This is an optimization exercise on Yosys and OpenROAD, whose aim is small area, not a production implementation. At most, simulation tests tie the RTL to the original design; equivalence was not proved. Not every run is shown, and edits may drop behaviour that the tests do not exercise. For runs 6 to 8, only the layout was checked, not whether the RTL still works. Power is estimated from default activity; no workload was simulated.

## flow/run.sh

```bash
#!/bin/bash
# synth_recipe.tcl (not shown) runs the flow's synth.tcl, then flattens the netlist and writes it again
# the make line also repeats each setting of config.mk as NAME=value (left out here)
make -C /OpenROAD-flow-scripts/flow DESIGN_CONFIG=/design/flow/config.mk WORK_HOME=/design/flow/orfs CLKGATE_MAP_FILE= SYNTH_SCRIPT=/design/flow/synth_recipe.tcl finish
```

## flow/config.mk

```make
export PLATFORM = sky130hd
export DESIGN_NAME = Digital_Clock
export DESIGN_NICKNAME = Digital_Clock
export VERILOG_FILES = /design/flow/design.v
export SDC_FILE = /design/flow/constraint.sdc
export NUM_CORES = 4
export LEC_CHECK = 0
export ABC_AREA = 1
export CAP_MARGIN = 20
export CORE_MARGIN = 2
export CORE_UTILIZATION = 65
export SLEW_MARGIN = 20
```

## flow/constraint.sdc

```tcl
create_clock -name core_clock -period 10.0 [get_ports {clk}]
set_input_delay 2.0000 -clock core_clock [delete_from_list [all_inputs] [get_ports {clk}]]
set_output_delay 2.0000 -clock core_clock [all_outputs]
set_load 0.01 [all_outputs]
```

## flow/design.v

```verilog
`timescale 1ns / 1ps
module Digital_Clock(
    input clk,
    input reset,
    input set_time,
    input set_time_unchnged,
    input [5:0] set_min,
    input [5:0] set_sec,
    input up,
    input down,
    input set_alarm,
    input left,
    input right,
    input stop_watch,
    input timer,
    input start,
    input stop,
    output reg led,
    output reg [3:0] Anode_Activation,
    output reg [6:0] Cathode_Activation,
    output reg [4:0] hrs
);
    reg [7:0] rc;
    reg [4:0] c25;
    always @(posedge clk) begin
        if (reset) begin
            rc <= 0;
            c25 <= 12;
        end else begin
            rc <= rc + 1;
            if (rc[3:0] == 4'd15)
                c25 <= (c25[4] & c25[3]) ? 5'd0 : c25 + 1;
        end
    end
    wire c_top = c25[4] & c25[3];
    wire tick_1Hz = c_top && rc[3:0] == 4'd7;
    wire samp = c_top && rc[3:0] == 4'd4;
    wire tick_100Hz = rc[1:0] == 2'b01;
    reg up1, down1;
    always @(posedge clk)
        if (samp) begin
            up1 <= up;
            down1 <= down;
        end
    reg [5:0] secs2, secs, secs3;
    reg [5:0] mins2;
    reg [6:0] mins, mins3;
    reg [4:0] hrs2, hrs3;
    reg [3:0] count;
    always @(posedge clk) begin
        if (reset) begin
            secs2 <= 0; mins2 <= 0; hrs2 <= 0;
            secs <= 0; mins <= 0; hrs <= 0;
            secs3 <= 0; mins3 <= 0; hrs3 <= 0;
            count <= 11;
        end else if (tick_1Hz) begin
            secs2 <= secs2 + 1;
            if (secs2 == 59) begin
                secs2 <= 0;
                mins2 <= mins2 + 1;
                if (mins2 == 59) begin
                    mins2 <= 0;
                    hrs2 <= hrs2 + 1;
                    if (hrs2 == 23) hrs2 <= 0;
                end
            end
            if (!stop_watch) begin
                if (!set_time && !timer && !set_time_unchnged) begin
                    hrs <= hrs2; mins <= mins2; secs <= secs2;
                end else if (set_time) begin
                    secs2 <= secs;
                    if (!right && up1) begin
                        if (mins2 == 59 && hrs2 == 23) begin
                            mins2 <= 0; hrs2 <= 0; mins <= 0; hrs <= 0;
                        end else if (mins2 == 59) begin
                            mins2 <= 0; hrs2 <= hrs2 + 1; mins <= 0; hrs <= hrs + 1;
                        end else begin
                            mins2 <= mins2 + 1; mins <= mins + 1;
                        end
                    end
                    if (right && up1) begin
                        if (hrs2 == 23) begin hrs2 <= 0; hrs <= 0; end
                        else begin hrs2 <= hrs2 + 1; hrs <= hrs + 1; end
                    end
                    if (!right && down1) begin
                        if (mins2 == 0 && hrs2 == 0) begin
                            mins2 <= 59; hrs2 <= 23; mins <= 59; hrs <= 23;
                        end else if (mins2 == 0) begin
                            mins2 <= 59; hrs2 <= hrs2 - 1; mins <= 59; hrs <= hrs - 1;
                        end else begin
                            mins2 <= mins2 - 1; mins <= mins - 1;
                        end
                    end
                    if (right && down1) begin
                        if (hrs2 == 0) begin hrs2 <= 23; hrs <= 23; end
                        else begin hrs2 <= hrs2 - 1; hrs <= hrs - 1; end
                    end
                end else if (set_time_unchnged) begin
                    if (timer) begin
                        if (!(mins == 0 && secs == 0)) begin
                            if (secs == 0) begin secs <= 59; mins <= mins - 1; end
                            else secs <= secs - 1;
                        end
                    end else if (set_alarm) begin
                        mins3 <= mins; secs3 <= secs; hrs3 <= hrs;
                    end else if (!right && up1) begin
                        if (mins == 59) begin mins <= 0; hrs <= hrs + 1; end
                        else mins <= mins + 1;
                    end
                    if (right && up1) begin
                        if (hrs == 23) hrs <= 0;
                        else hrs <= hrs + 1;
                    end
                end
                if (count == 11) begin
                    if (set_alarm && hrs2 == hrs3 && mins2 == mins3 && secs2 == secs3)
                        count <= 0;
                end else
                    count <= count + 1;
            end
        end
    end
    always @(*) led = ~count[0];
    reg [6:0] secs4;
    reg [5:0] mins4;
    always @(posedge clk) begin
        if (reset) begin
            secs4 <= 0; mins4 <= 0;
        end else if (tick_100Hz && stop_watch && !stop) begin
            if (!start) begin
                secs4 <= 0; mins4 <= 0;
            end else begin
                secs4 <= secs4 + 1;
                if (secs4 == 99) begin
                    secs4 <= 0;
                    mins4 <= (mins4 == 59) ? 6'd0 : mins4 + 1;
                end
            end
        end
    end
    wire [1:0] sel = rc[7:6];
    wire [6:0] v = sel[1] ? (stop_watch ? secs4 : {1'b0, secs})
                          : (stop_watch ? {1'b0, mins4} : mins);
    wire [3:0] LED_BCD = sel[0] ? v % 10 : v / 10;
    always @(*) begin
        case (sel)
            2'b00: Anode_Activation = 4'b0111;
            2'b01: Anode_Activation = 4'b1011;
            2'b10: Anode_Activation = 4'b1101;
            default: Anode_Activation = 4'b1110;
        endcase
        case (LED_BCD)
            4'd1: Cathode_Activation = 7'b1001111;
            4'd2: Cathode_Activation = 7'b0010010;
            4'd3: Cathode_Activation = 7'b0000110;
            4'd4: Cathode_Activation = 7'b1001100;
            4'd5: Cathode_Activation = 7'b0100100;
            4'd6: Cathode_Activation = 7'b0100000;
            4'd7: Cathode_Activation = 7'b0001111;
            4'd8: Cathode_Activation = 7'b0000000;
            4'd9: Cathode_Activation = 7'b0000100;
            default: Cathode_Activation = 7'b0000001;
        endcase
    end
endmodule
```

Figure 1. Signal wires on met2 (run 1).
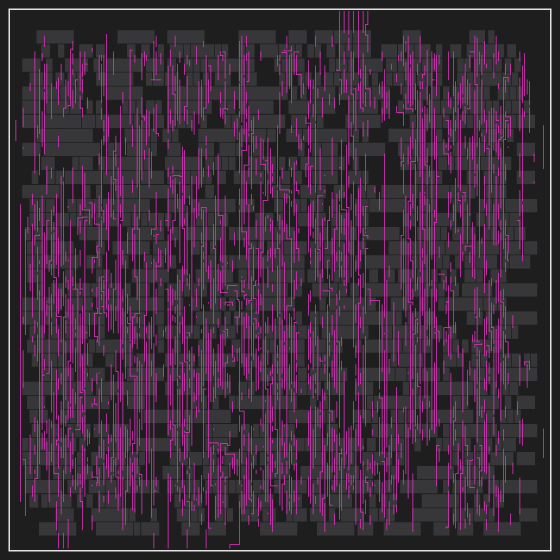
The layer carries 7990 microns of wire. The layer holds 47% of the routed length.

Figure 2. Metal layers overlaid (run 1).
Two of the layers only.
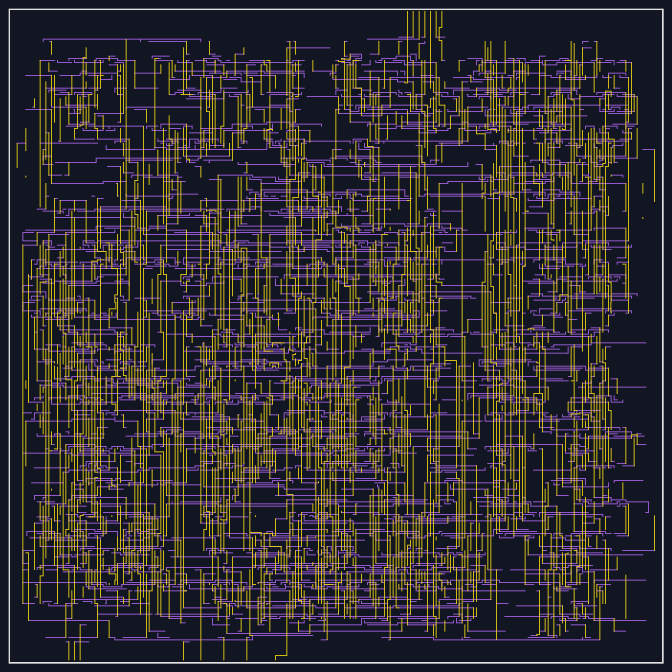
Yellow shows metal 2, wire length 7990 microns. Purple shows metal 1, wire length 7540 microns.
DR WL/cell: 14.7 microns
Routed WL: 17.0 mm

Figure 3. Register map, names as in the netlist (run 1).
Scale bar: 20 microns. Other sequential cells in the stronger grey, the rest of the logic in the fainter grey.
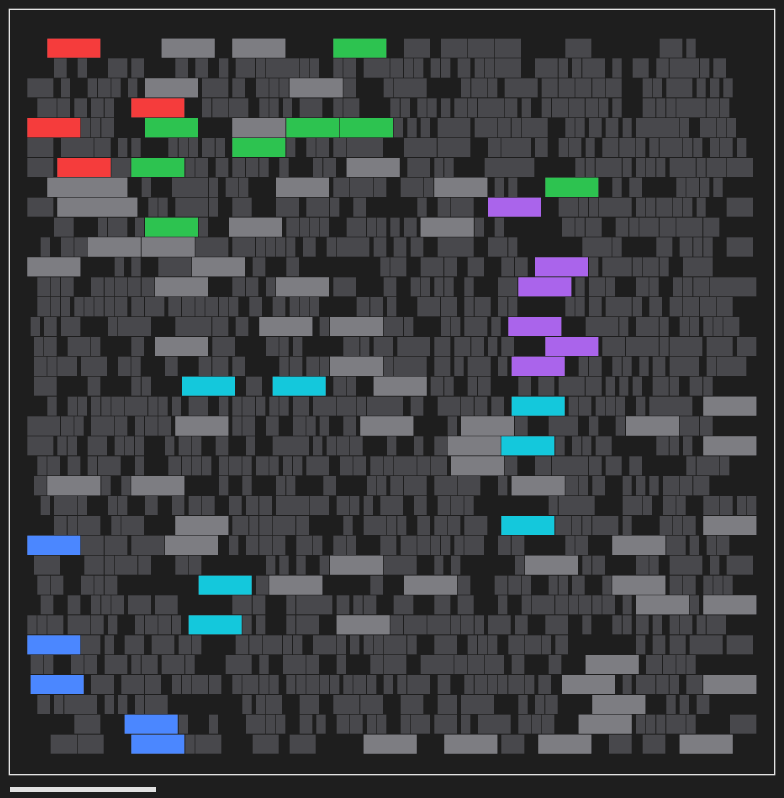
Purple shows secs, sequential cells 6. Blue shows hrs, sequential cells 5, where bottom left. Cyan shows mins3, sequential cells 7. Red shows count, sequential cells 4, where top left. Green shows rc, sequential cells 8.
Another 55 sequential cells are not coloured.
Seq power: 342 uW
fraction of area in registers: 0.243
register area: 1720 sq um

Figure 4. Metal 1 (run 1).
Supply wires on this layer in grey.
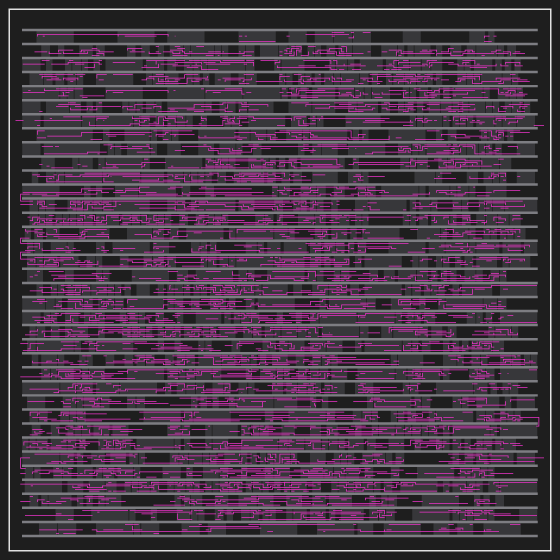
The layer holds 44% of the routed length. The layer carries 7540 microns of wire. The longest straight run is 32.2 microns. 993 nets have wire on it.
grt met1 use: 0.405
via count: 6706

==> results.txt, run 1 <==
total grt overflow=0; Clock net power=231 uW; outcome=complete, no violations; vias in the first global route=6177; Layout area overhead=8.08%; most frequent cells after synthesis=nand2_1 (200), inv_1 (121), nor2_1 (96); Leak Pwr=0.00307 uW; tap cells=133; hold path cells=2; Post-synth EDFFs=2; CP Capture Type=primary output; Power Dens Cells=86.2 nW/um^2; Tmin final=9200 ps; most common cell after layout, fill and taps aside=nand2_1; async set-or-reset flop fraction in the synthesized netlist=0; clock share of power=0.377; worst-path fanout max=11; Crit. Startpoint=stop_watch; Clk pin slew, worst setup/hold paths=90 ps; Logic pwr share=0.063; chip width=104 microns; met3 WL post-DR=1.05 mm; Hold Path End=mins3[2]$_SDFFE_PP0P_; max reg flops=8; RSZ-0062 raised after global routing=no; skew final=7.17 ps; most common cell in the netlist=nand2_1; WL met2=7.99 mm; Synth Area in Simple Gates=0.320; antenna-violating nets left=0; die height=104 microns; clk_buf instances=9; post-synthesis adder-cell area fraction=0.0534; sequential cell area fraction in the yosys report=0.262; Multi-input gate area=4190 sq um; CP arrival=7200 ps; met3 global-route usage=0.0445
## Run 2: what changed since run 1
==> flow/flow/run.sh (new file) <==
#!/bin/bash
# Standard synthesis, then the combinational logic re-mapped for area with a
# stronger ABC script (flip-flops untouched), then the standard layout
# with smaller port buffers and clock buffers and power (area) recovery.
set -euo pipefail
R=$PWD/orfs/results/sky130hd/Digital_Clock/base
bash standard.sh synth > synth_std.log 2>&1
cp $R/1_2_yosys.v synth_std.v
yosys -s flow/resynth.ys > resynth.log 2>&1
cp synth_resynth.v $R/1_2_yosys.v
rm -f $R/1_synth.odb $R/1_synth.sdc
bash standard.sh finish \
  "BUFFER_PORTS_ARGS=-buffer_cell sky130_fd_sc_hd__buf_1" \
  "CTS_ARGS=-sink_clustering_enable -repair_clock_nets -dont_use_dummy_load -buf_list {sky130_fd_sc_hd__clkbuf_8}" \
  "RECOVER_POWER=100" > layout.log 2>&1
==> flow/flow/resynth.abc (new file) <==
strash; &get -n; &deepsyn -T 30; &put; dch -f; amap -F 50 -A 100 -C 5000 -E 0.01; topo; dnsize
==> flow/flow/resynth.ys (new file) <==
read_liberty -ignore_miss_func /OpenROAD-flow-scripts/flow/platforms/sky130hd/lib/sky130_fd_sc_hd__tt_025C_1v80.lib
read_verilog synth_std.v
hierarchy -top Digital_Clock
setattr -mod -set keep_hierarchy 1 sky130_fd_sc_hd__dfxtp_1 sky130_fd_sc_hd__edfxtp_1
flatten
opt -purge
abc -liberty /OpenROAD-flow-scripts/flow/platforms/sky130hd/lib/sky130_fd_sc_hd__tt_025C_1v80.lib -dont_use sky130_fd_sc_hd__lpflow_bleeder_1 -dont_use sky130_fd_sc_hd__lpflow_clkbufkapwr_1 -dont_use sky130_fd_sc_hd__lpflow_clkbufkapwr_16 -dont_use sky130_fd_sc_hd__lpflow_clkbufkapwr_2 -dont_use sky130_fd_sc_hd__lpflow_clkbufkapwr_4 -dont_use sky130_fd_sc_hd__lpflow_clkbufkapwr_8 -dont_use sky130_fd_sc_hd__lpflow_clkinvkapwr_1 -dont_use sky130_fd_sc_hd__lpflow_clkinvkapwr_16 -dont_use sky130_fd_sc_hd__lpflow_clkinvkapwr_2 -dont_use sky130_fd_sc_hd__lpflow_clkinvkapwr_4 -dont_use sky130_fd_sc_hd__lpflow_clkinvkapwr_8 -dont_use sky130_fd_sc_hd__lpflow_decapkapwr_12 -dont_use sky130_fd_sc_hd__lpflow_decapkapwr_3 -dont_use sky130_fd_sc_hd__lpflow_decapkapwr_4 -dont_use sky130_fd_sc_hd__lpflow_decapkapwr_6 -dont_use sky130_fd_sc_hd__lpflow_decapkapwr_8 -dont_use sky130_fd_sc_hd__lpflow_inputiso0n_1 -dont_use sky130_fd_sc_hd__lpflow_inputiso0p_1 -dont_use sky130_fd_sc_hd__lpflow_inputiso1n_1 -dont_use sky130_fd_sc_hd__lpflow_inputiso1p_1 -dont_use sky130_fd_sc_hd__lpflow_inputisolatch_1 -dont_use sky130_fd_sc_hd__lpflow_isobufsrc_1 -dont_use sky130_fd_sc_hd__lpflow_isobufsrc_16 -dont_use sky130_fd_sc_hd__lpflow_isobufsrc_2 -dont_use sky130_fd_sc_hd__lpflow_isobufsrc_4 -dont_use sky130_fd_sc_hd__lpflow_isobufsrc_8 -dont_use sky130_fd_sc_hd__lpflow_isobufsrckapwr_16 -dont_use sky130_fd_sc_hd__lpflow_lsbuf_lh_hl_isowell_tap_1 -dont_use sky130_fd_sc_hd__lpflow_lsbuf_lh_hl_isowell_tap_2 -dont_use sky130_fd_sc_hd__lpflow_lsbuf_lh_hl_isowell_tap_4 -dont_use sky130_fd_sc_hd__lpflow_lsbuf_lh_isowell_4 -dont_use sky130_fd_sc_hd__lpflow_lsbuf_lh_isowell_tap_1 -dont_use sky130_fd_sc_hd__lpflow_lsbuf_lh_isowell_tap_2 -dont_use sky130_fd_sc_hd__lpflow_lsbuf_lh_isowell_tap_4 -dont_use sky130_fd_sc_hd__probe_p_8 -dont_use sky130_fd_sc_hd__probec_p_8  -script flow/resynth.abc
opt_clean -purge
hilomap -singleton -hicell sky130_fd_sc_hd__conb_1 HI -locell sky130_fd_sc_hd__conb_1 LO
splitnets
opt_clean -purge
insbuf -buf sky130_fd_sc_hd__buf_1 A X
tee -o resynth_stat.txt stat -liberty /OpenROAD-flow-scripts/flow/platforms/sky130hd/lib/sky130_fd_sc_hd__tt_025C_1v80.lib
select Digital_Clock
write_verilog -noattr -nohex -nodec -selected synth_resynth.v
==> flow/standard.sh (new file) <==
#!/bin/bash
# synth_recipe.tcl (not shown) runs the flow's synth.tcl, then flattens the netlist and writes it again
# the make line also repeats each setting of config.mk as NAME=value (left out here)
make -C /OpenROAD-flow-scripts/flow DESIGN_CONFIG=/design/flow/config.mk WORK_HOME=/design/flow/orfs CLKGATE_MAP_FILE= SYNTH_SCRIPT=/design/flow/synth_recipe.tcl "${@:-finish}"
--- a/flow/config.mk
+++ b/flow/config.mk
@@ -6,7 +6,6 @@
 export NUM_CORES = 4
 export LEC_CHECK = 0
-export ABC_AREA = 1
 export CAP_MARGIN = 20
 export CORE_MARGIN = 2
-export CORE_UTILIZATION = 65
+export CORE_UTILIZATION = 70
 export SLEW_MARGIN = 20
removed: flow/run.sh
Figure 5. Metal 1 (run 2).
Supply wires on this layer in grey.
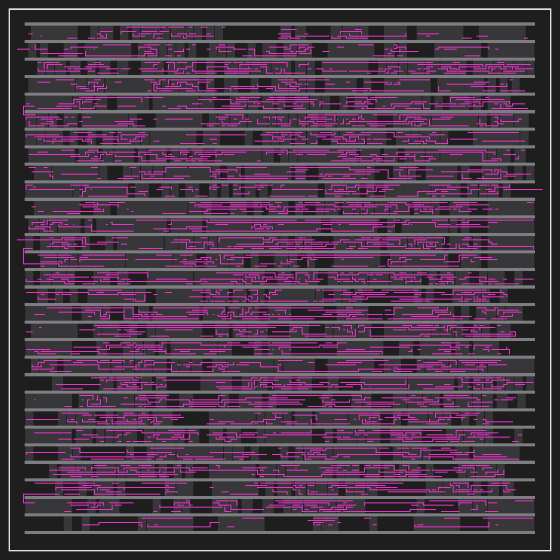
The layer carries 5220 microns of wire. The longest straight run is 35.0 microns. The layer holds 41% of the routed length.
via count: 4886
Routed WL: 12.8 mm
grt met1 use: 0.491

Figure 6. Signal wires on met2 (run 2).
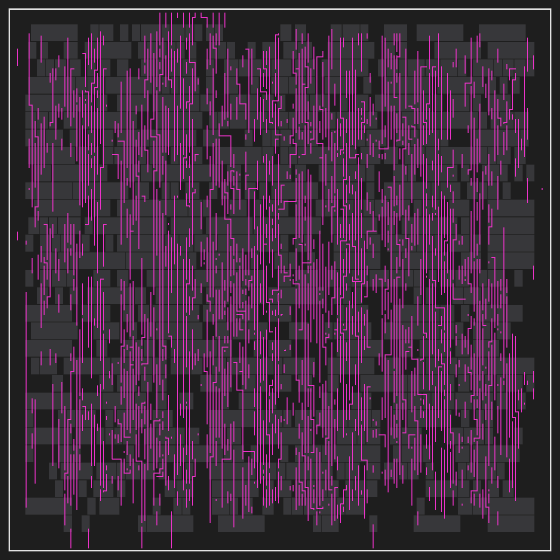
The layer carries 5750 microns of wire. The layer holds 45% of the routed length. The longest straight run is 36.0 microns.

==> results.txt, run 2 <==
Clock net power=193 uW (-16%); Post-CTS Resized=0; worst r2r src=rc[0]$_SDFF_PP0_; RSZ-0062 raised after global routing=no; Final HPWL DP=9.44 mm; skew final=29.8 ps (+22.6 ps); Power Dens Cells=119 nW/um^2 (+38%); clk_buf instances=9 (unchanged); CTS tree=built; chip width=83.8 microns (-20%); Setup TNS Final=0 ps; WL met2=5.75 mm (-28%); Clk pin slew, worst setup/hold paths=80 ps (about the same); fin. max-slew vios=35; vias in the first global route=4401 (-29%); Seq power=342 uW (about the same); outcome=complete, but fails checks; I/O pin cnt=42; SO Viols=max-capacitance violations, max-slew violations; Crit. Startpoint=stop_watch; worst-path fanout max=7 (-4); Tmin final=8130 ps (-1070 ps); flip-flop and latch count=85; CP required=8000 ps; die height=83.8 microns (-20%); clock share of power=0.341 (-0.036); Post-CTS Repair Setup Buffers=0; critical path type=input pin to primary output; Multi-input gate area=2320 sq um (-45%); CP bufs+invs=6; final instance area=4760 sq um; Leak Pwr=0.00150 uW (-51%); max reg flops=8 (unchanged); Internal Power=430 uW; CP arrival=6130 ps (-1070 ps); multi-input combinational area share=0.486; Hold Path End=secs4[6]$_SDFFE_PP0P_; Logic pwr share=0.055 (-0.008); reg2reg setup slack=4580 ps; total grt overflow=0 (unchanged); most common cell after layout, fill and taps aside=clkinv_1; CTS max path bufs=2; setup violators final=0; CP Capture Type=primary output; fraction of area in registers=0.361 (+0.119); # Max-Cap Violations=1; Slew headroom=-0.0829; hold path cells=1 (-1); met3 WL post-DR=1.36 mm (+29%); antenna-violating nets left=0 (unchanged); Most Used Layer, Global Route=met2; clk cell area share=0.0260; tap cells=77 (-42%); register area=1720 sq um (unchanged); Layout area overhead=6.97%; met3 global-route usage=0.0663 (+0.0218)
Figure 7. Metal layers overlaid (run 2).
Two of the layers only.
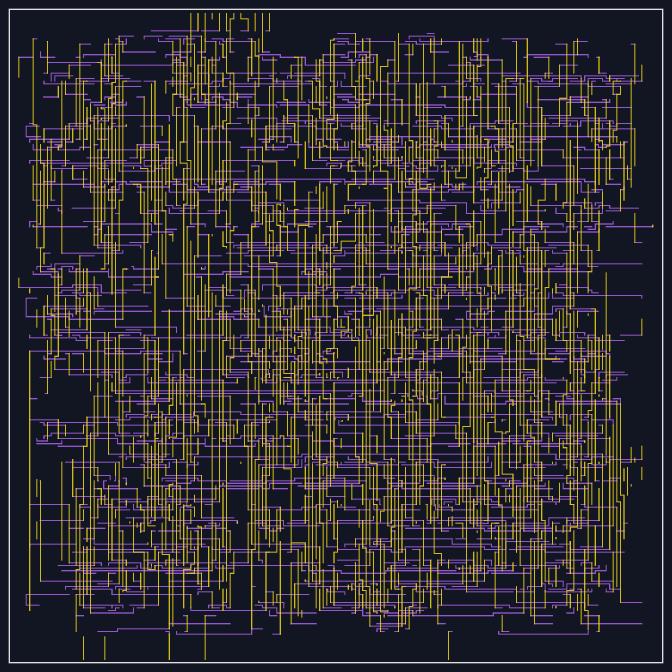
Purple shows metal 1, wire length 5220 microns. Yellow shows metal 2, wire length 5750 microns.
GRT Total Usage: 0.373
DR WL/cell: 18.0 microns

Figure 8. Register map, names as in the netlist (run 2).
Scale bar: 20 microns. Other sequential cells in the stronger grey, the rest of the logic in the fainter grey.
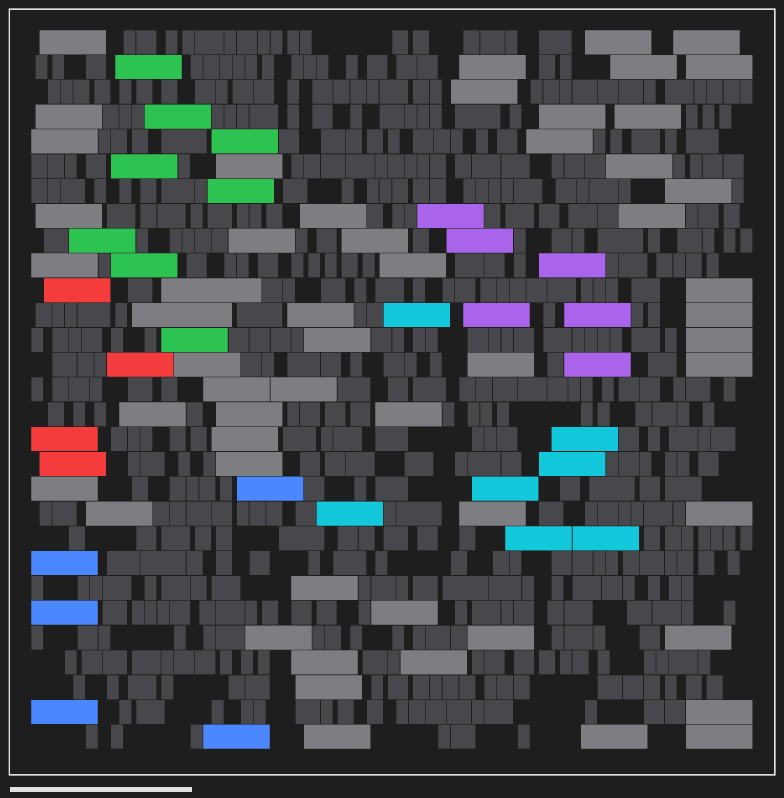

## Run 3: what changed since run 2
==> flow/flow/run.sh (replaced) <==
#!/bin/bash
# Standard synthesis, then the combinational logic re-mapped for area with a
# stronger ABC script (flip-flops untouched), then the standard layout.
set -euo pipefail
R=$PWD/orfs/results/sky130hd/Digital_Clock/base
bash standard.sh synth > synth_std.log 2>&1
cp $R/1_2_yosys.v synth_std.v
yosys -s flow/resynth.ys > resynth.log 2>&1
cp synth_resynth.v $R/1_2_yosys.v
rm -f $R/1_synth.odb $R/1_synth.sdc
bash standard.sh > layout.log 2>&1
==> flow/flow/resynth.abc (replaced) <==
strash; &get -n; &deepsyn -T 30; &put; dch -f; map -a; topo; dnsize
--- a/flow/config.mk
+++ b/flow/config.mk
@@ -8,4 +8,4 @@
 export CAP_MARGIN = 20
 export CORE_MARGIN = 2
-export CORE_UTILIZATION = 70
+export CORE_UTILIZATION = 65
 export SLEW_MARGIN = 20
Figure 9. Register map, names as in the netlist (run 3).
Scale bar: 20 microns. Other sequential cells in the stronger grey, the rest of the logic in the fainter grey.
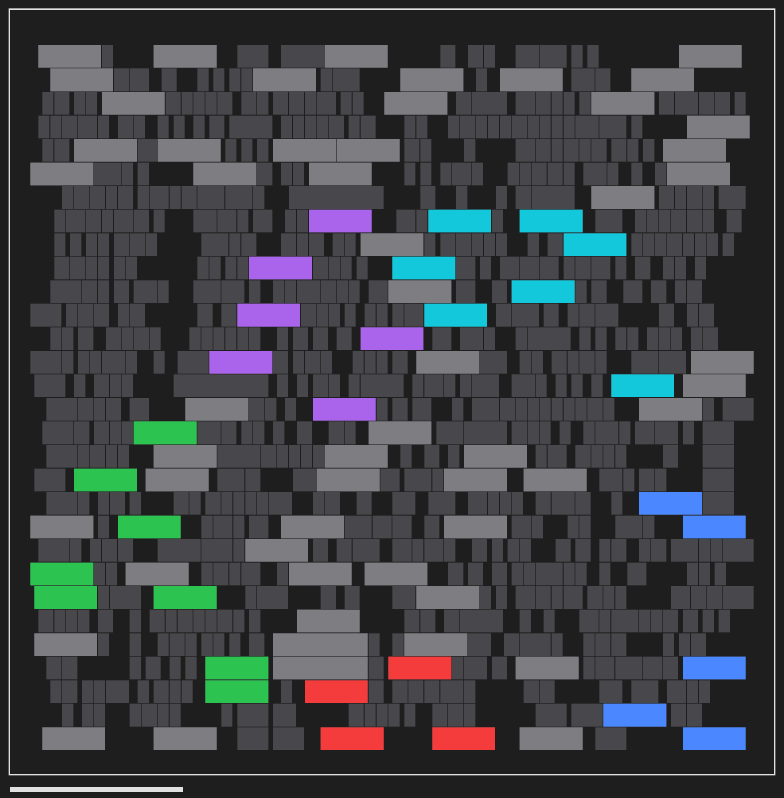
Red shows count, sequential cells 4, where bottom middle. Cyan shows mins3, sequential cells 7. Green shows rc, sequential cells 8, where bottom left. Purple shows secs, sequential cells 6, where middle. Blue shows hrs, sequential cells 5, where bottom right.
Another 55 sequential cells are not coloured.

Figure 10. Metal layers overlaid (run 3).
Two of the layers only.
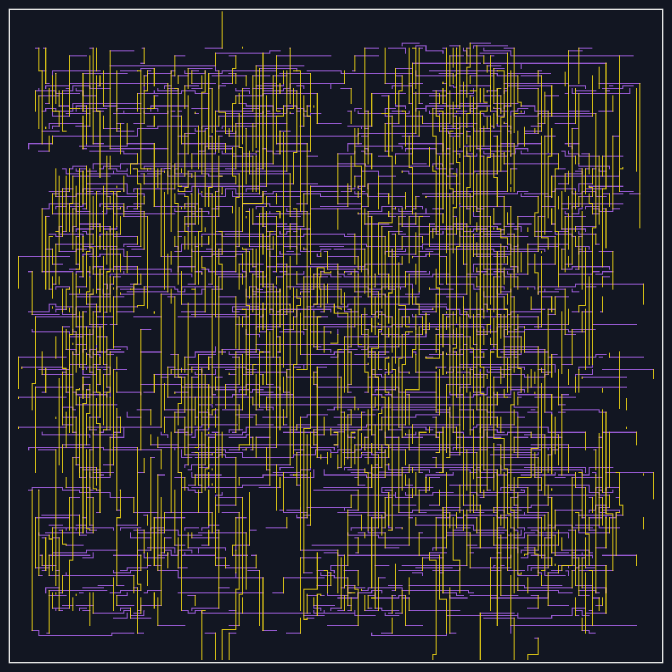
Yellow shows metal 2, wire length 5950 microns. Purple shows metal 1, wire length 5160 microns.
Routed WL: 12.8 mm
DR WL/cell: 15.1 microns
via count: 5078

==> results.txt, run 3 <==
outcome=complete, no violations; worst r2r src=c25[3]$_SDFFE_PP1P_; Multi-input gate area=2370 sq um (+2.5%); critical path depth=22; skew final=6.06 ps (-23.7 ps); vias in the first global route=4612 (+4.8%); critical path type=input pin to primary output; Slew headroom=0.445 (+0.527); Post-CTS Resized=0 (unchanged); flip-flop and latch count=85 (unchanged); die height=88.3 microns (+5.4%); Layout area overhead=13.4%; Seq power=342 uW (about the same); Final HPWL DP=9.40 mm (-0.51%); Pwr Total=678 uW; # Max-Cap Violations=0 (-1); Internal Power=505 uW (+18%); clk cell area share=0.0423 (+0.0163); CTS max path bufs=2 (unchanged); reg2reg setup slack=6350 ps (+1770 ps); final instance area=5240 sq um (+10%); setup violators final=0 (unchanged); hold_sp=rc[5]$_SDFF_PP0_; Crit. Startpoint=stop_watch; CP Capture Type=primary output; largest net degree at the start of global routing=29; antenna-violating nets left=0 (unchanged); Tmin final=8570 ps (+437 ps); Seq pwr share=0.504; Hold Path End=rc[5]$_SDFF_PP0_; worst-path fanout max=6 (-1); GRT Total Usage=0.340 (-0.0334); worst slew pin tran=826 ps; total grt overflow=0 (unchanged); fin. max-slew vios=0 (-100%); clk_buf instances=9 (unchanged); met3 global-route usage=0.0560 (-0.0103); Setup TNS Final=0 ps (unchanged); fraction of area in registers=0.329 (-0.0327); chip width=88.3 microns (+5.4%); Post-CTS Repair Setup Buffers=0 (unchanged); grt met1 use=0.430 (-0.0612); Power Dens Cells=129 nW/um^2 (+9.0%); CP required=8000 ps (about the same); RSZ-0062 raised after global routing=no; CP bufs+invs=7 (+1); CTS tree=built; most common cell after layout, fill and taps aside=clkinv_1; CP arrival=6570 ps (+440 ps); tap cells=96 (+25%); Clock net power=276 uW (+43%); Clk pin slew, worst setup/hold paths=90 ps (about the same); Most Used Layer, Global Route=met2; Leak Pwr=0.00183 uW (+22%)
Figure 11. Metal 1 (run 3).
Supply wires on this layer in grey.
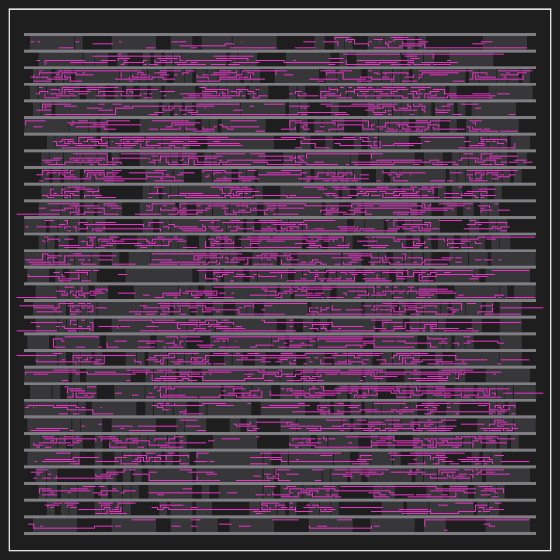
The layer carries 5160 microns of wire. The wires run mostly horizontal. The layer holds 40% of the routed length. The longest straight run is 33.1 microns. 722 nets have wire on it.

Figure 12. Signal wires on met2 (run 3).
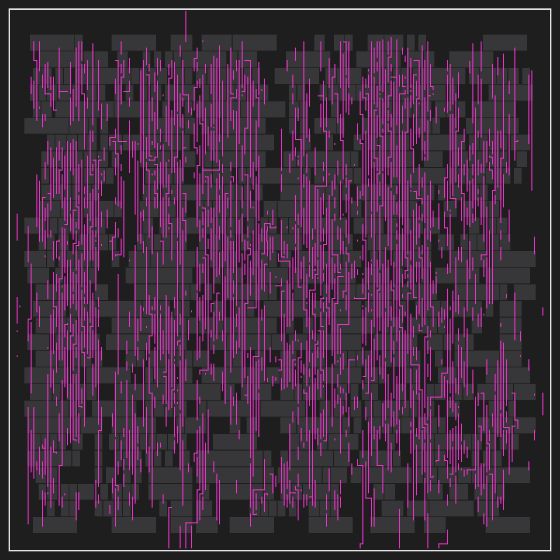

## Run 4: what changed since run 3
==> flow/design.v (replaced) <==
`timescale 1ns / 1ps
module Digital_Clock(
    input clk,
    input reset,
    input set_time,
    input set_time_unchnged,
    input [5:0] set_min,
    input [5:0] set_sec,
    input up,
    input down,
    input set_alarm,
    input left,
    input right,
    input stop_watch,
    input timer,
    input start,
    input stop,
    output reg led,
    output reg [3:0] Anode_Activation,
    output reg [6:0] Cathode_Activation,
    output reg [4:0] hrs
);
    reg [7:0] rc;
    reg [4:0] c25;
    always @(posedge clk) begin
        if (reset) begin
            rc <= 0;
            c25 <= 12;
        end else begin
            rc <= rc + 1;
            if (rc[3:0] == 4'd15)
                c25 <= (c25[4] & c25[3]) ? 5'd0 : c25 + 1;
        end
    end
    wire c_top = c25[4] & c25[3];
    wire tick = c_top && rc[3:0] == 4'd7;
    wire samp = c_top && rc[3:0] == 4'd4;
    wire t100 = rc[1:0] == 2'b01;
    reg U, D;
    always @(posedge clk)
        if (samp) begin
            U <= up;
            D <= down;
        end
    function [6:0] pm7(input [6:0] x, input dn);
        integer i;
        reg t;
        begin
            t = 1'b1;
            for (i = 0; i < 7; i = i + 1) begin
                pm7[i] = x[i] ^ t;
                t = t & (x[i] ^ dn);
            end
        end
    endfunction
    reg [5:0] S, M, s, As;
    reg [6:0] m;
    reg [5:0] Am;    
    reg [4:0] H, Ah;
    reg [3:0] count;
    wire W = stop_watch;
    wire R = right;
    wire Smax = S[5] & S[4] & S[3] & S[1] & S[0];
    wire Mmax = M[5] & M[4] & M[3] & M[1] & M[0];
    wire Mz = M == 0;
    wire Hmax = H[4] & H[2] & H[1] & H[0];
    wire Hz = H == 0;
    wire s0 = s == 0;
    wire m0 = m == 0;
    wire m59 = m == 59;
    wire h23 = hrs == 23;
    wire stm = set_time & !W;
    wire unm = !set_time & set_time_unchnged & !W;
    wire nrm = !set_time & !set_time_unchnged & !timer & !W;
    wire mdn = !R & D;
    wire mup = !R & U & !D;
    wire hdn = R ? D : (D & Mz);
    wire hup = R ? (U & !D) : (U & Mmax);
    wire Mdir = stm & mdn;
    wire [5:0] Mpm = pm7({1'b0, M}, Mdir);
    wire [5:0] Mnew = Mdir ? (Mz ? 6'd59 : Mpm) : (Mmax ? 6'd0 : Mpm);
    wire Men = stm & (mdn | mup) | Smax;
    wire Hdir = stm & hdn;
    wire [4:0] Hpm = pm7({2'b0, H}, Hdir);
    wire [4:0] Hnew = Hdir ? (Hz ? 5'd23 : Hpm) : (Hmax ? 5'd0 : Hpm);
    wire Hen = stm & (hdn | hup) | Smax & Mmax;
    wire mdir = set_time ? D : timer;
    wire [6:0] mpm = pm7(m, mdir);
    wire hdir = set_time & hdn;
    wire [4:0] hpm = pm7({2'b0, hrs}, hdir);
    wire [5:0] sdec = pm7({1'b0, s}, 1'b1);
    wire un_up = unm & !timer & !set_alarm & !R & U;
    wire tdec = unm & timer & !(m0 & s0);
    wire alarm_eq = set_alarm && H == Ah && M == Am && S == As;
    always @(posedge clk) begin
        if (reset) begin
            S <= 0; M <= 0; H <= 0;
            s <= 0; m <= 0; hrs <= 0;
            As <= 0; Am <= 0; Ah <= 0;
            count <= 11;
        end else if (tick) begin
            S <= stm ? s : (Smax ? 6'd0 : S + 6'd1);
            if (Men) M <= Mnew;
            if (Hen) H <= Hnew;
            if (nrm) begin
                s <= S; m <= {1'b0, M}; hrs <= H;
            end
            if (stm & mdn) m <= Mz ? 7'd59 : mpm;
            if (stm & mup) m <= Mmax ? 7'd0 : mpm;
            if (stm & hdn) hrs <= Hz ? 5'd23 : hpm;
            if (stm & hup) hrs <= Hmax ? 5'd0 : hpm;
            if (tdec) begin
                s <= s0 ? 6'd59 : sdec;
                if (s0) m <= mpm;
            end
            if (unm & !timer & set_alarm) begin
                As <= s; Ah <= hrs;
                Am <= {m[5:2] | {4{m[6]}}, m[1:0]};
            end
            if (un_up) begin
                m <= m59 ? 7'd0 : mpm;
                if (m59) hrs <= hpm;
            end
            if (unm & R & U) hrs <= h23 ? 5'd0 : hpm;
            if (!W) begin
                if (count[3] & count[1] & count[0]) begin
                    if (alarm_eq) count <= 0;
                end else
                    count <= count + 1;
            end
        end
    end
    always @(*) led = ~count[0];
    reg [6:0] secs4;
    reg [5:0] mins4;
    wire sw_en = t100 & W & !stop;
    wire s4max = secs4[6] & secs4[5] & secs4[1] & secs4[0];
    wire m4max = mins4[5] & mins4[4] & mins4[3] & mins4[1] & mins4[0];
    always @(posedge clk) begin
        if (reset | sw_en & !start) begin
            secs4 <= 0; mins4 <= 0;
        end else if (sw_en) begin
            secs4 <= s4max ? 7'd0 : secs4 + 7'd1;
            if (s4max) mins4 <= m4max ? 6'd0 : mins4 + 6'd1;
        end
    end
    wire [1:0] sel = rc[7:6];
    wire [6:0] v = sel[1] ? (W ? secs4 : {1'b0, s}) : (W ? {1'b0, mins4} : m);
    wire [3:0] LED_BCD = sel[0] ? v % 10 : v / 10;
    always @(*) begin
        case (sel)
            2'b00: Anode_Activation = 4'b0111;
            2'b01: Anode_Activation = 4'b1011;
            2'b10: Anode_Activation = 4'b1101;
            default: Anode_Activation = 4'b1110;
        endcase
        case (LED_BCD)
            4'd1: Cathode_Activation = 7'b1001111;
            4'd2: Cathode_Activation = 7'b0010010;
            4'd3: Cathode_Activation = 7'b0000110;
            4'd4: Cathode_Activation = 7'b1001100;
            4'd5: Cathode_Activation = 7'b0100100;
            4'd6: Cathode_Activation = 7'b0100000;
            4'd7: Cathode_Activation = 7'b0001111;
            4'd8: Cathode_Activation = 7'b0000000;
            4'd9: Cathode_Activation = 7'b0000100;
            default: Cathode_Activation = 7'b0000001;
        endcase
    end
endmodule
==> flow/flow/run.sh (replaced) <==
#!/bin/bash
# Standard synthesis, then the combinational logic re-mapped for area with a
# stronger ABC script (flip-flops untouched), then the standard layout
# with smaller port buffers and no dummy clock loads.
set -euo pipefail
R=$PWD/orfs/results/sky130hd/Digital_Clock/base
bash standard.sh synth > synth_std.log 2>&1
cp $R/1_2_yosys.v synth_std.v
yosys -s flow/resynth.ys > resynth.log 2>&1
cp synth_resynth.v $R/1_2_yosys.v
rm -f $R/1_synth.odb $R/1_synth.sdc
bash standard.sh finish \
  "BUFFER_PORTS_ARGS=-buffer_cell sky130_fd_sc_hd__buf_1" \
  "CTS_ARGS=-sink_clustering_enable -repair_clock_nets -dont_use_dummy_load -buf_list {sky130_fd_sc_hd__clkbuf_8}" > layout.log 2>&1
==> flow/flow/resynth.abc (replaced) <==
strash; &get -n; &deepsyn -T 30; &put; dch -f; amap -F 50 -A 100 -C 5000 -E 0.01; topo; dnsize
--- a/flow/config.mk
+++ b/flow/config.mk
@@ -8,4 +8,4 @@
 export CAP_MARGIN = 20
 export CORE_MARGIN = 2
-export CORE_UTILIZATION = 65
+export CORE_UTILIZATION = 70
 export SLEW_MARGIN = 20
Figure 13. Signal wires on met2 (run 4).
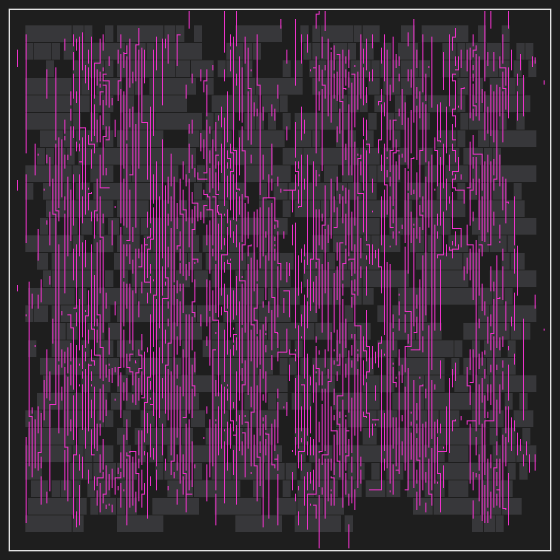
The wires run mostly vertical. 589 nets have wire on it. The layer holds 46% of the routed length.
via count: 4834
Routed WL: 12.6 mm
global-route met2 utilization: 0.581

Figure 14. Metal layers overlaid (run 4).
Two of the layers only.
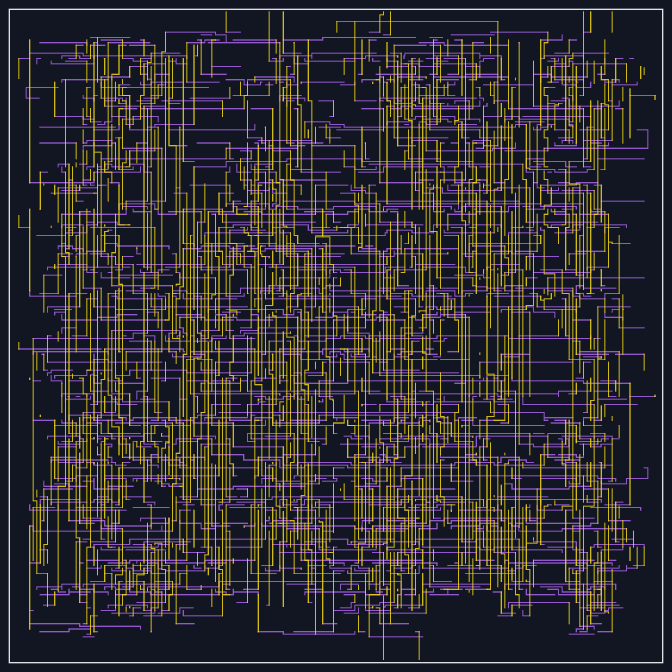
Yellow shows metal 2, wire length 5760 microns. Purple shows metal 1, wire length 5260 microns.
GRT Total Usage: 0.359
DR WL/cell: 17.5 microns

==> results.txt, run 4 <==
Setup TNS Final=0 ps (unchanged); Pwr Total=579 uW (-15%); largest net degree at the start of global routing=26 (-10%); fraction of area in registers=0.354 (+0.0257); setup violators final=0 (unchanged); grt met1 use=0.482 (+0.0519); critical path type=input pin to primary output; Crit. Startpoint=stop_watch; antenna-violating nets left=0 (unchanged); fin. max-slew vios=0 (unchanged); chip width=83.9 microns (-5.0%); Post-CTS Resized=0 (unchanged); Leak Pwr=0.00155 uW (-15%); worst r2r src=rc[3]$_SDFF_PP0_; Clock net power=190 uW (-31%); CP bufs+invs=6 (-1); worst-path fanout max=7 (+1); CP arrival=5930 ps (-640 ps); Seq power=340 uW (about the same); Tmin final=7930 ps (-636 ps); clk cell area share=0.0258 (-0.0165); Final HPWL DP=9.45 mm (+0.56%); CTS max path bufs=2 (unchanged); outcome=complete, no violations; Layout area overhead=7.36%; CP required=8000 ps (about the same); hold_sp=rc[0]$_SDFF_PP0_; skew final=27.2 ps (+21.2 ps); Seq pwr share=0.587 (+0.083); # Max-Cap Violations=0 (unchanged); RSZ-0062 raised after global routing=no; Hold Path End=rc[0]$_SDFF_PP0_; Clk pin slew, worst setup/hold paths=90 ps (about the same)
Figure 15. Metal 1 (run 4).
Supply wires on this layer in grey.
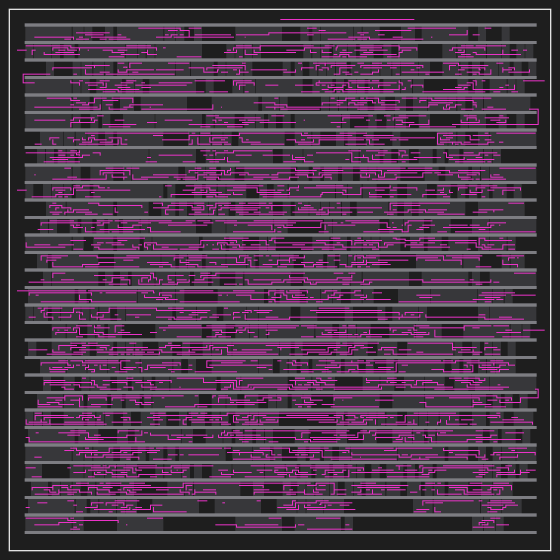
The layer holds 42% of the routed length. The layer carries 5260 microns of wire. 621 nets have wire on it. The longest straight run is 39.1 microns.

Figure 16. Register map, names as in the netlist (run 4).
Scale bar: 20 microns. Other sequential cells in the stronger grey, the rest of the logic in the fainter grey.
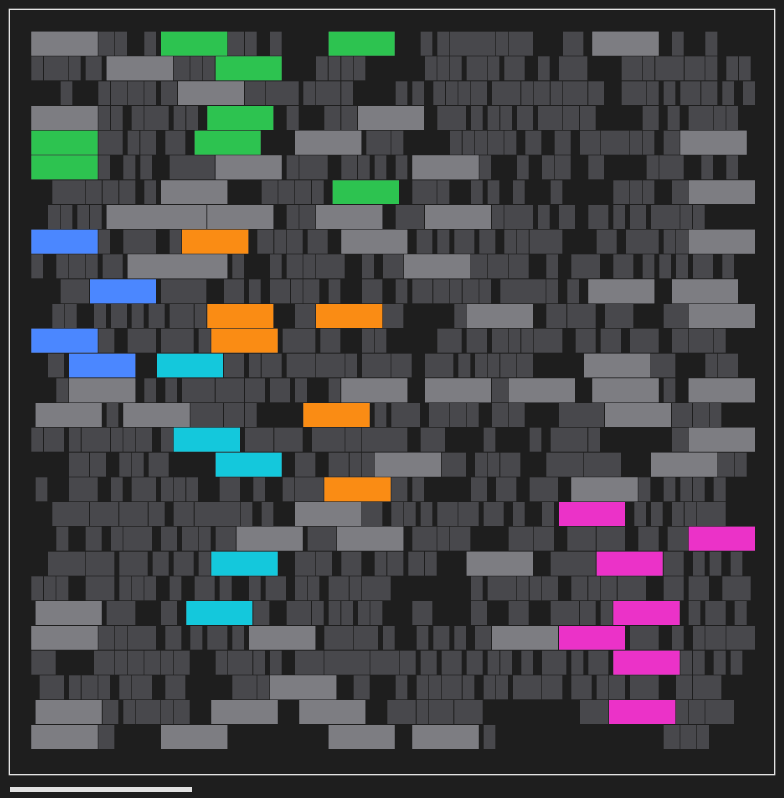

## Run 5: what changed since run 4
--- a/flow/flow/run.sh
+++ b/flow/flow/run.sh
@@ -12,3 +12,3 @@
 bash standard.sh finish \
   "BUFFER_PORTS_ARGS=-buffer_cell sky130_fd_sc_hd__buf_1" \
-  "CTS_ARGS=-sink_clustering_enable -repair_clock_nets -dont_use_dummy_load -buf_list {sky130_fd_sc_hd__clkbuf_8}" > layout.log 2>&1
+  "CTS_ARGS=-sink_clustering_enable -repair_clock_nets -dont_use_dummy_load -buf_list {sky130_fd_sc_hd__clkbuf_8} -sink_clustering_size 25 -sink_clustering_max_diameter 100" > layout.log 2>&1
Figure 17. Register map, names as in the netlist (run 5).
Scale bar: 20 microns. Other sequential cells in the stronger grey, the rest of the logic in the fainter grey.
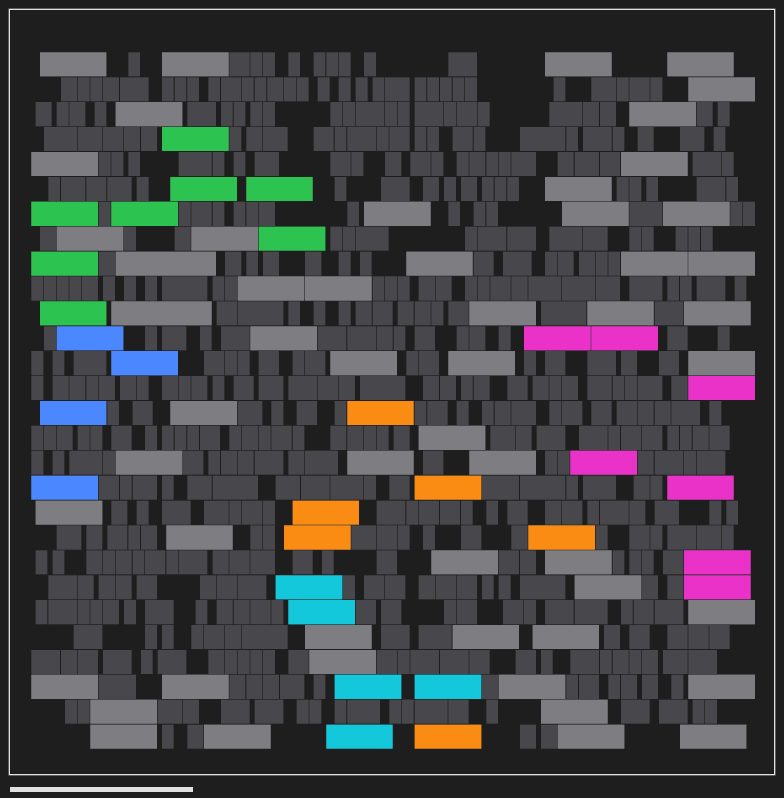
Cyan shows Ah, sequential cells 5, where bottom middle. Magenta shows m, sequential cells 7. Blue shows count, sequential cells 4, where left middle. Green shows rc, sequential cells 8, where top left. Orange shows As, sequential cells 6.
Another 54 sequential cells are not coloured.
fin util: 0.788
fraction of area in registers: 0.358
register area: 1700 sq um
Seq power: 339 uW

Figure 18. Metal layers overlaid (run 5).
Two of the layers only.
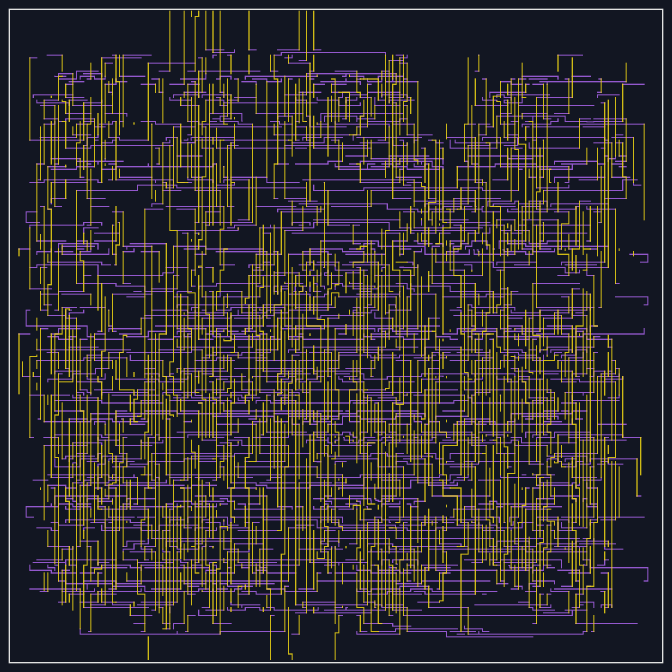
Purple shows metal 1, wire length 5190 microns. Yellow shows metal 2, wire length 5590 microns.

Figure 19. Signal wires on met2 (run 5).
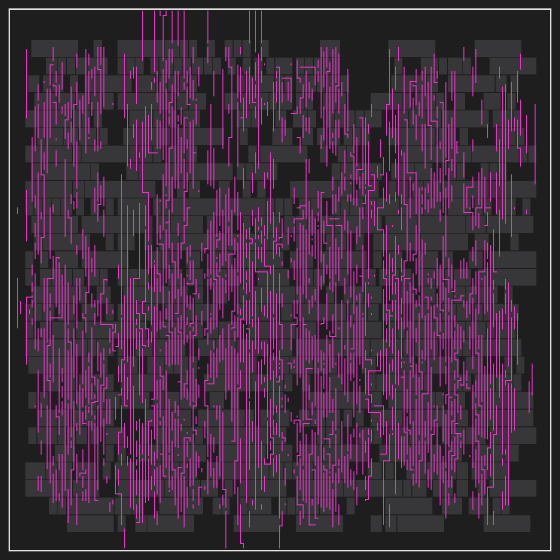
580 nets have wire on it. The layer holds 45% of the routed length.
global-route met2 utilization: 0.558
via count: 4863
Routed WL: 12.5 mm

==> results.txt, run 5 <==
Tmin final=8020 ps (+85.4 ps); Crit. Startpoint=stop_watch; setup violators final=0 (unchanged); Layout area overhead=7.39% (about the same); Post-CTS Resized=0 (unchanged); RSZ-0062 raised after global routing=no; # Max-Cap Violations=0 (unchanged); Seq pwr share=0.606 (+0.019); grt met1 use=0.481 (-0.00126); clk cell area share=0.0261 (+0.000299); CP required=8000 ps (about the same); DR WL/cell=17.9 microns (+2.0%); largest net degree at the start of global routing=31 (+19%); Hold Path End=rc[0]$_SDFF_PP0_; Setup TNS Final=0 ps (unchanged); GRT Total Usage=0.355 (-0.00336); Clock net power=188 uW (about the same); Clk pin slew, worst setup/hold paths=70 ps (-20 ps); CP arrival=6020 ps (+90 ps); Final HPWL DP=9.23 mm (-2.3%); Leak Pwr=0.00153 uW (-1.5%); critical path type=input pin to primary output; CP bufs+invs=6 (unchanged); antenna-violating nets left=0 (unchanged); multi-input combinational area share=0.480; outcome=complete, no violations; Pwr Total=559 uW (-3.5%); CTS max path bufs=2 (unchanged); hold_sp=rc[0]$_SDFF_PP0_; fin. max-slew vios=0 (unchanged)
Figure 20. Metal 1 (run 5).
Supply wires on this layer in grey.
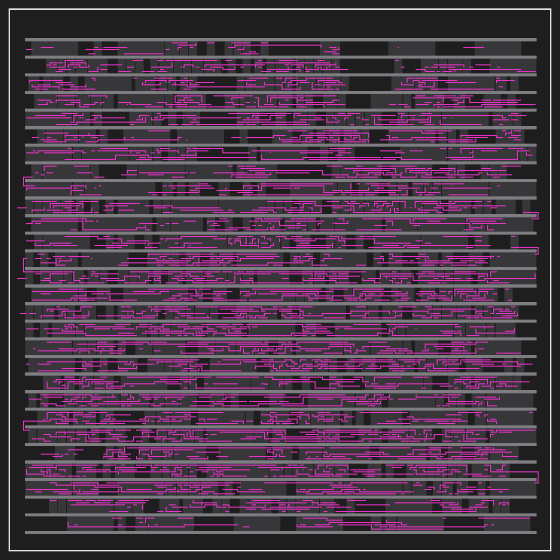

## Run 6: what changed since run 5
--- a/flow/design.v
+++ b/flow/design.v
@@ -55,6 +55,5 @@
     endfunction
     reg [5:0] S, M, s, As;
-    reg [6:0] m;
-    reg [5:0] Am;    
+    reg [6:0] m, Am;
     reg [4:0] H, Ah;
     reg [3:0] count;
@@ -115,6 +114,5 @@
             end
             if (unm & !timer & set_alarm) begin
-                As <= s; Ah <= hrs;
-                Am <= {m[5:2] | {4{m[6]}}, m[1:0]};
+                As <= s; Am <= m; Ah <= hrs;
             end
             if (un_up) begin
@@ -132,20 +130,41 @@
     end
     always @(*) led = ~count[0];
-    reg [6:0] secs4;
-    reg [5:0] mins4;
+    reg [3:0] Xt, Xo, Wo;
+    reg [2:0] Wt;
     wire sw_en = t100 & W & !stop;
-    wire s4max = secs4[6] & secs4[5] & secs4[1] & secs4[0];
-    wire m4max = mins4[5] & mins4[4] & mins4[3] & mins4[1] & mins4[0];
+    wire z = reset | (sw_en & !start);
+    wire c0 = sw_en;
+    wire c1 = c0 & Xo[0] & Xo[3];
+    wire c2 = c1 & Xt[0] & Xt[3];
+    wire c3 = c2 & Wo[0] & Wo[3];
     always @(posedge clk) begin
-        if (reset | sw_en & !start) begin
-            secs4 <= 0; mins4 <= 0;
-        end else if (sw_en) begin
-            secs4 <= s4max ? 7'd0 : secs4 + 7'd1;
-            if (s4max) mins4 <= m4max ? 6'd0 : mins4 + 6'd1;
-        end
+        Xo[0] <= !z & (Xo[0] ^ c0);
+        Xo[1] <= !z & (Xo[1] ^ (c0 & Xo[0] & !Xo[3]));
+        Xo[2] <= !z & (Xo[2] ^ (c0 & Xo[0] & Xo[1]));
+        Xo[3] <= !z & (Xo[3] ^ (c0 & Xo[0] & (Xo[1] & Xo[2] | Xo[3])));
+        Xt[0] <= !z & (Xt[0] ^ c1);
+        Xt[1] <= !z & (Xt[1] ^ (c1 & Xt[0] & !Xt[3]));
+        Xt[2] <= !z & (Xt[2] ^ (c1 & Xt[0] & Xt[1]));
+        Xt[3] <= !z & (Xt[3] ^ (c1 & Xt[0] & (Xt[1] & Xt[2] | Xt[3])));
+        Wo[0] <= !z & (Wo[0] ^ c2);
+        Wo[1] <= !z & (Wo[1] ^ (c2 & Wo[0] & !Wo[3]));
+        Wo[2] <= !z & (Wo[2] ^ (c2 & Wo[0] & Wo[1]));
+        Wo[3] <= !z & (Wo[3] ^ (c2 & Wo[0] & (Wo[1] & Wo[2] | Wo[3])));
+        Wt[0] <= !z & (Wt[0] ^ c3);
+        Wt[1] <= !z & (Wt[1] ^ (c3 & Wt[0] & !Wt[2]));
+        Wt[2] <= !z & (Wt[2] ^ (c3 & Wt[0] & (Wt[1] | Wt[2])));
     end
     wire [1:0] sel = rc[7:6];
-    wire [6:0] v = sel[1] ? (W ? secs4 : {1'b0, s}) : (W ? {1'b0, mins4} : m);
-    wire [3:0] LED_BCD = sel[0] ? v % 10 : v / 10;
+    wire [6:0] v = sel[1] ? {1'b0, s} : m;
+    wire [3:0] tdig = sel[0] ? v % 10 : v / 10;
+    reg [3:0] wdig;
+    always @(*)
+        case (sel)
+            2'b00: wdig = {1'b0, Wt};
+            2'b01: wdig = Wo;
+            2'b10: wdig = Xt;
+            default: wdig = Xo;
+        endcase
+    wire [3:0] LED_BCD = W ? wdig : tdig;
     always @(*) begin
         case (sel)
==> flow/flow/run.sh (replaced) <==
#!/bin/bash
# Standard synthesis, then the combinational logic re-mapped for area with a
# stronger ABC script (flip-flops untouched), then the standard layout
# with smaller port buffers and clock buffers and power (area) recovery.
set -euo pipefail
R=$PWD/orfs/results/sky130hd/Digital_Clock/base
bash standard.sh synth > synth_std.log 2>&1
cp $R/1_2_yosys.v synth_std.v
yosys -s flow/resynth.ys > resynth.log 2>&1
cp synth_resynth.v $R/1_2_yosys.v
rm -f $R/1_synth.odb $R/1_synth.sdc
bash standard.sh finish \
  "BUFFER_PORTS_ARGS=-buffer_cell sky130_fd_sc_hd__buf_1" \
  "CTS_ARGS=-sink_clustering_enable -repair_clock_nets -dont_use_dummy_load -buf_list {sky130_fd_sc_hd__clkbuf_8}" \
  "RECOVER_POWER=100" > layout.log 2>&1
==> flow/flow/resynth.abc (replaced) <==
strash; &get -n; &deepsyn -T 30; &put; dch -f; map -a; topo; dnsize
Figure 21. Metal 1 (run 6).
Supply wires on this layer in grey.
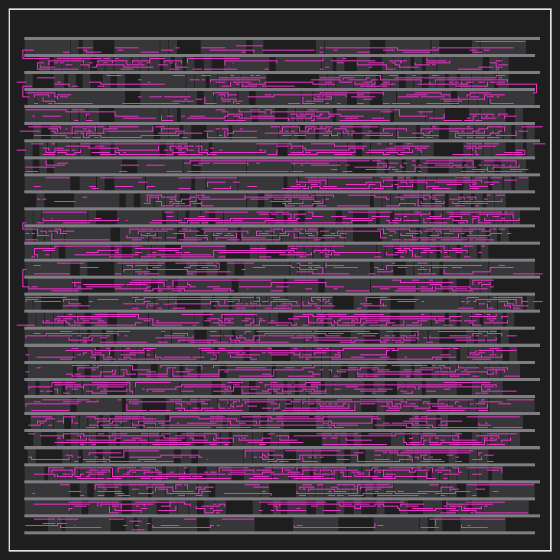
The layer holds 43% of the routed length. The layer carries 5350 microns of wire. 733 nets have wire on it. The wires run mostly horizontal. The longest straight run is 28.5 microns.
Routed WL: 12.6 mm
via count: 5141
grt met1 use: 0.500

Figure 22. Register map, names as in the netlist (run 6).
Scale bar: 20 microns. Other sequential cells in the stronger grey, the rest of the logic in the fainter grey.
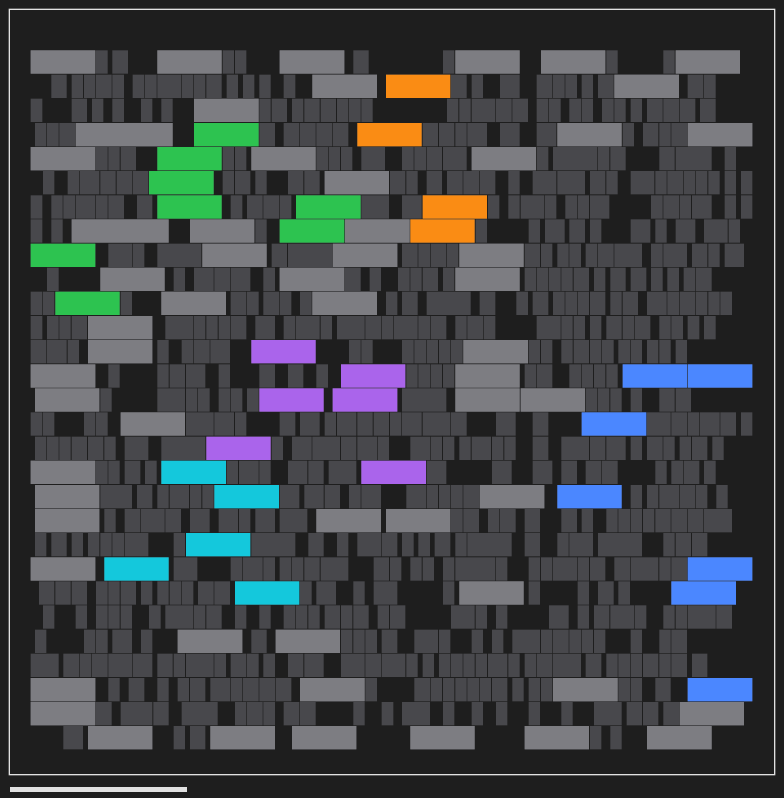
Cyan shows Ah, sequential cells 5. Green shows rc, sequential cells 8, where top left. Blue shows m, sequential cells 7. Purple shows As, sequential cells 6, where middle. Orange shows Xt, sequential cells 4, where top middle.
Another 57 sequential cells are not coloured.
register area: 1760 sq um
fin util: 0.787
Seq power: 355 uW

Figure 23. Metal layers overlaid (run 6).
Two of the layers only.
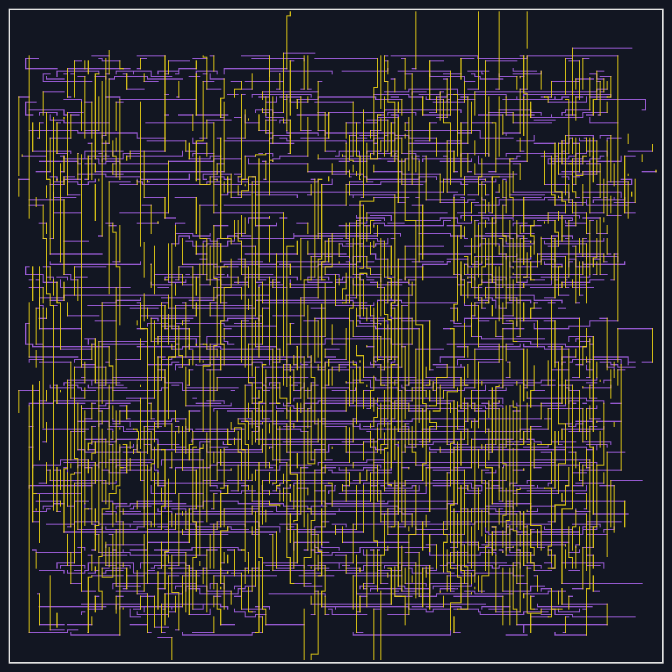
Purple shows metal 1, wire length 5350 microns. Yellow shows metal 2, wire length 5440 microns.

==> results.txt, run 6 <==
Seq pwr share=0.586 (-0.020); Mapped Nets=740; Synth Area per Inst=6.60 sq um; Layout area overhead=7.10%; hold_sp=Wt[0]$_DFF_P_; Tmin final=6410 ps (-1610 ps); comb pwr=56.3 uW; CTS tree=built; setup violators final=0 (unchanged); multi-input combinational area share=0.487 (+0.00677); Multi-input gate area=2460 sq um; outcome=complete, no violations; clk cell area share=0.0245 (-0.00159); critical path type=input pin to primary output; WL met2=5.44 mm; Worst path max stage delay=560 ps; RSZ-0062 raised after global routing=no; CP Capture Type=primary output; CP bufs+invs=3 (-3); skew final=30.0 ps; area of the mapped netlist=4720 sq um; Crit. Startpoint=stop_watch; ratio of cells with drive above 1 in the final layout=0.0213; crit path capture=Cathode_Activation[6]; DR WL/cell=15.2 microns (-15%); fin. max-slew vios=0 (unchanged); reg2reg setup slack=6360 ps; antenna violations before repair=0; non-clock inverter count=129; f_max=0.156 GHz; Hold Path End=Wt[0]$_DFF_P_; CP required=8000 ps (about the same); Most Used Layer, Global Route=met2; Leak Pwr=0.00173 uW (+13%); CTS max path bufs=2 (unchanged); Clk pin slew, worst setup/hold paths=70 ps (about the same); area of the core region=6420 sq um; GRT Total Usage=0.358 (+0.00272); Pwr Total=605 uW (+8.3%); fin worst setup slack=3590 ps; final net count=778; CP arrival=4410 ps (-1610 ps); global-route met2 utilization=0.540 (-0.0181); CP Launch Type=input pin; Setup TNS Final=0 ps (unchanged); fraction of area in registers=0.348 (-0.0100); die area=7420 sq um; largest net degree at the start of global routing=29 (-6.5%); Clock net power=194 uW (+3%); Skew-Pair Late Insertion Delay=370 ps; CTS buffer count=9; # Max-Cap Violations=0 (unchanged); Final HPWL DP=9.41 mm (+1.9%); met3 global-route usage=0.0962; max reg flops=8; flip-flop and latch count=87; most common cell after layout, fill and taps aside=clkinv_1; antenna-violating nets left=0 (unchanged); Post-CTS Resized=0 (unchanged); clock share of power=0.321
Figure 24. Signal wires on met2 (run 6).
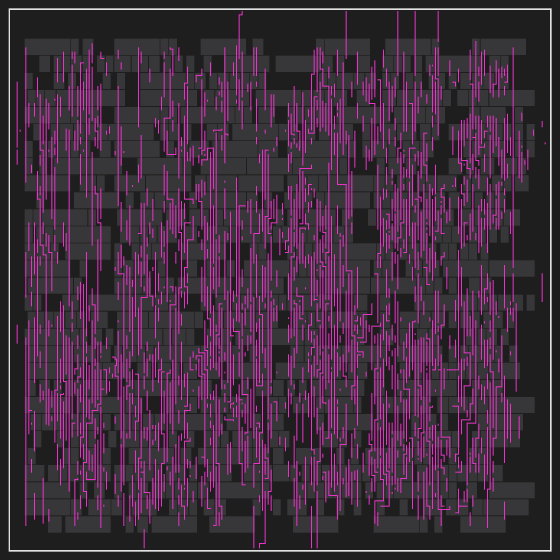

## Run 7: what changed since run 6
==> flow/flow/resynth.abc (replaced) <==
strash; &get -n; &deepsyn -T 30; &put; dch -f; amap -F 50 -A 100 -C 5000 -E 0.01; topo; dnsize
Figure 25. Signal wires on met2 (run 7).
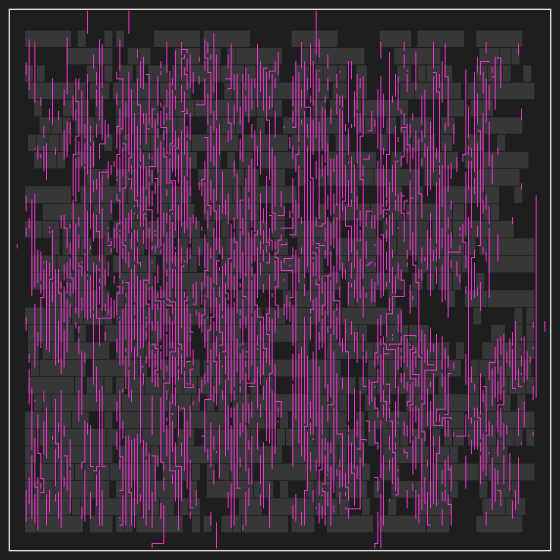
The wires run mostly vertical. The longest straight run is 31.6 microns. The layer carries 5690 microns of wire.
global-route met2 utilization: 0.560
via count: 5066
Routed WL: 13.2 mm

Figure 26. Register map, names as in the netlist (run 7).
Scale bar: 20 microns. Other sequential cells in the stronger grey, the rest of the logic in the fainter grey.
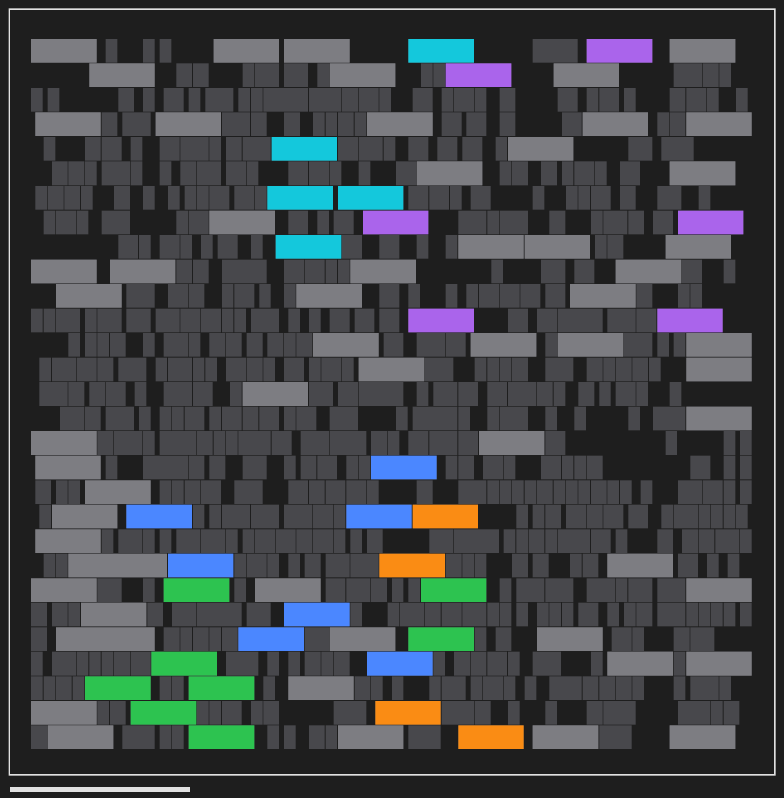
Purple shows As, sequential cells 6. Green shows rc, sequential cells 8. Cyan shows Ah, sequential cells 5, where top middle. Blue shows m, sequential cells 7. Orange shows Xt, sequential cells 4, where bottom middle.
Another 57 sequential cells are not coloured.
Seq power: 353 uW
fin util: 0.777

==> results.txt, run 7 <==
outcome=complete, but fails checks; SO Viols=max-capacitance violations, max-slew violations; antenna-violating nets left=0 (unchanged); CP Launch Type=input pin; CP arrival=4530 ps (+120 ps); Mapped Nets=639 (-14%); Most Used Layer, Global Route=met2; CP Capture Type=primary output; Crit. Startpoint=stop_watch; Worst path max stage delay=600 ps (+40 ps); crit path capture=Cathode_Activation[2]; area of the core region=6310 sq um (-1.7%); clk cell area share=0.0252 (+0.000750); Multi-input gate area=2350 sq um (-4.6%); Seq pwr share=0.590 (+0.004); setup violators final=0 (unchanged); CP bufs+invs=3 (unchanged); Post-CTS Resized=0 (unchanged); Clock net power=193 uW (about the same); grt met1 use=0.526 (+0.0267); fin. max-slew vios=32 (+32); skew final=21.6 ps (-8.39 ps); WL met2=5.69 mm (+4.7%); CTS buffer count=9 (unchanged); fin worst setup slack=3470 ps (-120 ps); CTS tree=built; Skew-Pair Late Insertion Delay=370 ps (about the same); antenna violations before repair=0 (unchanged); final net count=679 (-13%); reg2reg setup slack=6570 ps (+210 ps); clock share of power=0.323 (+0.002); die height=84.8 microns; max reg flops=8 (unchanged); CP required=8000 ps (about the same); Hold Path End=count[2]$_SDFFE_PP0P_; hold_sp=count[2]$_SDFFE_PP0P_; multi-input combinational area share=0.479 (-0.00805); flip-flop and latch count=87 (unchanged); # Max-Cap Violations=1 (+1); most common cell after layout, fill and taps aside=clkinv_1; non-clock inverter count=116 (-10%); die area=7180 sq um (-3.1%); Pwr Total=598 uW (-1.2%); Layout area overhead=7.45%; Leak Pwr=0.00159 uW (-8.1%); RSZ-0062 raised after global routing=no; comb pwr=51.5 uW (-8.5%); met3 global-route usage=0.0934 (-0.00283); DR WL/cell=18.1 microns (+20%); CTS max path bufs=2 (unchanged); ratio of cells with drive above 1 in the final layout=0.0184 (-0.00290)
Figure 27. Metal 1 (run 7).
Supply wires on this layer in grey.
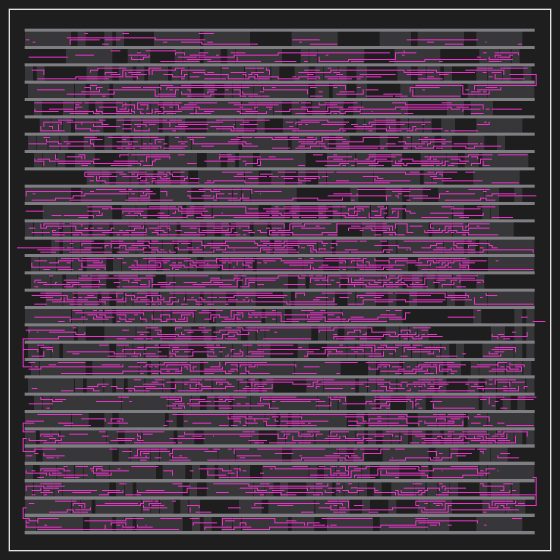
The wires run mostly horizontal. 639 nets have wire on it. The longest straight run is 36.8 microns.

Figure 28. Metal layers overlaid (run 7).
Two of the layers only.
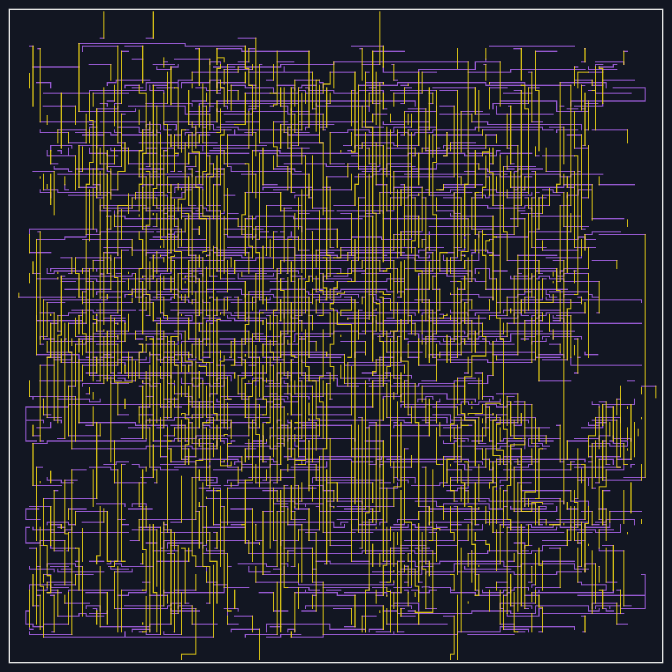

## Run 8: what changed since run 7
==> flow/flow/run.sh (replaced) <==
#!/bin/bash
# Standard synthesis, then the combinational logic re-mapped for area with a
# stronger ABC script (flip-flops untouched), then the standard layout
# with smaller port buffers and no dummy clock loads.
set -euo pipefail
R=$PWD/orfs/results/sky130hd/Digital_Clock/base
bash standard.sh synth > synth_std.log 2>&1
cp $R/1_2_yosys.v synth_std.v
yosys -s flow/resynth.ys > resynth.log 2>&1
cp synth_resynth.v $R/1_2_yosys.v
rm -f $R/1_synth.odb $R/1_synth.sdc
bash standard.sh finish \
  "BUFFER_PORTS_ARGS=-buffer_cell sky130_fd_sc_hd__buf_1" \
  "CTS_ARGS=-sink_clustering_enable -repair_clock_nets -dont_use_dummy_load -buf_list {sky130_fd_sc_hd__clkbuf_8}" > layout.log 2>&1
Figure 29. Metal layers overlaid (run 8).
Two of the layers only.
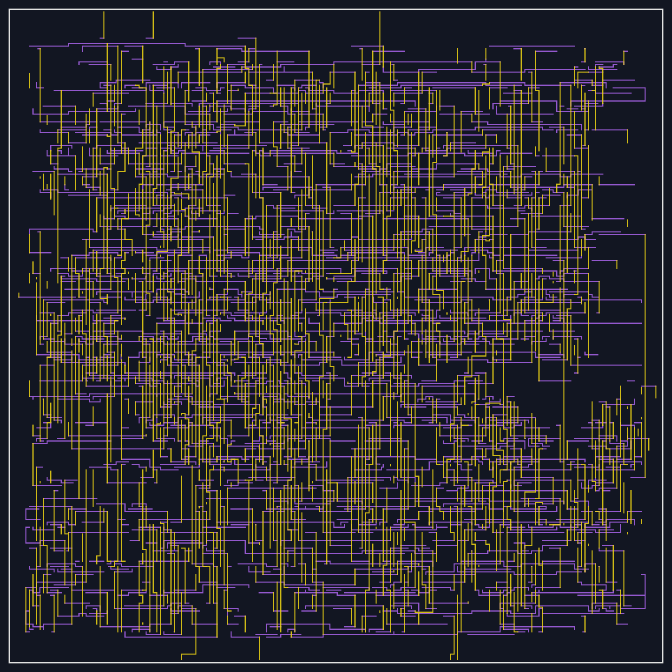
Purple shows metal 1, wire length 5440 microns. Yellow shows metal 2, wire length 5610 microns.

Figure 30. Register map, names as in the netlist (run 8).
Scale bar: 20 microns. Other sequential cells in the stronger grey, the rest of the logic in the fainter grey.
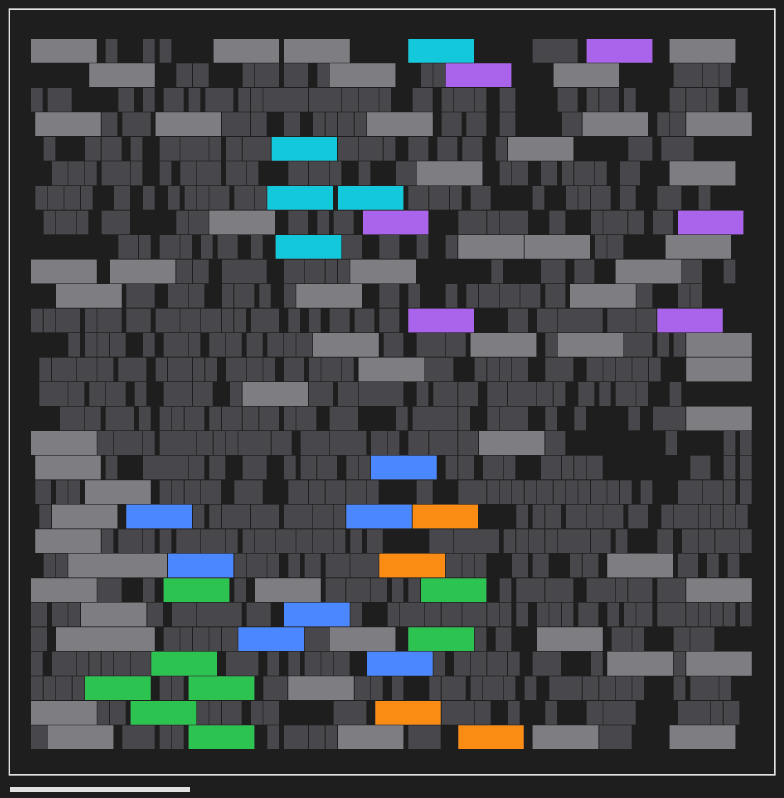
Purple shows As, sequential cells 6. Blue shows m, sequential cells 7. Cyan shows Ah, sequential cells 5, where top middle. Green shows rc, sequential cells 8. Orange shows Xt, sequential cells 4, where bottom middle.
Another 57 sequential cells are not coloured.

Figure 31. Metal 1 (run 8).
Supply wires on this layer in grey.
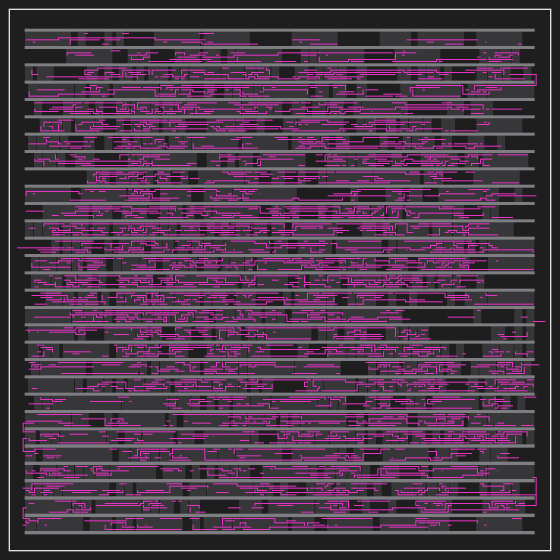
The layer carries 5440 microns of wire. The layer holds 41% of the routed length.
via count: 5070
grt met1 use: 0.526
Routed WL: 13.3 mm

==> results.txt, run 8 <==
crit path capture=Cathode_Activation[2]; max reg flops=8 (unchanged); Seq pwr share=0.589 (about the same); clock share of power=0.323 (about the same); comb pwr=52.3 uW (+2%); Layout area overhead=7.70%; Leak Pwr=0.00160 uW (+0.68%); Crit. Startpoint=stop_watch; Mapped Nets=639 (unchanged); Worst path max stage delay=600 ps (about the same); Skew-Pair Late Insertion Delay=370 ps (about the same); fin util=0.779 (+0.00178); Hold Path End=count[2]$_SDFFE_PP0P_; CTS tree=built; flip-flop and latch count=87 (unchanged); Multi-input gate area=2350 sq um (unchanged); CP bufs+invs=3 (unchanged); CP Capture Type=primary output; fraction of area in registers=0.358; Most Used Layer, Global Route=met2; DR WL/cell=18.2 microns (+0.29%); hold_sp=count[2]$_SDFFE_PP0P_; skew final=22.3 ps (+0.693 ps); Post-CTS Resized=0 (unchanged); CP Launch Type=input pin; Seq power=353 uW (about the same); # Max-Cap Violations=0 (-1); CTS buffer count=9 (unchanged); antenna-violating nets left=0 (unchanged); hold path cells=1; reg2reg setup slack=6610 ps (+40 ps); CP arrival=4550 ps (+20 ps); WL met2=5.61 mm (-1.4%); non-clock inverter count=116 (unchanged); Synth Instances=614; die height=84.8 microns (unchanged); fin worst setup slack=3450 ps (-15.0 ps); outcome=complete, no violations; global-route met2 utilization=0.560 (unchanged); most common cell after layout, fill and taps aside=clkinv_1; met3 global-route usage=0.0934 (unchanged); sinks on the clock net=87; antenna violations before repair=0 (unchanged); Clock net power=194 uW (about the same); clk cell area share=0.0252 (-0.0000578); final net count=679 (unchanged); Pwr Total=599 uW (+0.21%); reg-to-reg endpoint=s[5]$_SDFFE_PP0P_; area of the core region=6310 sq um (unchanged); CTS max path bufs=2 (unchanged)
Figure 32. Signal wires on met2 (run 8).
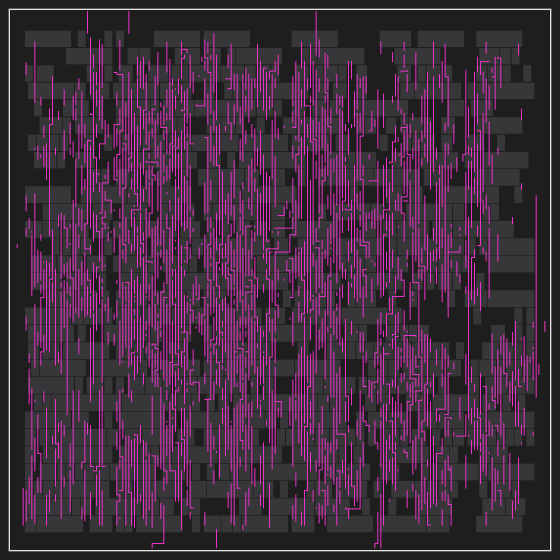

## Run 9: files that changed since run 8, shown whole
removed: flow/flow/resynth.abc
removed: flow/flow/resynth.ys
==> flow/design.v <==
`timescale 1ns / 1ps
module Digital_Clock(
    input clk,
    input reset,
    input set_time,
    input set_time_unchnged,
    input [5:0] set_min,
    input [5:0] set_sec,
    input up,
    input down,
    input set_alarm,
    input left,
    input right,
    input stop_watch,
    input timer,
    input start,
    input stop,
    output reg led,
    output reg [3:0] Anode_Activation,
    output reg [6:0] Cathode_Activation,
    output reg [4:0] hrs
);
    reg [7:0] rc;
    reg [4:0] c25;
    always @(posedge clk) begin
        if (reset) begin
            rc <= 0;
            c25 <= 12;
        end else begin
            rc <= rc + 1;
            if (rc[3:0] == 4'd15)
                c25 <= (c25[4] & c25[3]) ? 5'd0 : c25 + 1;
        end
    end
    wire c_top = c25[4] & c25[3];
    wire tick = c_top && rc[3:0] == 4'd7;
    wire samp = c_top && rc[3:0] == 4'd4;
    wire t100 = rc[1:0] == 2'b01;
    reg U, D;
    always @(posedge clk)
        if (samp) begin
            U <= up;
            D <= down;
        end
    function [6:0] pm7(input [6:0] x, input dn);
        integer i;
        reg t;
        begin
            t = 1'b1;
            for (i = 0; i < 7; i = i + 1) begin
                pm7[i] = x[i] ^ t;
                t = t & (x[i] ^ dn);
            end
        end
    endfunction
    reg [5:0] S, M, s, As;
    reg [6:0] m;
    reg [5:0] Am;    
    reg [4:0] H, Ah;
    reg [3:0] count;
    wire W = stop_watch;
    wire R = right;
    wire Smax = S[5] & S[4] & S[3] & S[1] & S[0];
    wire Mmax = M[5] & M[4] & M[3] & M[1] & M[0];
    wire Mz = M == 0;
    wire Hmax = H[4] & H[2] & H[1] & H[0];
    wire Hz = H == 0;
    wire s0 = s == 0;
    wire m0 = m == 0;
    wire m59 = m == 59;
    wire h23 = hrs == 23;
    wire stm = set_time & !W;
    wire unm = !set_time & set_time_unchnged & !W;
    wire nrm = !set_time & !set_time_unchnged & !timer & !W;
    wire mdn = !R & D;
    wire mup = !R & U & !D;
    wire hdn = R ? D : (D & Mz);
    wire hup = R ? (U & !D) : (U & Mmax);
    wire Mdir = stm & mdn;
    wire [5:0] Mpm = pm7({1'b0, M}, Mdir);
    wire [5:0] Mnew = Mdir ? (Mz ? 6'd59 : Mpm) : (Mmax ? 6'd0 : Mpm);
    wire Men = stm & (mdn | mup) | Smax;
    wire Hdir = stm & hdn;
    wire [4:0] Hpm = pm7({2'b0, H}, Hdir);
    wire [4:0] Hnew = Hdir ? (Hz ? 5'd23 : Hpm) : (Hmax ? 5'd0 : Hpm);
    wire Hen = stm & (hdn | hup) | Smax & Mmax;
    wire mdir = set_time ? D : timer;
    wire [6:0] mpm = pm7(m, mdir);
    wire hdir = set_time & hdn;
    wire [4:0] hpm = pm7({2'b0, hrs}, hdir);
    wire [5:0] sdec = pm7({1'b0, s}, 1'b1);
    wire un_up = unm & !timer & !set_alarm & !R & U;
    wire tdec = unm & timer & !(m0 & s0);
    wire alarm_eq = set_alarm && H == Ah && M == Am && S == As;
    always @(posedge clk) begin
        if (reset) begin
            S <= 0; M <= 0; H <= 0;
            s <= 0; m <= 0; hrs <= 0;
            As <= 0; Am <= 0; Ah <= 0;
            count <= 11;
        end else if (tick) begin
            S <= stm ? s : (Smax ? 6'd0 : S + 6'd1);
            if (Men) M <= Mnew;
            if (Hen) H <= Hnew;
            if (nrm) begin
                s <= S; m <= {1'b0, M}; hrs <= H;
            end
            if (stm & mdn) m <= Mz ? 7'd59 : mpm;
            if (stm & mup) m <= Mmax ? 7'd0 : mpm;
            if (stm & hdn) hrs <= Hz ? 5'd23 : hpm;
            if (stm & hup) hrs <= Hmax ? 5'd0 : hpm;
            if (tdec) begin
                s <= s0 ? 6'd59 : sdec;
                if (s0) m <= mpm;
            end
            if (unm & !timer & set_alarm) begin
                As <= s; Ah <= hrs;
                Am <= {m[5:2] | {4{m[6]}}, m[1:0]};
            end
            if (un_up) begin
                m <= m59 ? 7'd0 : mpm;
                if (m59) hrs <= hpm;
            end
            if (unm & R & U) hrs <= h23 ? 5'd0 : hpm;
            if (!W) begin
                if (count[3] & count[1] & count[0]) begin
                    if (alarm_eq) count <= 0;
                end else
                    count <= count + 1;
            end
        end
    end
    always @(*) led = ~count[0];
    reg [6:0] secs4;
    reg [5:0] mins4;
    wire sw_en = t100 & W & !stop;
    wire s4max = secs4[6] & secs4[5] & secs4[1] & secs4[0];
    wire m4max = mins4[5] & mins4[4] & mins4[3] & mins4[1] & mins4[0];
    always @(posedge clk) begin
        if (reset | sw_en & !start) begin
            secs4 <= 0; mins4 <= 0;
        end else if (sw_en) begin
            secs4 <= s4max ? 7'd0 : secs4 + 7'd1;
            if (s4max) mins4 <= m4max ? 6'd0 : mins4 + 6'd1;
        end
    end
    wire [1:0] sel = rc[7:6];
    wire [6:0] v = sel[1] ? (W ? secs4 : {1'b0, s}) : (W ? {1'b0, mins4} : m);
    wire [3:0] LED_BCD = sel[0] ? v % 10 : v / 10;
    always @(*) begin
        case (sel)
            2'b00: Anode_Activation = 4'b0111;
            2'b01: Anode_Activation = 4'b1011;
            2'b10: Anode_Activation = 4'b1101;
            default: Anode_Activation = 4'b1110;
        endcase
        case (LED_BCD)
            4'd1: Cathode_Activation = 7'b1001111;
            4'd2: Cathode_Activation = 7'b0010010;
            4'd3: Cathode_Activation = 7'b0000110;
            4'd4: Cathode_Activation = 7'b1001100;
            4'd5: Cathode_Activation = 7'b0100100;
            4'd6: Cathode_Activation = 7'b0100000;
            4'd7: Cathode_Activation = 7'b0001111;
            4'd8: Cathode_Activation = 7'b0000000;
            4'd9: Cathode_Activation = 7'b0000100;
            default: Cathode_Activation = 7'b0000001;
        endcase
    end
endmodule
==> flow/flow/run.sh <==
#!/bin/bash
# Standard synthesis, then the combinational logic re-mapped for area with a
# stronger ABC script (flip-flops untouched), then the standard layout
# with smaller port buffers and no dummy clock loads.
set -euo pipefail
R=$PWD/orfs/results/sky130hd/Digital_Clock/base
bash standard.sh synth > synth_std.log 2>&1
cp $R/1_2_yosys.v synth_std.v
bash flow/resynth.sh 1 2 3 4 5 6 7 8 > resynth.log 2>&1
cp synth_resynth.v $R/1_2_yosys.v
rm -f $R/1_synth.odb $R/1_synth.sdc
bash standard.sh finish \
  "BUFFER_PORTS_ARGS=-buffer_cell sky130_fd_sc_hd__buf_1" \
  "CTS_ARGS=-sink_clustering_enable -repair_clock_nets -dont_use_dummy_load -buf_list {sky130_fd_sc_hd__clkbuf_8}" > layout.log 2>&1
==> flow/flow/resynth.sh <==
#!/bin/bash
# Re-map the combinational logic of the standard synthesis (synth_std.v) for
# area: ABC's deepsyn with several random seeds, NUM_CORES at a time; the smallest
# mapped netlist is copied to synth_resynth.v. Flip-flops are not touched.
set -uo pipefail
SEEDS="$*"
for s in $SEEDS; do
  echo "strash; &get -n; &deepsyn -T 30 -S $s; &put; dch -f; amap -F 50 -A 100 -C 5000 -E 0.01; topo; dnsize" > resynth_$s.abc
  sed "s/SEED/$s/g" flow/resynth.ys.in > resynth_$s.ys
  yosys -s resynth_$s.ys > resynth_$s.log 2>&1 &
  while [[ $(jobs -r | wc -l) -ge ${NUM_CORES:-4} ]]; do sleep 1; done
done
wait
best=; barea=
for s in $SEEDS; do
  a=$(grep "Chip area for top module" resynth_${s}_stat.txt 2>/dev/null | awk '{print $NF}')
  echo "seed $s: ${a:-failed}"
  [[ -n "$a" && -s synth_resynth_$s.v ]] || continue
  if [[ -z "$best" ]] || awk "BEGIN{exit !($a < $barea)}"; then best=$s; barea=$a; fi
done
[[ -n "$best" ]] || { echo "no resynthesis succeeded"; exit 1; }
echo "best seed $best: $barea"
cp synth_resynth_$best.v synth_resynth.v
==> flow/flow/resynth.ys.in <==
read_liberty -ignore_miss_func /OpenROAD-flow-scripts/flow/platforms/sky130hd/lib/sky130_fd_sc_hd__tt_025C_1v80.lib
read_verilog synth_std.v
hierarchy -top Digital_Clock
setattr -mod -set keep_hierarchy 1 sky130_fd_sc_hd__dfxtp_1 sky130_fd_sc_hd__edfxtp_1
flatten
opt -purge
abc -liberty /OpenROAD-flow-scripts/flow/platforms/sky130hd/lib/sky130_fd_sc_hd__tt_025C_1v80.lib -dont_use sky130_fd_sc_hd__lpflow_bleeder_1 -dont_use sky130_fd_sc_hd__lpflow_clkbufkapwr_1 -dont_use sky130_fd_sc_hd__lpflow_clkbufkapwr_16 -dont_use sky130_fd_sc_hd__lpflow_clkbufkapwr_2 -dont_use sky130_fd_sc_hd__lpflow_clkbufkapwr_4 -dont_use sky130_fd_sc_hd__lpflow_clkbufkapwr_8 -dont_use sky130_fd_sc_hd__lpflow_clkinvkapwr_1 -dont_use sky130_fd_sc_hd__lpflow_clkinvkapwr_16 -dont_use sky130_fd_sc_hd__lpflow_clkinvkapwr_2 -dont_use sky130_fd_sc_hd__lpflow_clkinvkapwr_4 -dont_use sky130_fd_sc_hd__lpflow_clkinvkapwr_8 -dont_use sky130_fd_sc_hd__lpflow_decapkapwr_12 -dont_use sky130_fd_sc_hd__lpflow_decapkapwr_3 -dont_use sky130_fd_sc_hd__lpflow_decapkapwr_4 -dont_use sky130_fd_sc_hd__lpflow_decapkapwr_6 -dont_use sky130_fd_sc_hd__lpflow_decapkapwr_8 -dont_use sky130_fd_sc_hd__lpflow_inputiso0n_1 -dont_use sky130_fd_sc_hd__lpflow_inputiso0p_1 -dont_use sky130_fd_sc_hd__lpflow_inputiso1n_1 -dont_use sky130_fd_sc_hd__lpflow_inputiso1p_1 -dont_use sky130_fd_sc_hd__lpflow_inputisolatch_1 -dont_use sky130_fd_sc_hd__lpflow_isobufsrc_1 -dont_use sky130_fd_sc_hd__lpflow_isobufsrc_16 -dont_use sky130_fd_sc_hd__lpflow_isobufsrc_2 -dont_use sky130_fd_sc_hd__lpflow_isobufsrc_4 -dont_use sky130_fd_sc_hd__lpflow_isobufsrc_8 -dont_use sky130_fd_sc_hd__lpflow_isobufsrckapwr_16 -dont_use sky130_fd_sc_hd__lpflow_lsbuf_lh_hl_isowell_tap_1 -dont_use sky130_fd_sc_hd__lpflow_lsbuf_lh_hl_isowell_tap_2 -dont_use sky130_fd_sc_hd__lpflow_lsbuf_lh_hl_isowell_tap_4 -dont_use sky130_fd_sc_hd__lpflow_lsbuf_lh_isowell_4 -dont_use sky130_fd_sc_hd__lpflow_lsbuf_lh_isowell_tap_1 -dont_use sky130_fd_sc_hd__lpflow_lsbuf_lh_isowell_tap_2 -dont_use sky130_fd_sc_hd__lpflow_lsbuf_lh_isowell_tap_4 -dont_use sky130_fd_sc_hd__probe_p_8 -dont_use sky130_fd_sc_hd__probec_p_8  -script resynth_SEED.abc
opt_clean -purge
hilomap -singleton -hicell sky130_fd_sc_hd__conb_1 HI -locell sky130_fd_sc_hd__conb_1 LO
splitnets
opt_clean -purge
insbuf -buf sky130_fd_sc_hd__buf_1 A X
tee -o resynth_SEED_stat.txt stat -liberty /OpenROAD-flow-scripts/flow/platforms/sky130hd/lib/sky130_fd_sc_hd__tt_025C_1v80.lib
select Digital_Clock
write_verilog -noattr -nohex -nodec -selected synth_resynth_SEED.v
Figure 33. Signal wires on met2 (run 9).
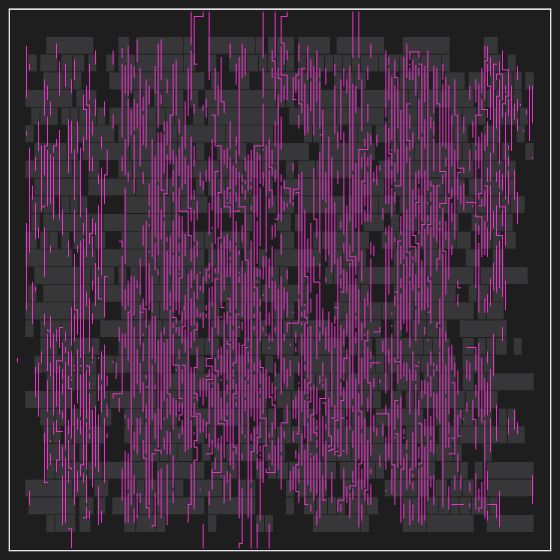
The longest straight run is 38.8 microns. The layer carries 5410 microns of wire. The layer holds 45% of the routed length. 561 nets have wire on it. The wires run mostly vertical.
global-route met2 utilization: 0.567
via count: 4675
Routed WL: 11.9 mm

Figure 34. Metal 1 (run 9).
Supply wires on this layer in grey.
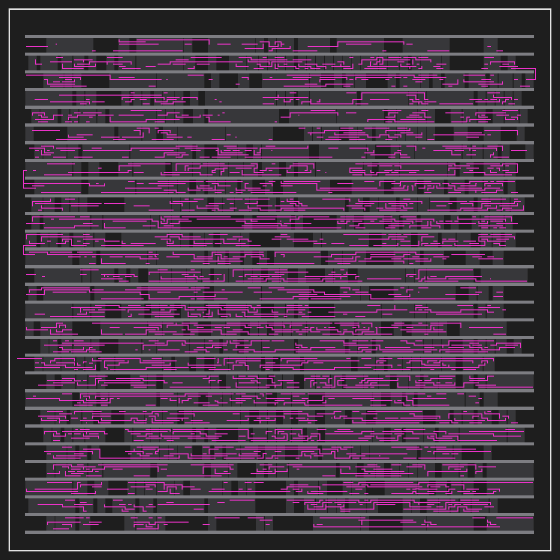
The layer holds 41% of the routed length. The layer carries 4870 microns of wire. The longest straight run is 28.5 microns. 604 nets have wire on it. The wires run mostly horizontal.
grt met1 use: 0.441

Figure 35. Metal layers overlaid (run 9).
Two of the layers only.
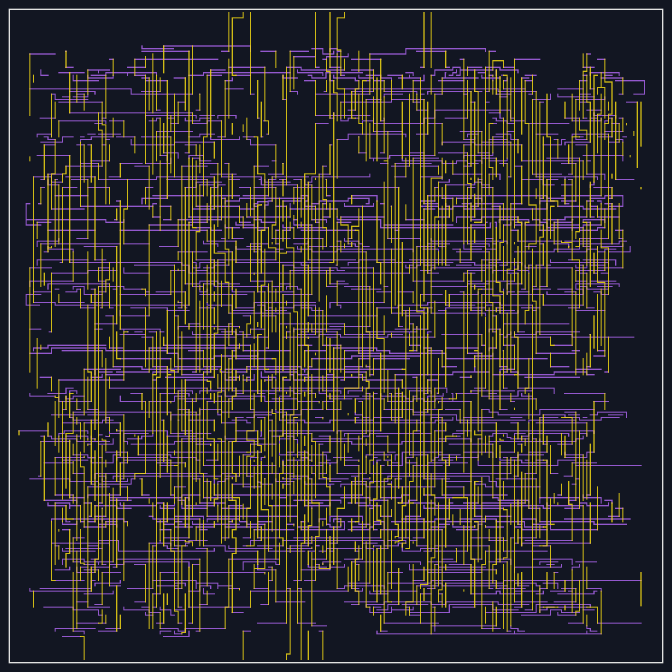
Yellow shows metal 2, wire length 5410 microns. Purple shows metal 1, wire length 4870 microns.

==> results.txt, run 9 <==
outcome=complete, no violations; CP bufs+invs=3 (unchanged); Most Used Layer, Global Route=met2; Skew-Pair Late Insertion Delay=380 ps (about the same); skew final=36.1 ps (+13.8 ps); die height=82.9 microns (-2.1%); Pwr Total=571 uW (-4.8%); Post-CTS Resized=0 (unchanged); GRT Total Usage=0.352; Mapped Nets=614 (-3.9%); CP arrival=6120 ps (+1570 ps); antenna-violating nets left=0 (unchanged); clock share of power=0.336 (+0.013); non-clock inverter count=106 (-8.6%); CTS max path bufs=2 (unchanged); Largest regs=rc x8, m x7, secs4 x7; most common cell after layout, fill and taps aside=clkinv_1; Multi-input comb cells=394; # diodes=0; CP Launch Type=input pin; DR WL/cell=17.1 microns (-6.0%); area of the mapped netlist=4360 sq um; Leak Pwr=0.00147 uW (-8.3%); final net count=650 (-4.3%); fraction of area in registers=0.363 (+0.00517); clk cell area share=0.0265 (+0.00127); CTS buffer count=9 (unchanged); Seq power=339 uW (-4%); Layout area overhead=7.31%; area of the core region=5960 sq um (-5.7%); Synth Instances=589 (-4.1%); sinks on the clock net=84 (-3.4%); reg-to-reg endpoint=As[1]$_SDFFE_PP0P_; Hold Path End=c25[1]$_SDFFE_PP0P_; fin worst setup slack=1880 ps (-1580 ps); Crit. Startpoint=stop_watch; CP Capture Type=primary output; largest cell class by area=multi-input combinational cells; Seq pwr share=0.594 (+0.005); Worst path max stage delay=440 ps (-160 ps); # Max-Cap Violations=0 (unchanged); clk_buf instances=9; chip width=82.9 microns; hold_sp=c25[1]$_SDFFE_PP0P_; WL met2=5.41 mm (-3.5%); Clock net power=192 uW (about the same); fin util=0.786 (+0.00730); crit path capture=Cathode_Activation[3]; CTS tree=built; max reg flops=8 (unchanged); met3 global-route usage=0.0974 (+0.00400); antenna violations before repair=0 (unchanged); hold path cells=2 (+1); flip-flop and latch count=84 (-3.4%); sw frac=0.245
Figure 36. Register map, names as in the netlist (run 9).
Scale bar: 20 microns. Other sequential cells in the stronger grey, the rest of the logic in the fainter grey.
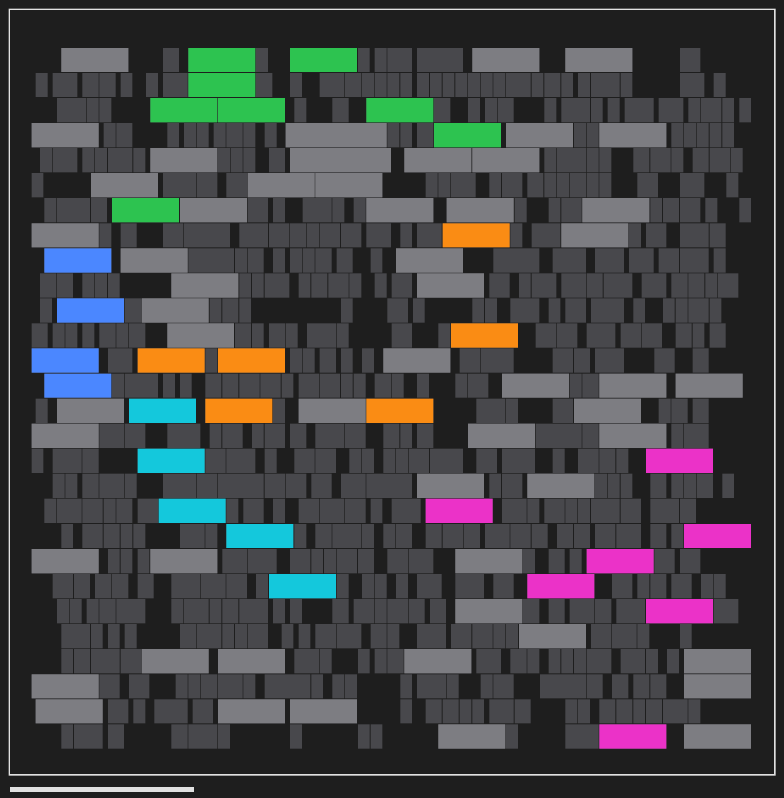

## Run 10: what changed since run 9
--- a/flow/flow/run.sh
+++ b/flow/flow/run.sh
@@ -7,5 +7,13 @@
 bash standard.sh synth > synth_std.log 2>&1
 cp $R/1_2_yosys.v synth_std.v
-bash flow/resynth.sh 1 2 3 4 5 6 7 8 > resynth.log 2>&1
+cp $R/1_2_yosys.v synth_standard.v
+# Three rounds, each starting from the previous round's best netlist.
+for round in 1 2 3; do
+  echo "round $round" >> resynth.log
+  bash flow/resynth.sh 1 2 3 4 5 6 7 8 >> resynth.log 2>&1
+  mkdir -p resynth_round$round
+  mv resynth_[0-9]* synth_resynth_[0-9]* resynth_round$round/
+  cp synth_resynth.v synth_std.v
+done
 cp synth_resynth.v $R/1_2_yosys.v
 rm -f $R/1_synth.odb $R/1_synth.sdc
Figure 37. Register map, names as in the netlist (run 10).
Scale bar: 20 microns. Other sequential cells in the stronger grey, the rest of the logic in the fainter grey.
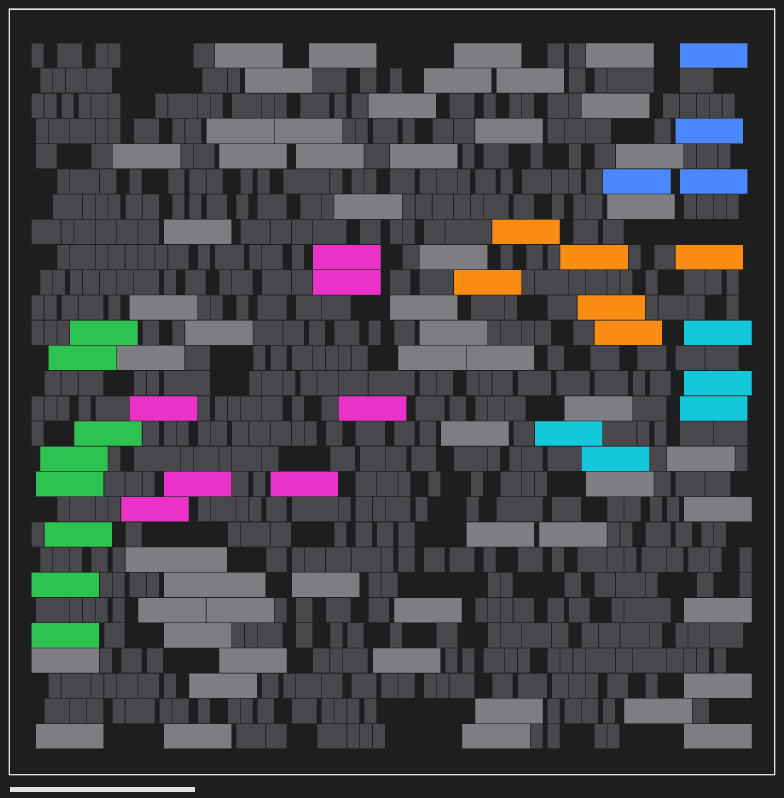
Blue shows count, sequential cells 4, where top right. Orange shows As, sequential cells 6. Cyan shows Ah, sequential cells 5, where right middle. Magenta shows m, sequential cells 7. Green shows rc, sequential cells 8.
Another 54 sequential cells are not coloured.

Figure 38. Signal wires on met2 (run 10).
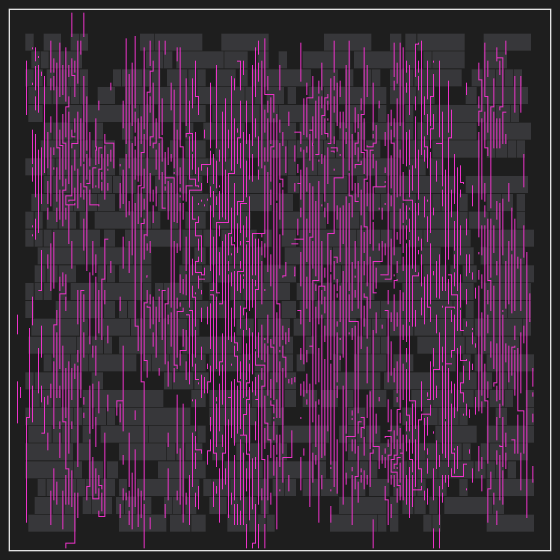
The layer holds 47% of the routed length. The longest straight run is 40.5 microns. The layer carries 5430 microns of wire.
via count: 4512
Routed WL: 11.6 mm
global-route met2 utilization: 0.590

==> results.txt, run 10 <==
final net count=632 (-2.8%); register area=1700 sq um; fin util=0.782 (-0.00401); Largest regs=rc x8, m x7, secs4 x7; antenna-violating nets left=0 (unchanged); Post-CTS Resized=0 (unchanged); Synth Instances=570 (-3.2%); CTS max path bufs=2 (unchanged); skew final=25.7 ps (-10.4 ps); Clock net power=188 uW (-2%); die height=82.4 microns (-0.64%); Multi-input comb cells=390 (-1.0%); non-clock inverter count=91 (-14%); CP arrival=6170 ps (+50 ps); Pwr Total=570 uW (-0.13%); Seq power=340 uW (about the same); hold path cells=2 (unchanged); Most Used Layer, Global Route=met2; Seq pwr share=0.597 (+0.003); # Max-Cap Violations=0 (unchanged); DR WL/cell=17.0 microns (-0.64%); hold_sp=Am[5]$_SDFFE_PP0P_; CTS tree=built; Switching Power=138 uW; largest cell class by area=multi-input combinational cells; CTS buffer count=9 (unchanged); met3 global-route usage=0.0728 (-0.0246); crit share post-route=0.817; clk_buf instances=9 (unchanged); outcome=complete, no violations; Mapped Nets=595 (-3.1%); clock share of power=0.329 (-0.007); Crit. Startpoint=stop_watch; CP Capture Type=primary output; critical path type=input pin to primary output; antenna violations before repair=0 (unchanged); crit path capture=Cathode_Activation[3]; Skew-Pair Late Insertion Delay=370 ps (about the same); CP bufs+invs=4 (+1); sinks on the clock net=84 (unchanged); chip width=82.4 microns (-0.64%); Worst path max stage delay=530 ps (+90 ps); clk cell area share=0.0267 (+0.000293); HP Class=register to register; flip-flop and latch count=84 (unchanged); fraction of area in registers=0.367 (+0.00403); GRT Total Usage=0.357 (+0.00536); fin worst setup slack=1830 ps (-45.6 ps); WL met2=5.43 mm (+0.39%); CP Launch Type=input pin; grt met1 use=0.449 (+0.00751); # diodes=0 (unchanged); most common cell after layout, fill and taps aside=clkinv_1
Figure 39. Metal layers overlaid (run 10).
Two of the layers only.
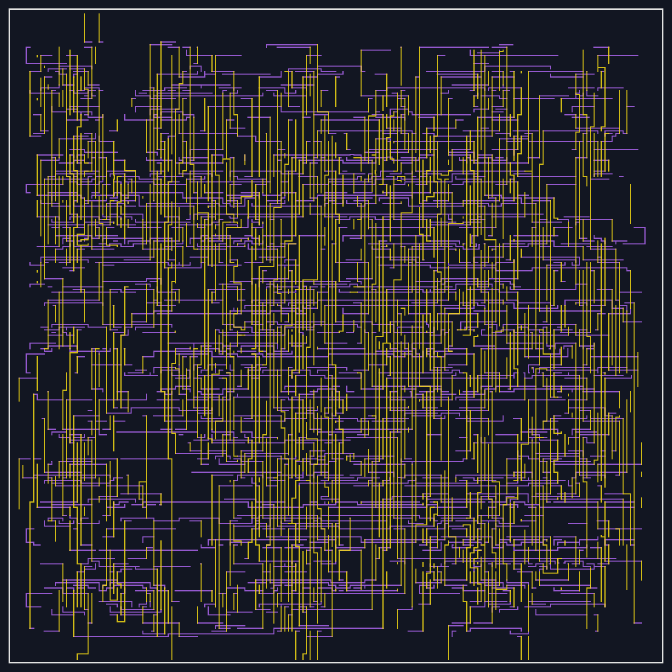
Purple shows metal 1, wire length 4690 microns. Yellow shows metal 2, wire length 5430 microns.

Figure 40. Metal 1 (run 10).
Supply wires on this layer in grey.
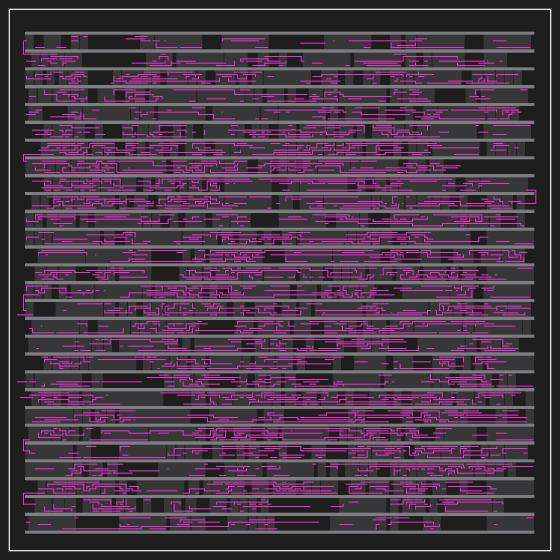

## Run 11: what changed since run 10
--- a/flow/flow/run.sh
+++ b/flow/flow/run.sh
@@ -8,6 +8,6 @@
 cp $R/1_2_yosys.v synth_std.v
 cp $R/1_2_yosys.v synth_standard.v
-# Three rounds, each starting from the previous round's best netlist.
-for round in 1 2 3; do
+# Five rounds, each starting from the previous round's best netlist.
+for round in 1 2 3 4 5; do
   echo "round $round" >> resynth.log
   bash flow/resynth.sh 1 2 3 4 5 6 7 8 >> resynth.log 2>&1
Figure 41. Metal 1 (run 11).
Supply wires on this layer in grey.
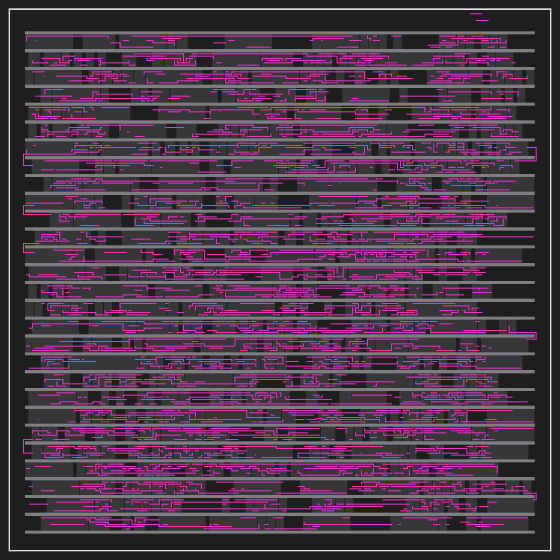
The layer holds 43% of the routed length. 593 nets have wire on it. The layer carries 5080 microns of wire. The longest straight run is 33.6 microns. The wires run mostly horizontal.

Figure 42. Signal wires on met2 (run 11).
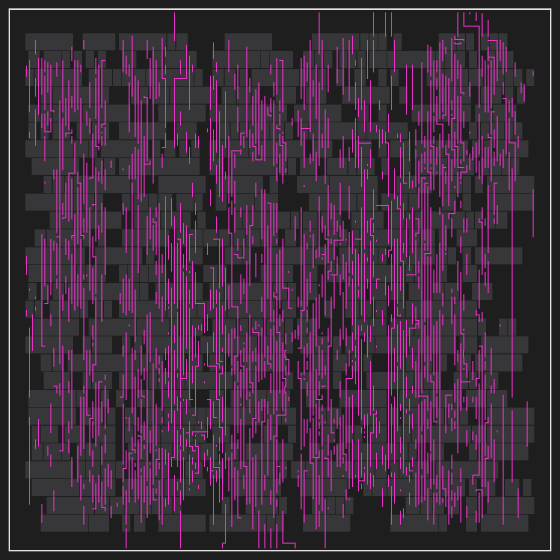
The longest straight run is 40.1 microns. The wires run mostly vertical. 552 nets have wire on it. The layer holds 43% of the routed length.

Figure 43. Metal layers overlaid (run 11).
Two of the layers only.
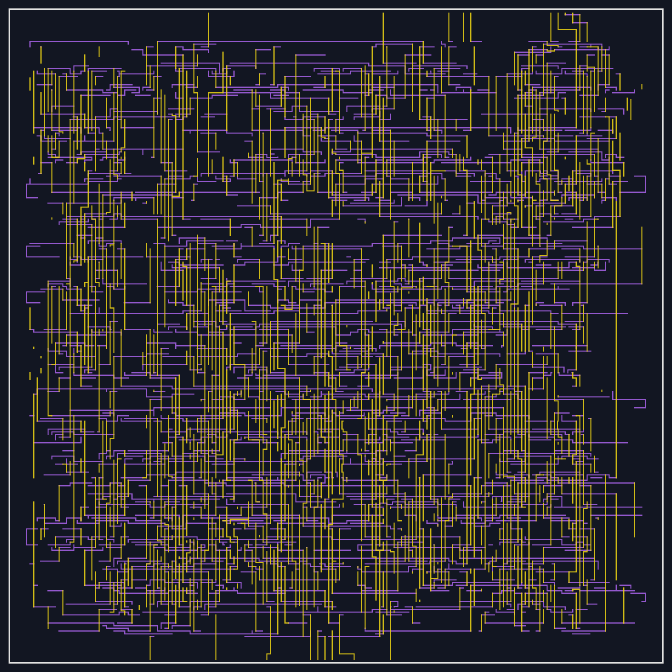
Purple shows metal 1, wire length 5080 microns. Yellow shows metal 2, wire length 4990 microns.

==> results.txt, run 11 <==
crit share post-route=0.827 (+0.0106); clk_buf instances=9 (unchanged); die height=82.4 microns (about the same); met3 global-route usage=0.0696 (-0.00326); Pwr Total=554 uW (-2.8%); hold path cells=1 (-1); crit path capture=Cathode_Activation[3]; outcome=complete, no violations; CTS tree=built; fraction of area in registers=0.369 (+0.00129); non-clock inverter count=105 (+15%); WL met2=4.99 mm (-8.2%); clock share of power=0.341 (+0.012); most common cell after layout, fill and taps aside=clkinv_1; clk cell area share=0.0268 (+0.0000943); Crit. Startpoint=stop_watch; GRT Total Usage=0.363 (+0.00597); Synth Instances=574 (+0.70%); CP bufs+invs=6 (+2); Clock net power=189 uW (about the same); CP Launch Type=input pin; Multi-input comb cells=380 (-2.6%); Seq power=338 uW (about the same); CTS buffer count=9 (unchanged); final net count=635 (+0.47%); fin worst setup slack=1730 ps (-106 ps); flip-flop and latch count=84 (unchanged); largest cell class by area=multi-input combinational cells; Routed WL=11.7 mm (+1.4%); Post-CTS Resized=0 (unchanged); Seq pwr share=0.611 (+0.014); fin util=0.779 (-0.00275); ratio of cells with drive above 1 in the final layout=0.0181; CP arrival=6270 ps (+100 ps); sinks on the clock net=84 (unchanged); Most Used Layer, Global Route=met2; skew final=30.5 ps (+4.83 ps); Switching Power=128 uW (-7.0%); antenna violations before repair=0 (unchanged); cts hold-fix bufs=0; DR WL/cell=17.2 microns (+0.92%); chip width=82.4 microns (about the same); Mapped Nets=599 (+0.67%); # diodes=0 (unchanged); HP Class=register to register; critical path type=input pin to primary output; antenna-violating nets left=0 (unchanged); grt met1 use=0.511 (+0.0623)
Figure 44. Register map, names as in the netlist (run 11).
Scale bar: 20 microns. Other sequential cells in the stronger grey, the rest of the logic in the fainter grey.
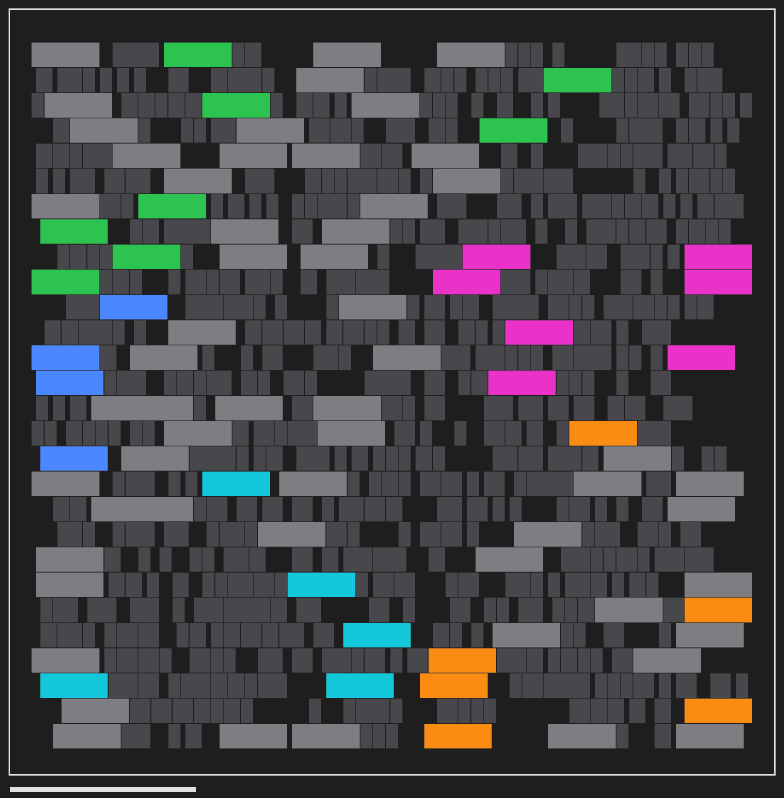

## Run 12: what changed since run 11
--- a/flow/flow/run.sh
+++ b/flow/flow/run.sh
@@ -8,12 +8,20 @@
 cp $R/1_2_yosys.v synth_std.v
 cp $R/1_2_yosys.v synth_standard.v
-# Five rounds, each starting from the previous round's best netlist.
-for round in 1 2 3 4 5; do
+# Six rounds, each starting from the best netlist so far.
+best_area=
+for round in 1 2 3 4 5 6; do
   echo "round $round" >> resynth.log
   bash flow/resynth.sh 1 2 3 4 5 6 7 8 >> resynth.log 2>&1
   mkdir -p resynth_round$round
   mv resynth_[0-9]* synth_resynth_[0-9]* resynth_round$round/
-  cp synth_resynth.v synth_std.v
+  a=$(tail -1 resynth.log | awk '{print $NF}')
+  if [[ -z "$best_area" ]] || awk "BEGIN{exit !($a < $best_area)}"; then
+    best_area=$a
+    cp synth_resynth.v synth_best.v
+  fi
+  echo "best so far: $best_area" >> resynth.log
+  cp synth_best.v synth_std.v
 done
+cp synth_best.v synth_resynth.v
 cp synth_resynth.v $R/1_2_yosys.v
 rm -f $R/1_synth.odb $R/1_synth.sdc
Figure 45. Register map, names as in the netlist (run 12).
Scale bar: 20 microns. Other sequential cells in the stronger grey, the rest of the logic in the fainter grey.
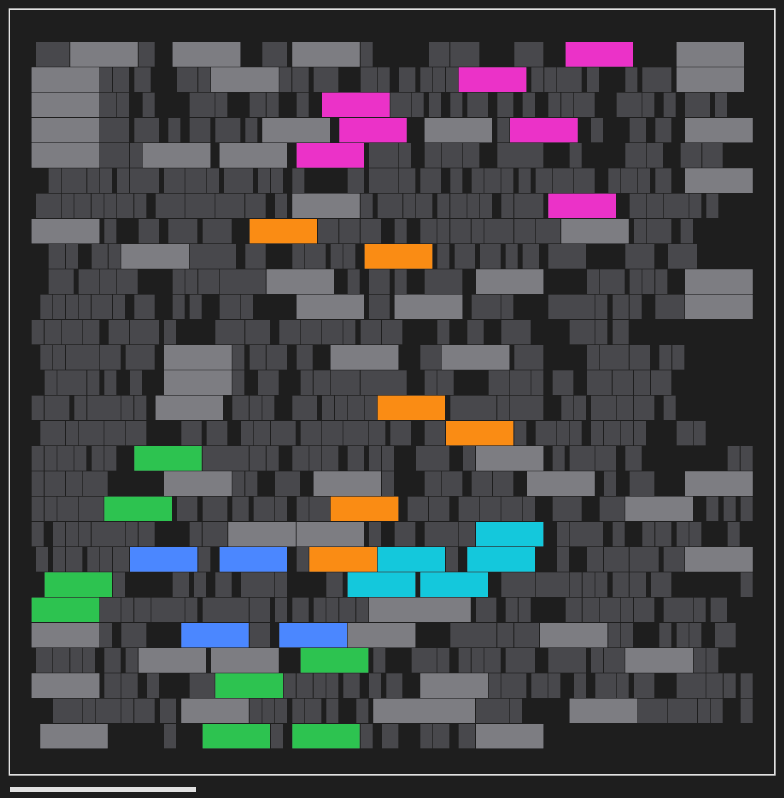
Magenta shows m, sequential cells 7. Blue shows count, sequential cells 4. Green shows rc, sequential cells 8. Cyan shows Ah, sequential cells 5, where bottom middle. Orange shows As, sequential cells 6, where middle.
Another 54 sequential cells are not coloured.

Figure 46. Metal layers overlaid (run 12).
Two of the layers only.
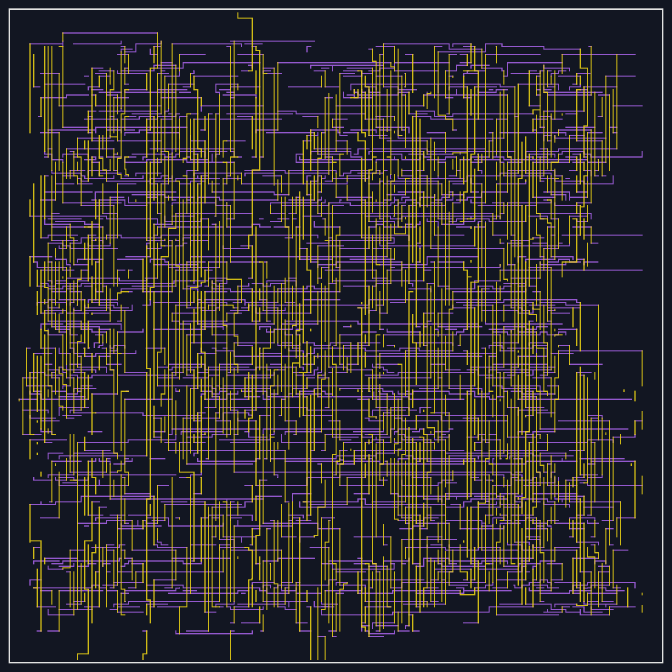
Yellow shows metal 2, wire length 5550 microns. Purple shows metal 1, wire length 4930 microns.

Figure 47. Metal 1 (run 12).
Supply wires on this layer in grey.
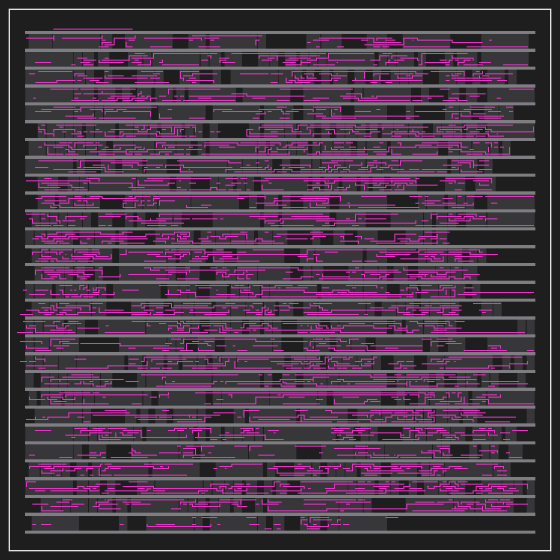
The wires run mostly horizontal. 585 nets have wire on it. The layer holds 41% of the routed length. The layer carries 4930 microns of wire. The longest straight run is 35.0 microns.

==> results.txt, run 12 <==
CP bufs+invs=7 (+1); Clock net power=190 uW (about the same); DR WL/cell=17.5 microns (+2.3%); grt met1 use=0.458 (-0.0530); critical path type=input pin to primary output; clock share of power=0.331 (-0.010); skew final=26.7 ps (-3.76 ps); CP Launch Type=input pin; Most Used Layer, Global Route=met2; # diodes=0 (unchanged); Crit. Startpoint=stop_watch; Switching Power=142 uW (+10%); fin util=0.780 (+0.000846); WL met2=5.55 mm (+11%); flip-flop and latch count=84 (unchanged); fraction of area in registers=0.368 (-0.000399); antenna-violating nets left=0 (unchanged); CP arrival=6910 ps (+640 ps); Seq power=341 uW (about the same); CTS tree=built; sinks on the clock net=84 (unchanged); GRT Total Usage=0.363 (-0.000462); clk cell area share=0.0268 (-0.0000291); die height=82.3 microns (about the same); outcome=complete, no violations; CTS buffer count=9 (unchanged); clk_buf instances=9 (unchanged); Multi-input comb cells=383 (+0.79%); largest cell class by area=multi-input combinational cells; chip width=82.3 microns (about the same); non-clock inverter count=99 (-5.7%); Routed WL=12.0 mm (+2.0%); Mapped Nets=596 (-0.50%); final net count=633 (-0.31%); HP Class=register to register; cts hold-fix bufs=0 (unchanged); met3 global-route usage=0.0761 (+0.00652); ratio of cells with drive above 1 in the final layout=0.0198 (+0.00171)
Figure 48. Signal wires on met2 (run 12).
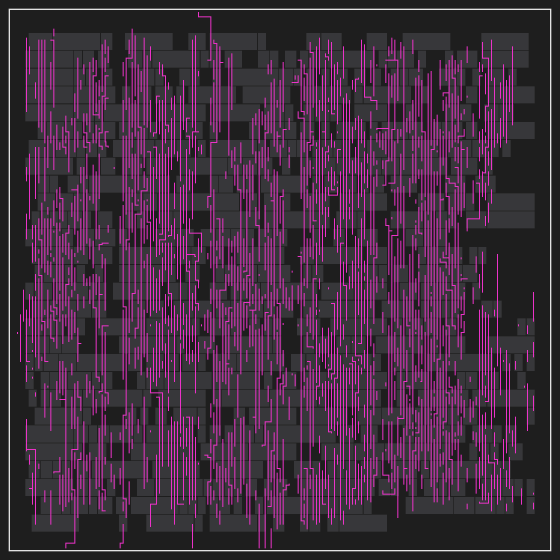

## Run 13: what changed since run 12
--- a/flow/flow/run.sh
+++ b/flow/flow/run.sh
@@ -12,5 +12,5 @@
 for round in 1 2 3 4 5 6; do
   echo "round $round" >> resynth.log
-  bash flow/resynth.sh 1 2 3 4 5 6 7 8 >> resynth.log 2>&1
+  bash flow/resynth.sh $(seq $(( (round-1)*12 % 100 + 1 )) $(( (round-1)*12 % 100 + 12 ))) >> resynth.log 2>&1
   mkdir -p resynth_round$round
   mv resynth_[0-9]* synth_resynth_[0-9]* resynth_round$round/
Figure 49. Signal wires on met2 (run 13).
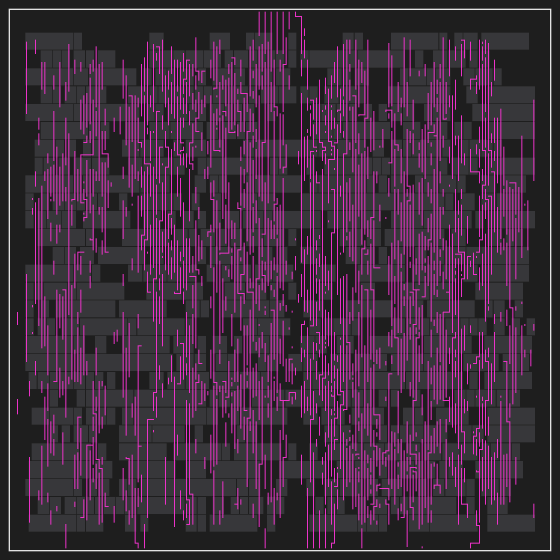
The layer holds 46% of the routed length. 562 nets have wire on it.
Routed WL: 11.7 mm
via count: 4623
global-route met2 utilization: 0.597

Figure 50. Metal 1 (run 13).
Supply wires on this layer in grey.
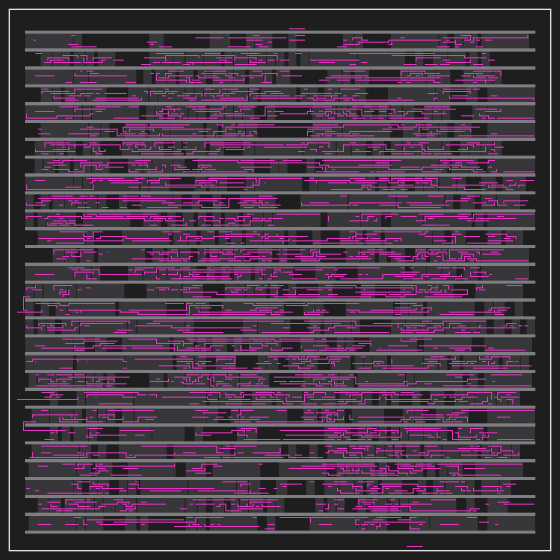
The wires run mostly horizontal. 608 nets have wire on it.
grt met1 use: 0.462

Figure 51. Metal layers overlaid (run 13).
Two of the layers only.
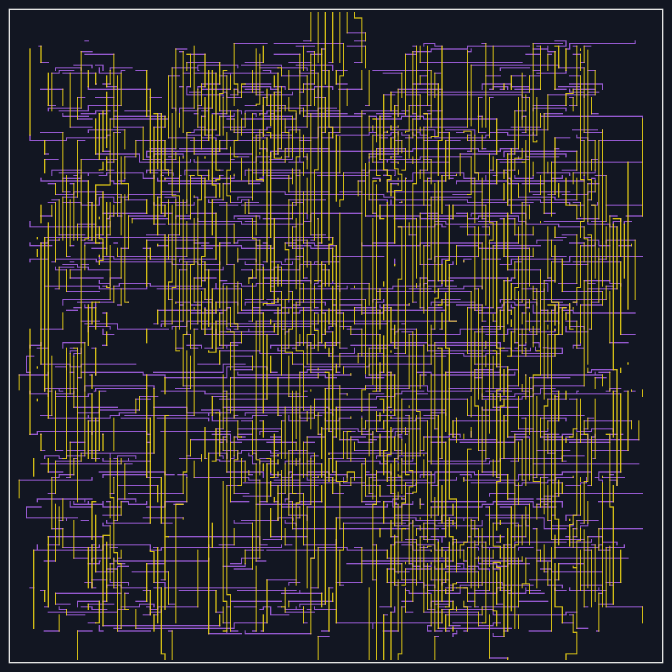
Purple shows metal 1, wire length 4720 microns. Yellow shows metal 2, wire length 5410 microns.
DR WL/cell: 17.0 microns
GRT Total Usage: 0.372

==> results.txt, run 13 <==
outcome=complete, no violations; setup violators final=0; fraction of area in registers=0.370 (+0.00160); largest cell class by area=multi-input combinational cells; Root Driver=clkbuf_8; Rows=28; die height=82.3 microns (about the same); Area after DPL=4480 sq um; crit share post-route=0.851; top power group=sequential cells; CTS buffer count=9 (unchanged); WL met2=5.41 mm (-2.5%); met3 global-route usage=0.0880 (+0.0120); family with the most delay on the worst path=compound AO/OA/AOI/OAI gates; cts hold-fix bufs=0 (unchanged); crit-path cells=buf_1 > clkinv_1 > nand2_1 > o22ai_1 > a221oi_1 > clkinv_1 > nand2_1 > clkinv_1 > o21ai_0 > o21ai_0 > clkinv_1 > nor2_1 > clkinv_1 > o22ai_1 > and3_1 > o311ai_0 > o21ai_0 > o311ai_0 > nor2_1 > o21a_1 > or2_0 > nor2_1 > buf_1; uppermost routed layer=met4; clock share of power=0.329 (-0.002); chip width=82.3 microns (about the same); antenna violations before repair=0; Hold Slack=472 ps; via/cell ratio=6.71; HP Class=register to register; clk_buf instances=9 (unchanged); most common cell after layout, fill and taps aside=clkinv_1; clk cell area share=0.0269 (+0.000117); Tmin final=8510 ps; Multi-input comb cells=383 (unchanged); critical path type=input pin to primary output; Final Hold Vio Count=0; worst r2r src=rc[0]$_SDFF_PP0_; Clock net power=185 uW (-3%); Switching Power=132 uW (-6.5%); area of the mapped netlist=4290 sq um; antenna-violating nets left=0 (unchanged); flip-flop and latch count=84 (unchanged); Crit. Startpoint=stop_watch; CP arrival=6510 ps (-400 ps); Synth Area per Inst=7.38 sq um; Most Used Layer, Global Route=met2; Seq power=340 uW (about the same); non-clock inverter count=109 (+10%); Seq pwr share=0.604; fin util=0.777 (-0.00338); CTS tree=built; Mapped Nets=606 (+1.7%); comb pwr=37.6 uW; sinks on the clock net=84 (unchanged); CP bufs+invs=7 (unchanged); CP Launch Type=input pin; # diodes=0 (unchanged); most frequent cells in the layout=clkinv_1 (109), dfxtp_1 (82), nor2_1 (77); f_max=0.117 GHz; skew final=21.0 ps (-5.73 ps); final net count=641 (+1.3%); ratio of cells with drive above 1 in the final layout=0.0163 (-0.00352); CP Capture Type=primary output; Signal buf overhead=0.0245

-- re-timing with driven ports --
No port has a modelled driver above. Below, the same layouts with a new extraction and two added sets of constraints. Step 1 sets driving cells, clkbuf_16 on the clock port and buf_2 on the other inputs (assumed; they add their load-dependent delay and slew). Step 2 adds t to the input delays and takes it off the output delays; t is the mean of the earliest and latest rising clock arrival at the registers after step 1. Input paths then give back, and output paths get back, about the clock's delay inside the block. Three values: no drivers, after step 1, after step 2; two values: the first two.
| run | t (ns) | slack for setup (ns) | cell pins on the clock port's net |
|---|---|---|---|
| run 1 | 0.398 | 0.799 / 0.773 / 0.773 | 1 |
| run 2 | 0.397 | 1.867 / 1.837 / 1.837 | 1 |
| run 3 | 0.395 | 1.431 / 1.388 / 1.388 | 1 |
| run 4 | 0.393 | 2.067 / 2.044 / 2.044 | 1 |
| run 5 | 0.376 | 1.982 / 1.950 / 1.950 | 1 |
| run 6 | 0.383 | 3.590 / 3.564 / 3.564 | 1 |
| run 7 | 0.389 | 3.470 / 3.443 / 3.443 | 1 |
| run 8 | 0.391 | 3.455 / 3.426 / 3.426 | 1 |
| run 9 | 0.393 | 1.877 / 1.856 / 1.856 | 1 |
| run 10 | 0.385 | 1.831 / 1.807 / 1.807 | 1 |
| run 11 | 0.386 | 1.726 / 1.702 / 1.702 | 1 |
| run 12 | 0.379 | 1.086 / 1.063 / 1.063 | 1 |
| run 13 | 0.371 | 1.489 / 1.460 / 1.460 | 1 |
For run 3, which loses most, drivers alone change the setup slack by -0.043 ns; drivers and shift together by -0.043 ns.
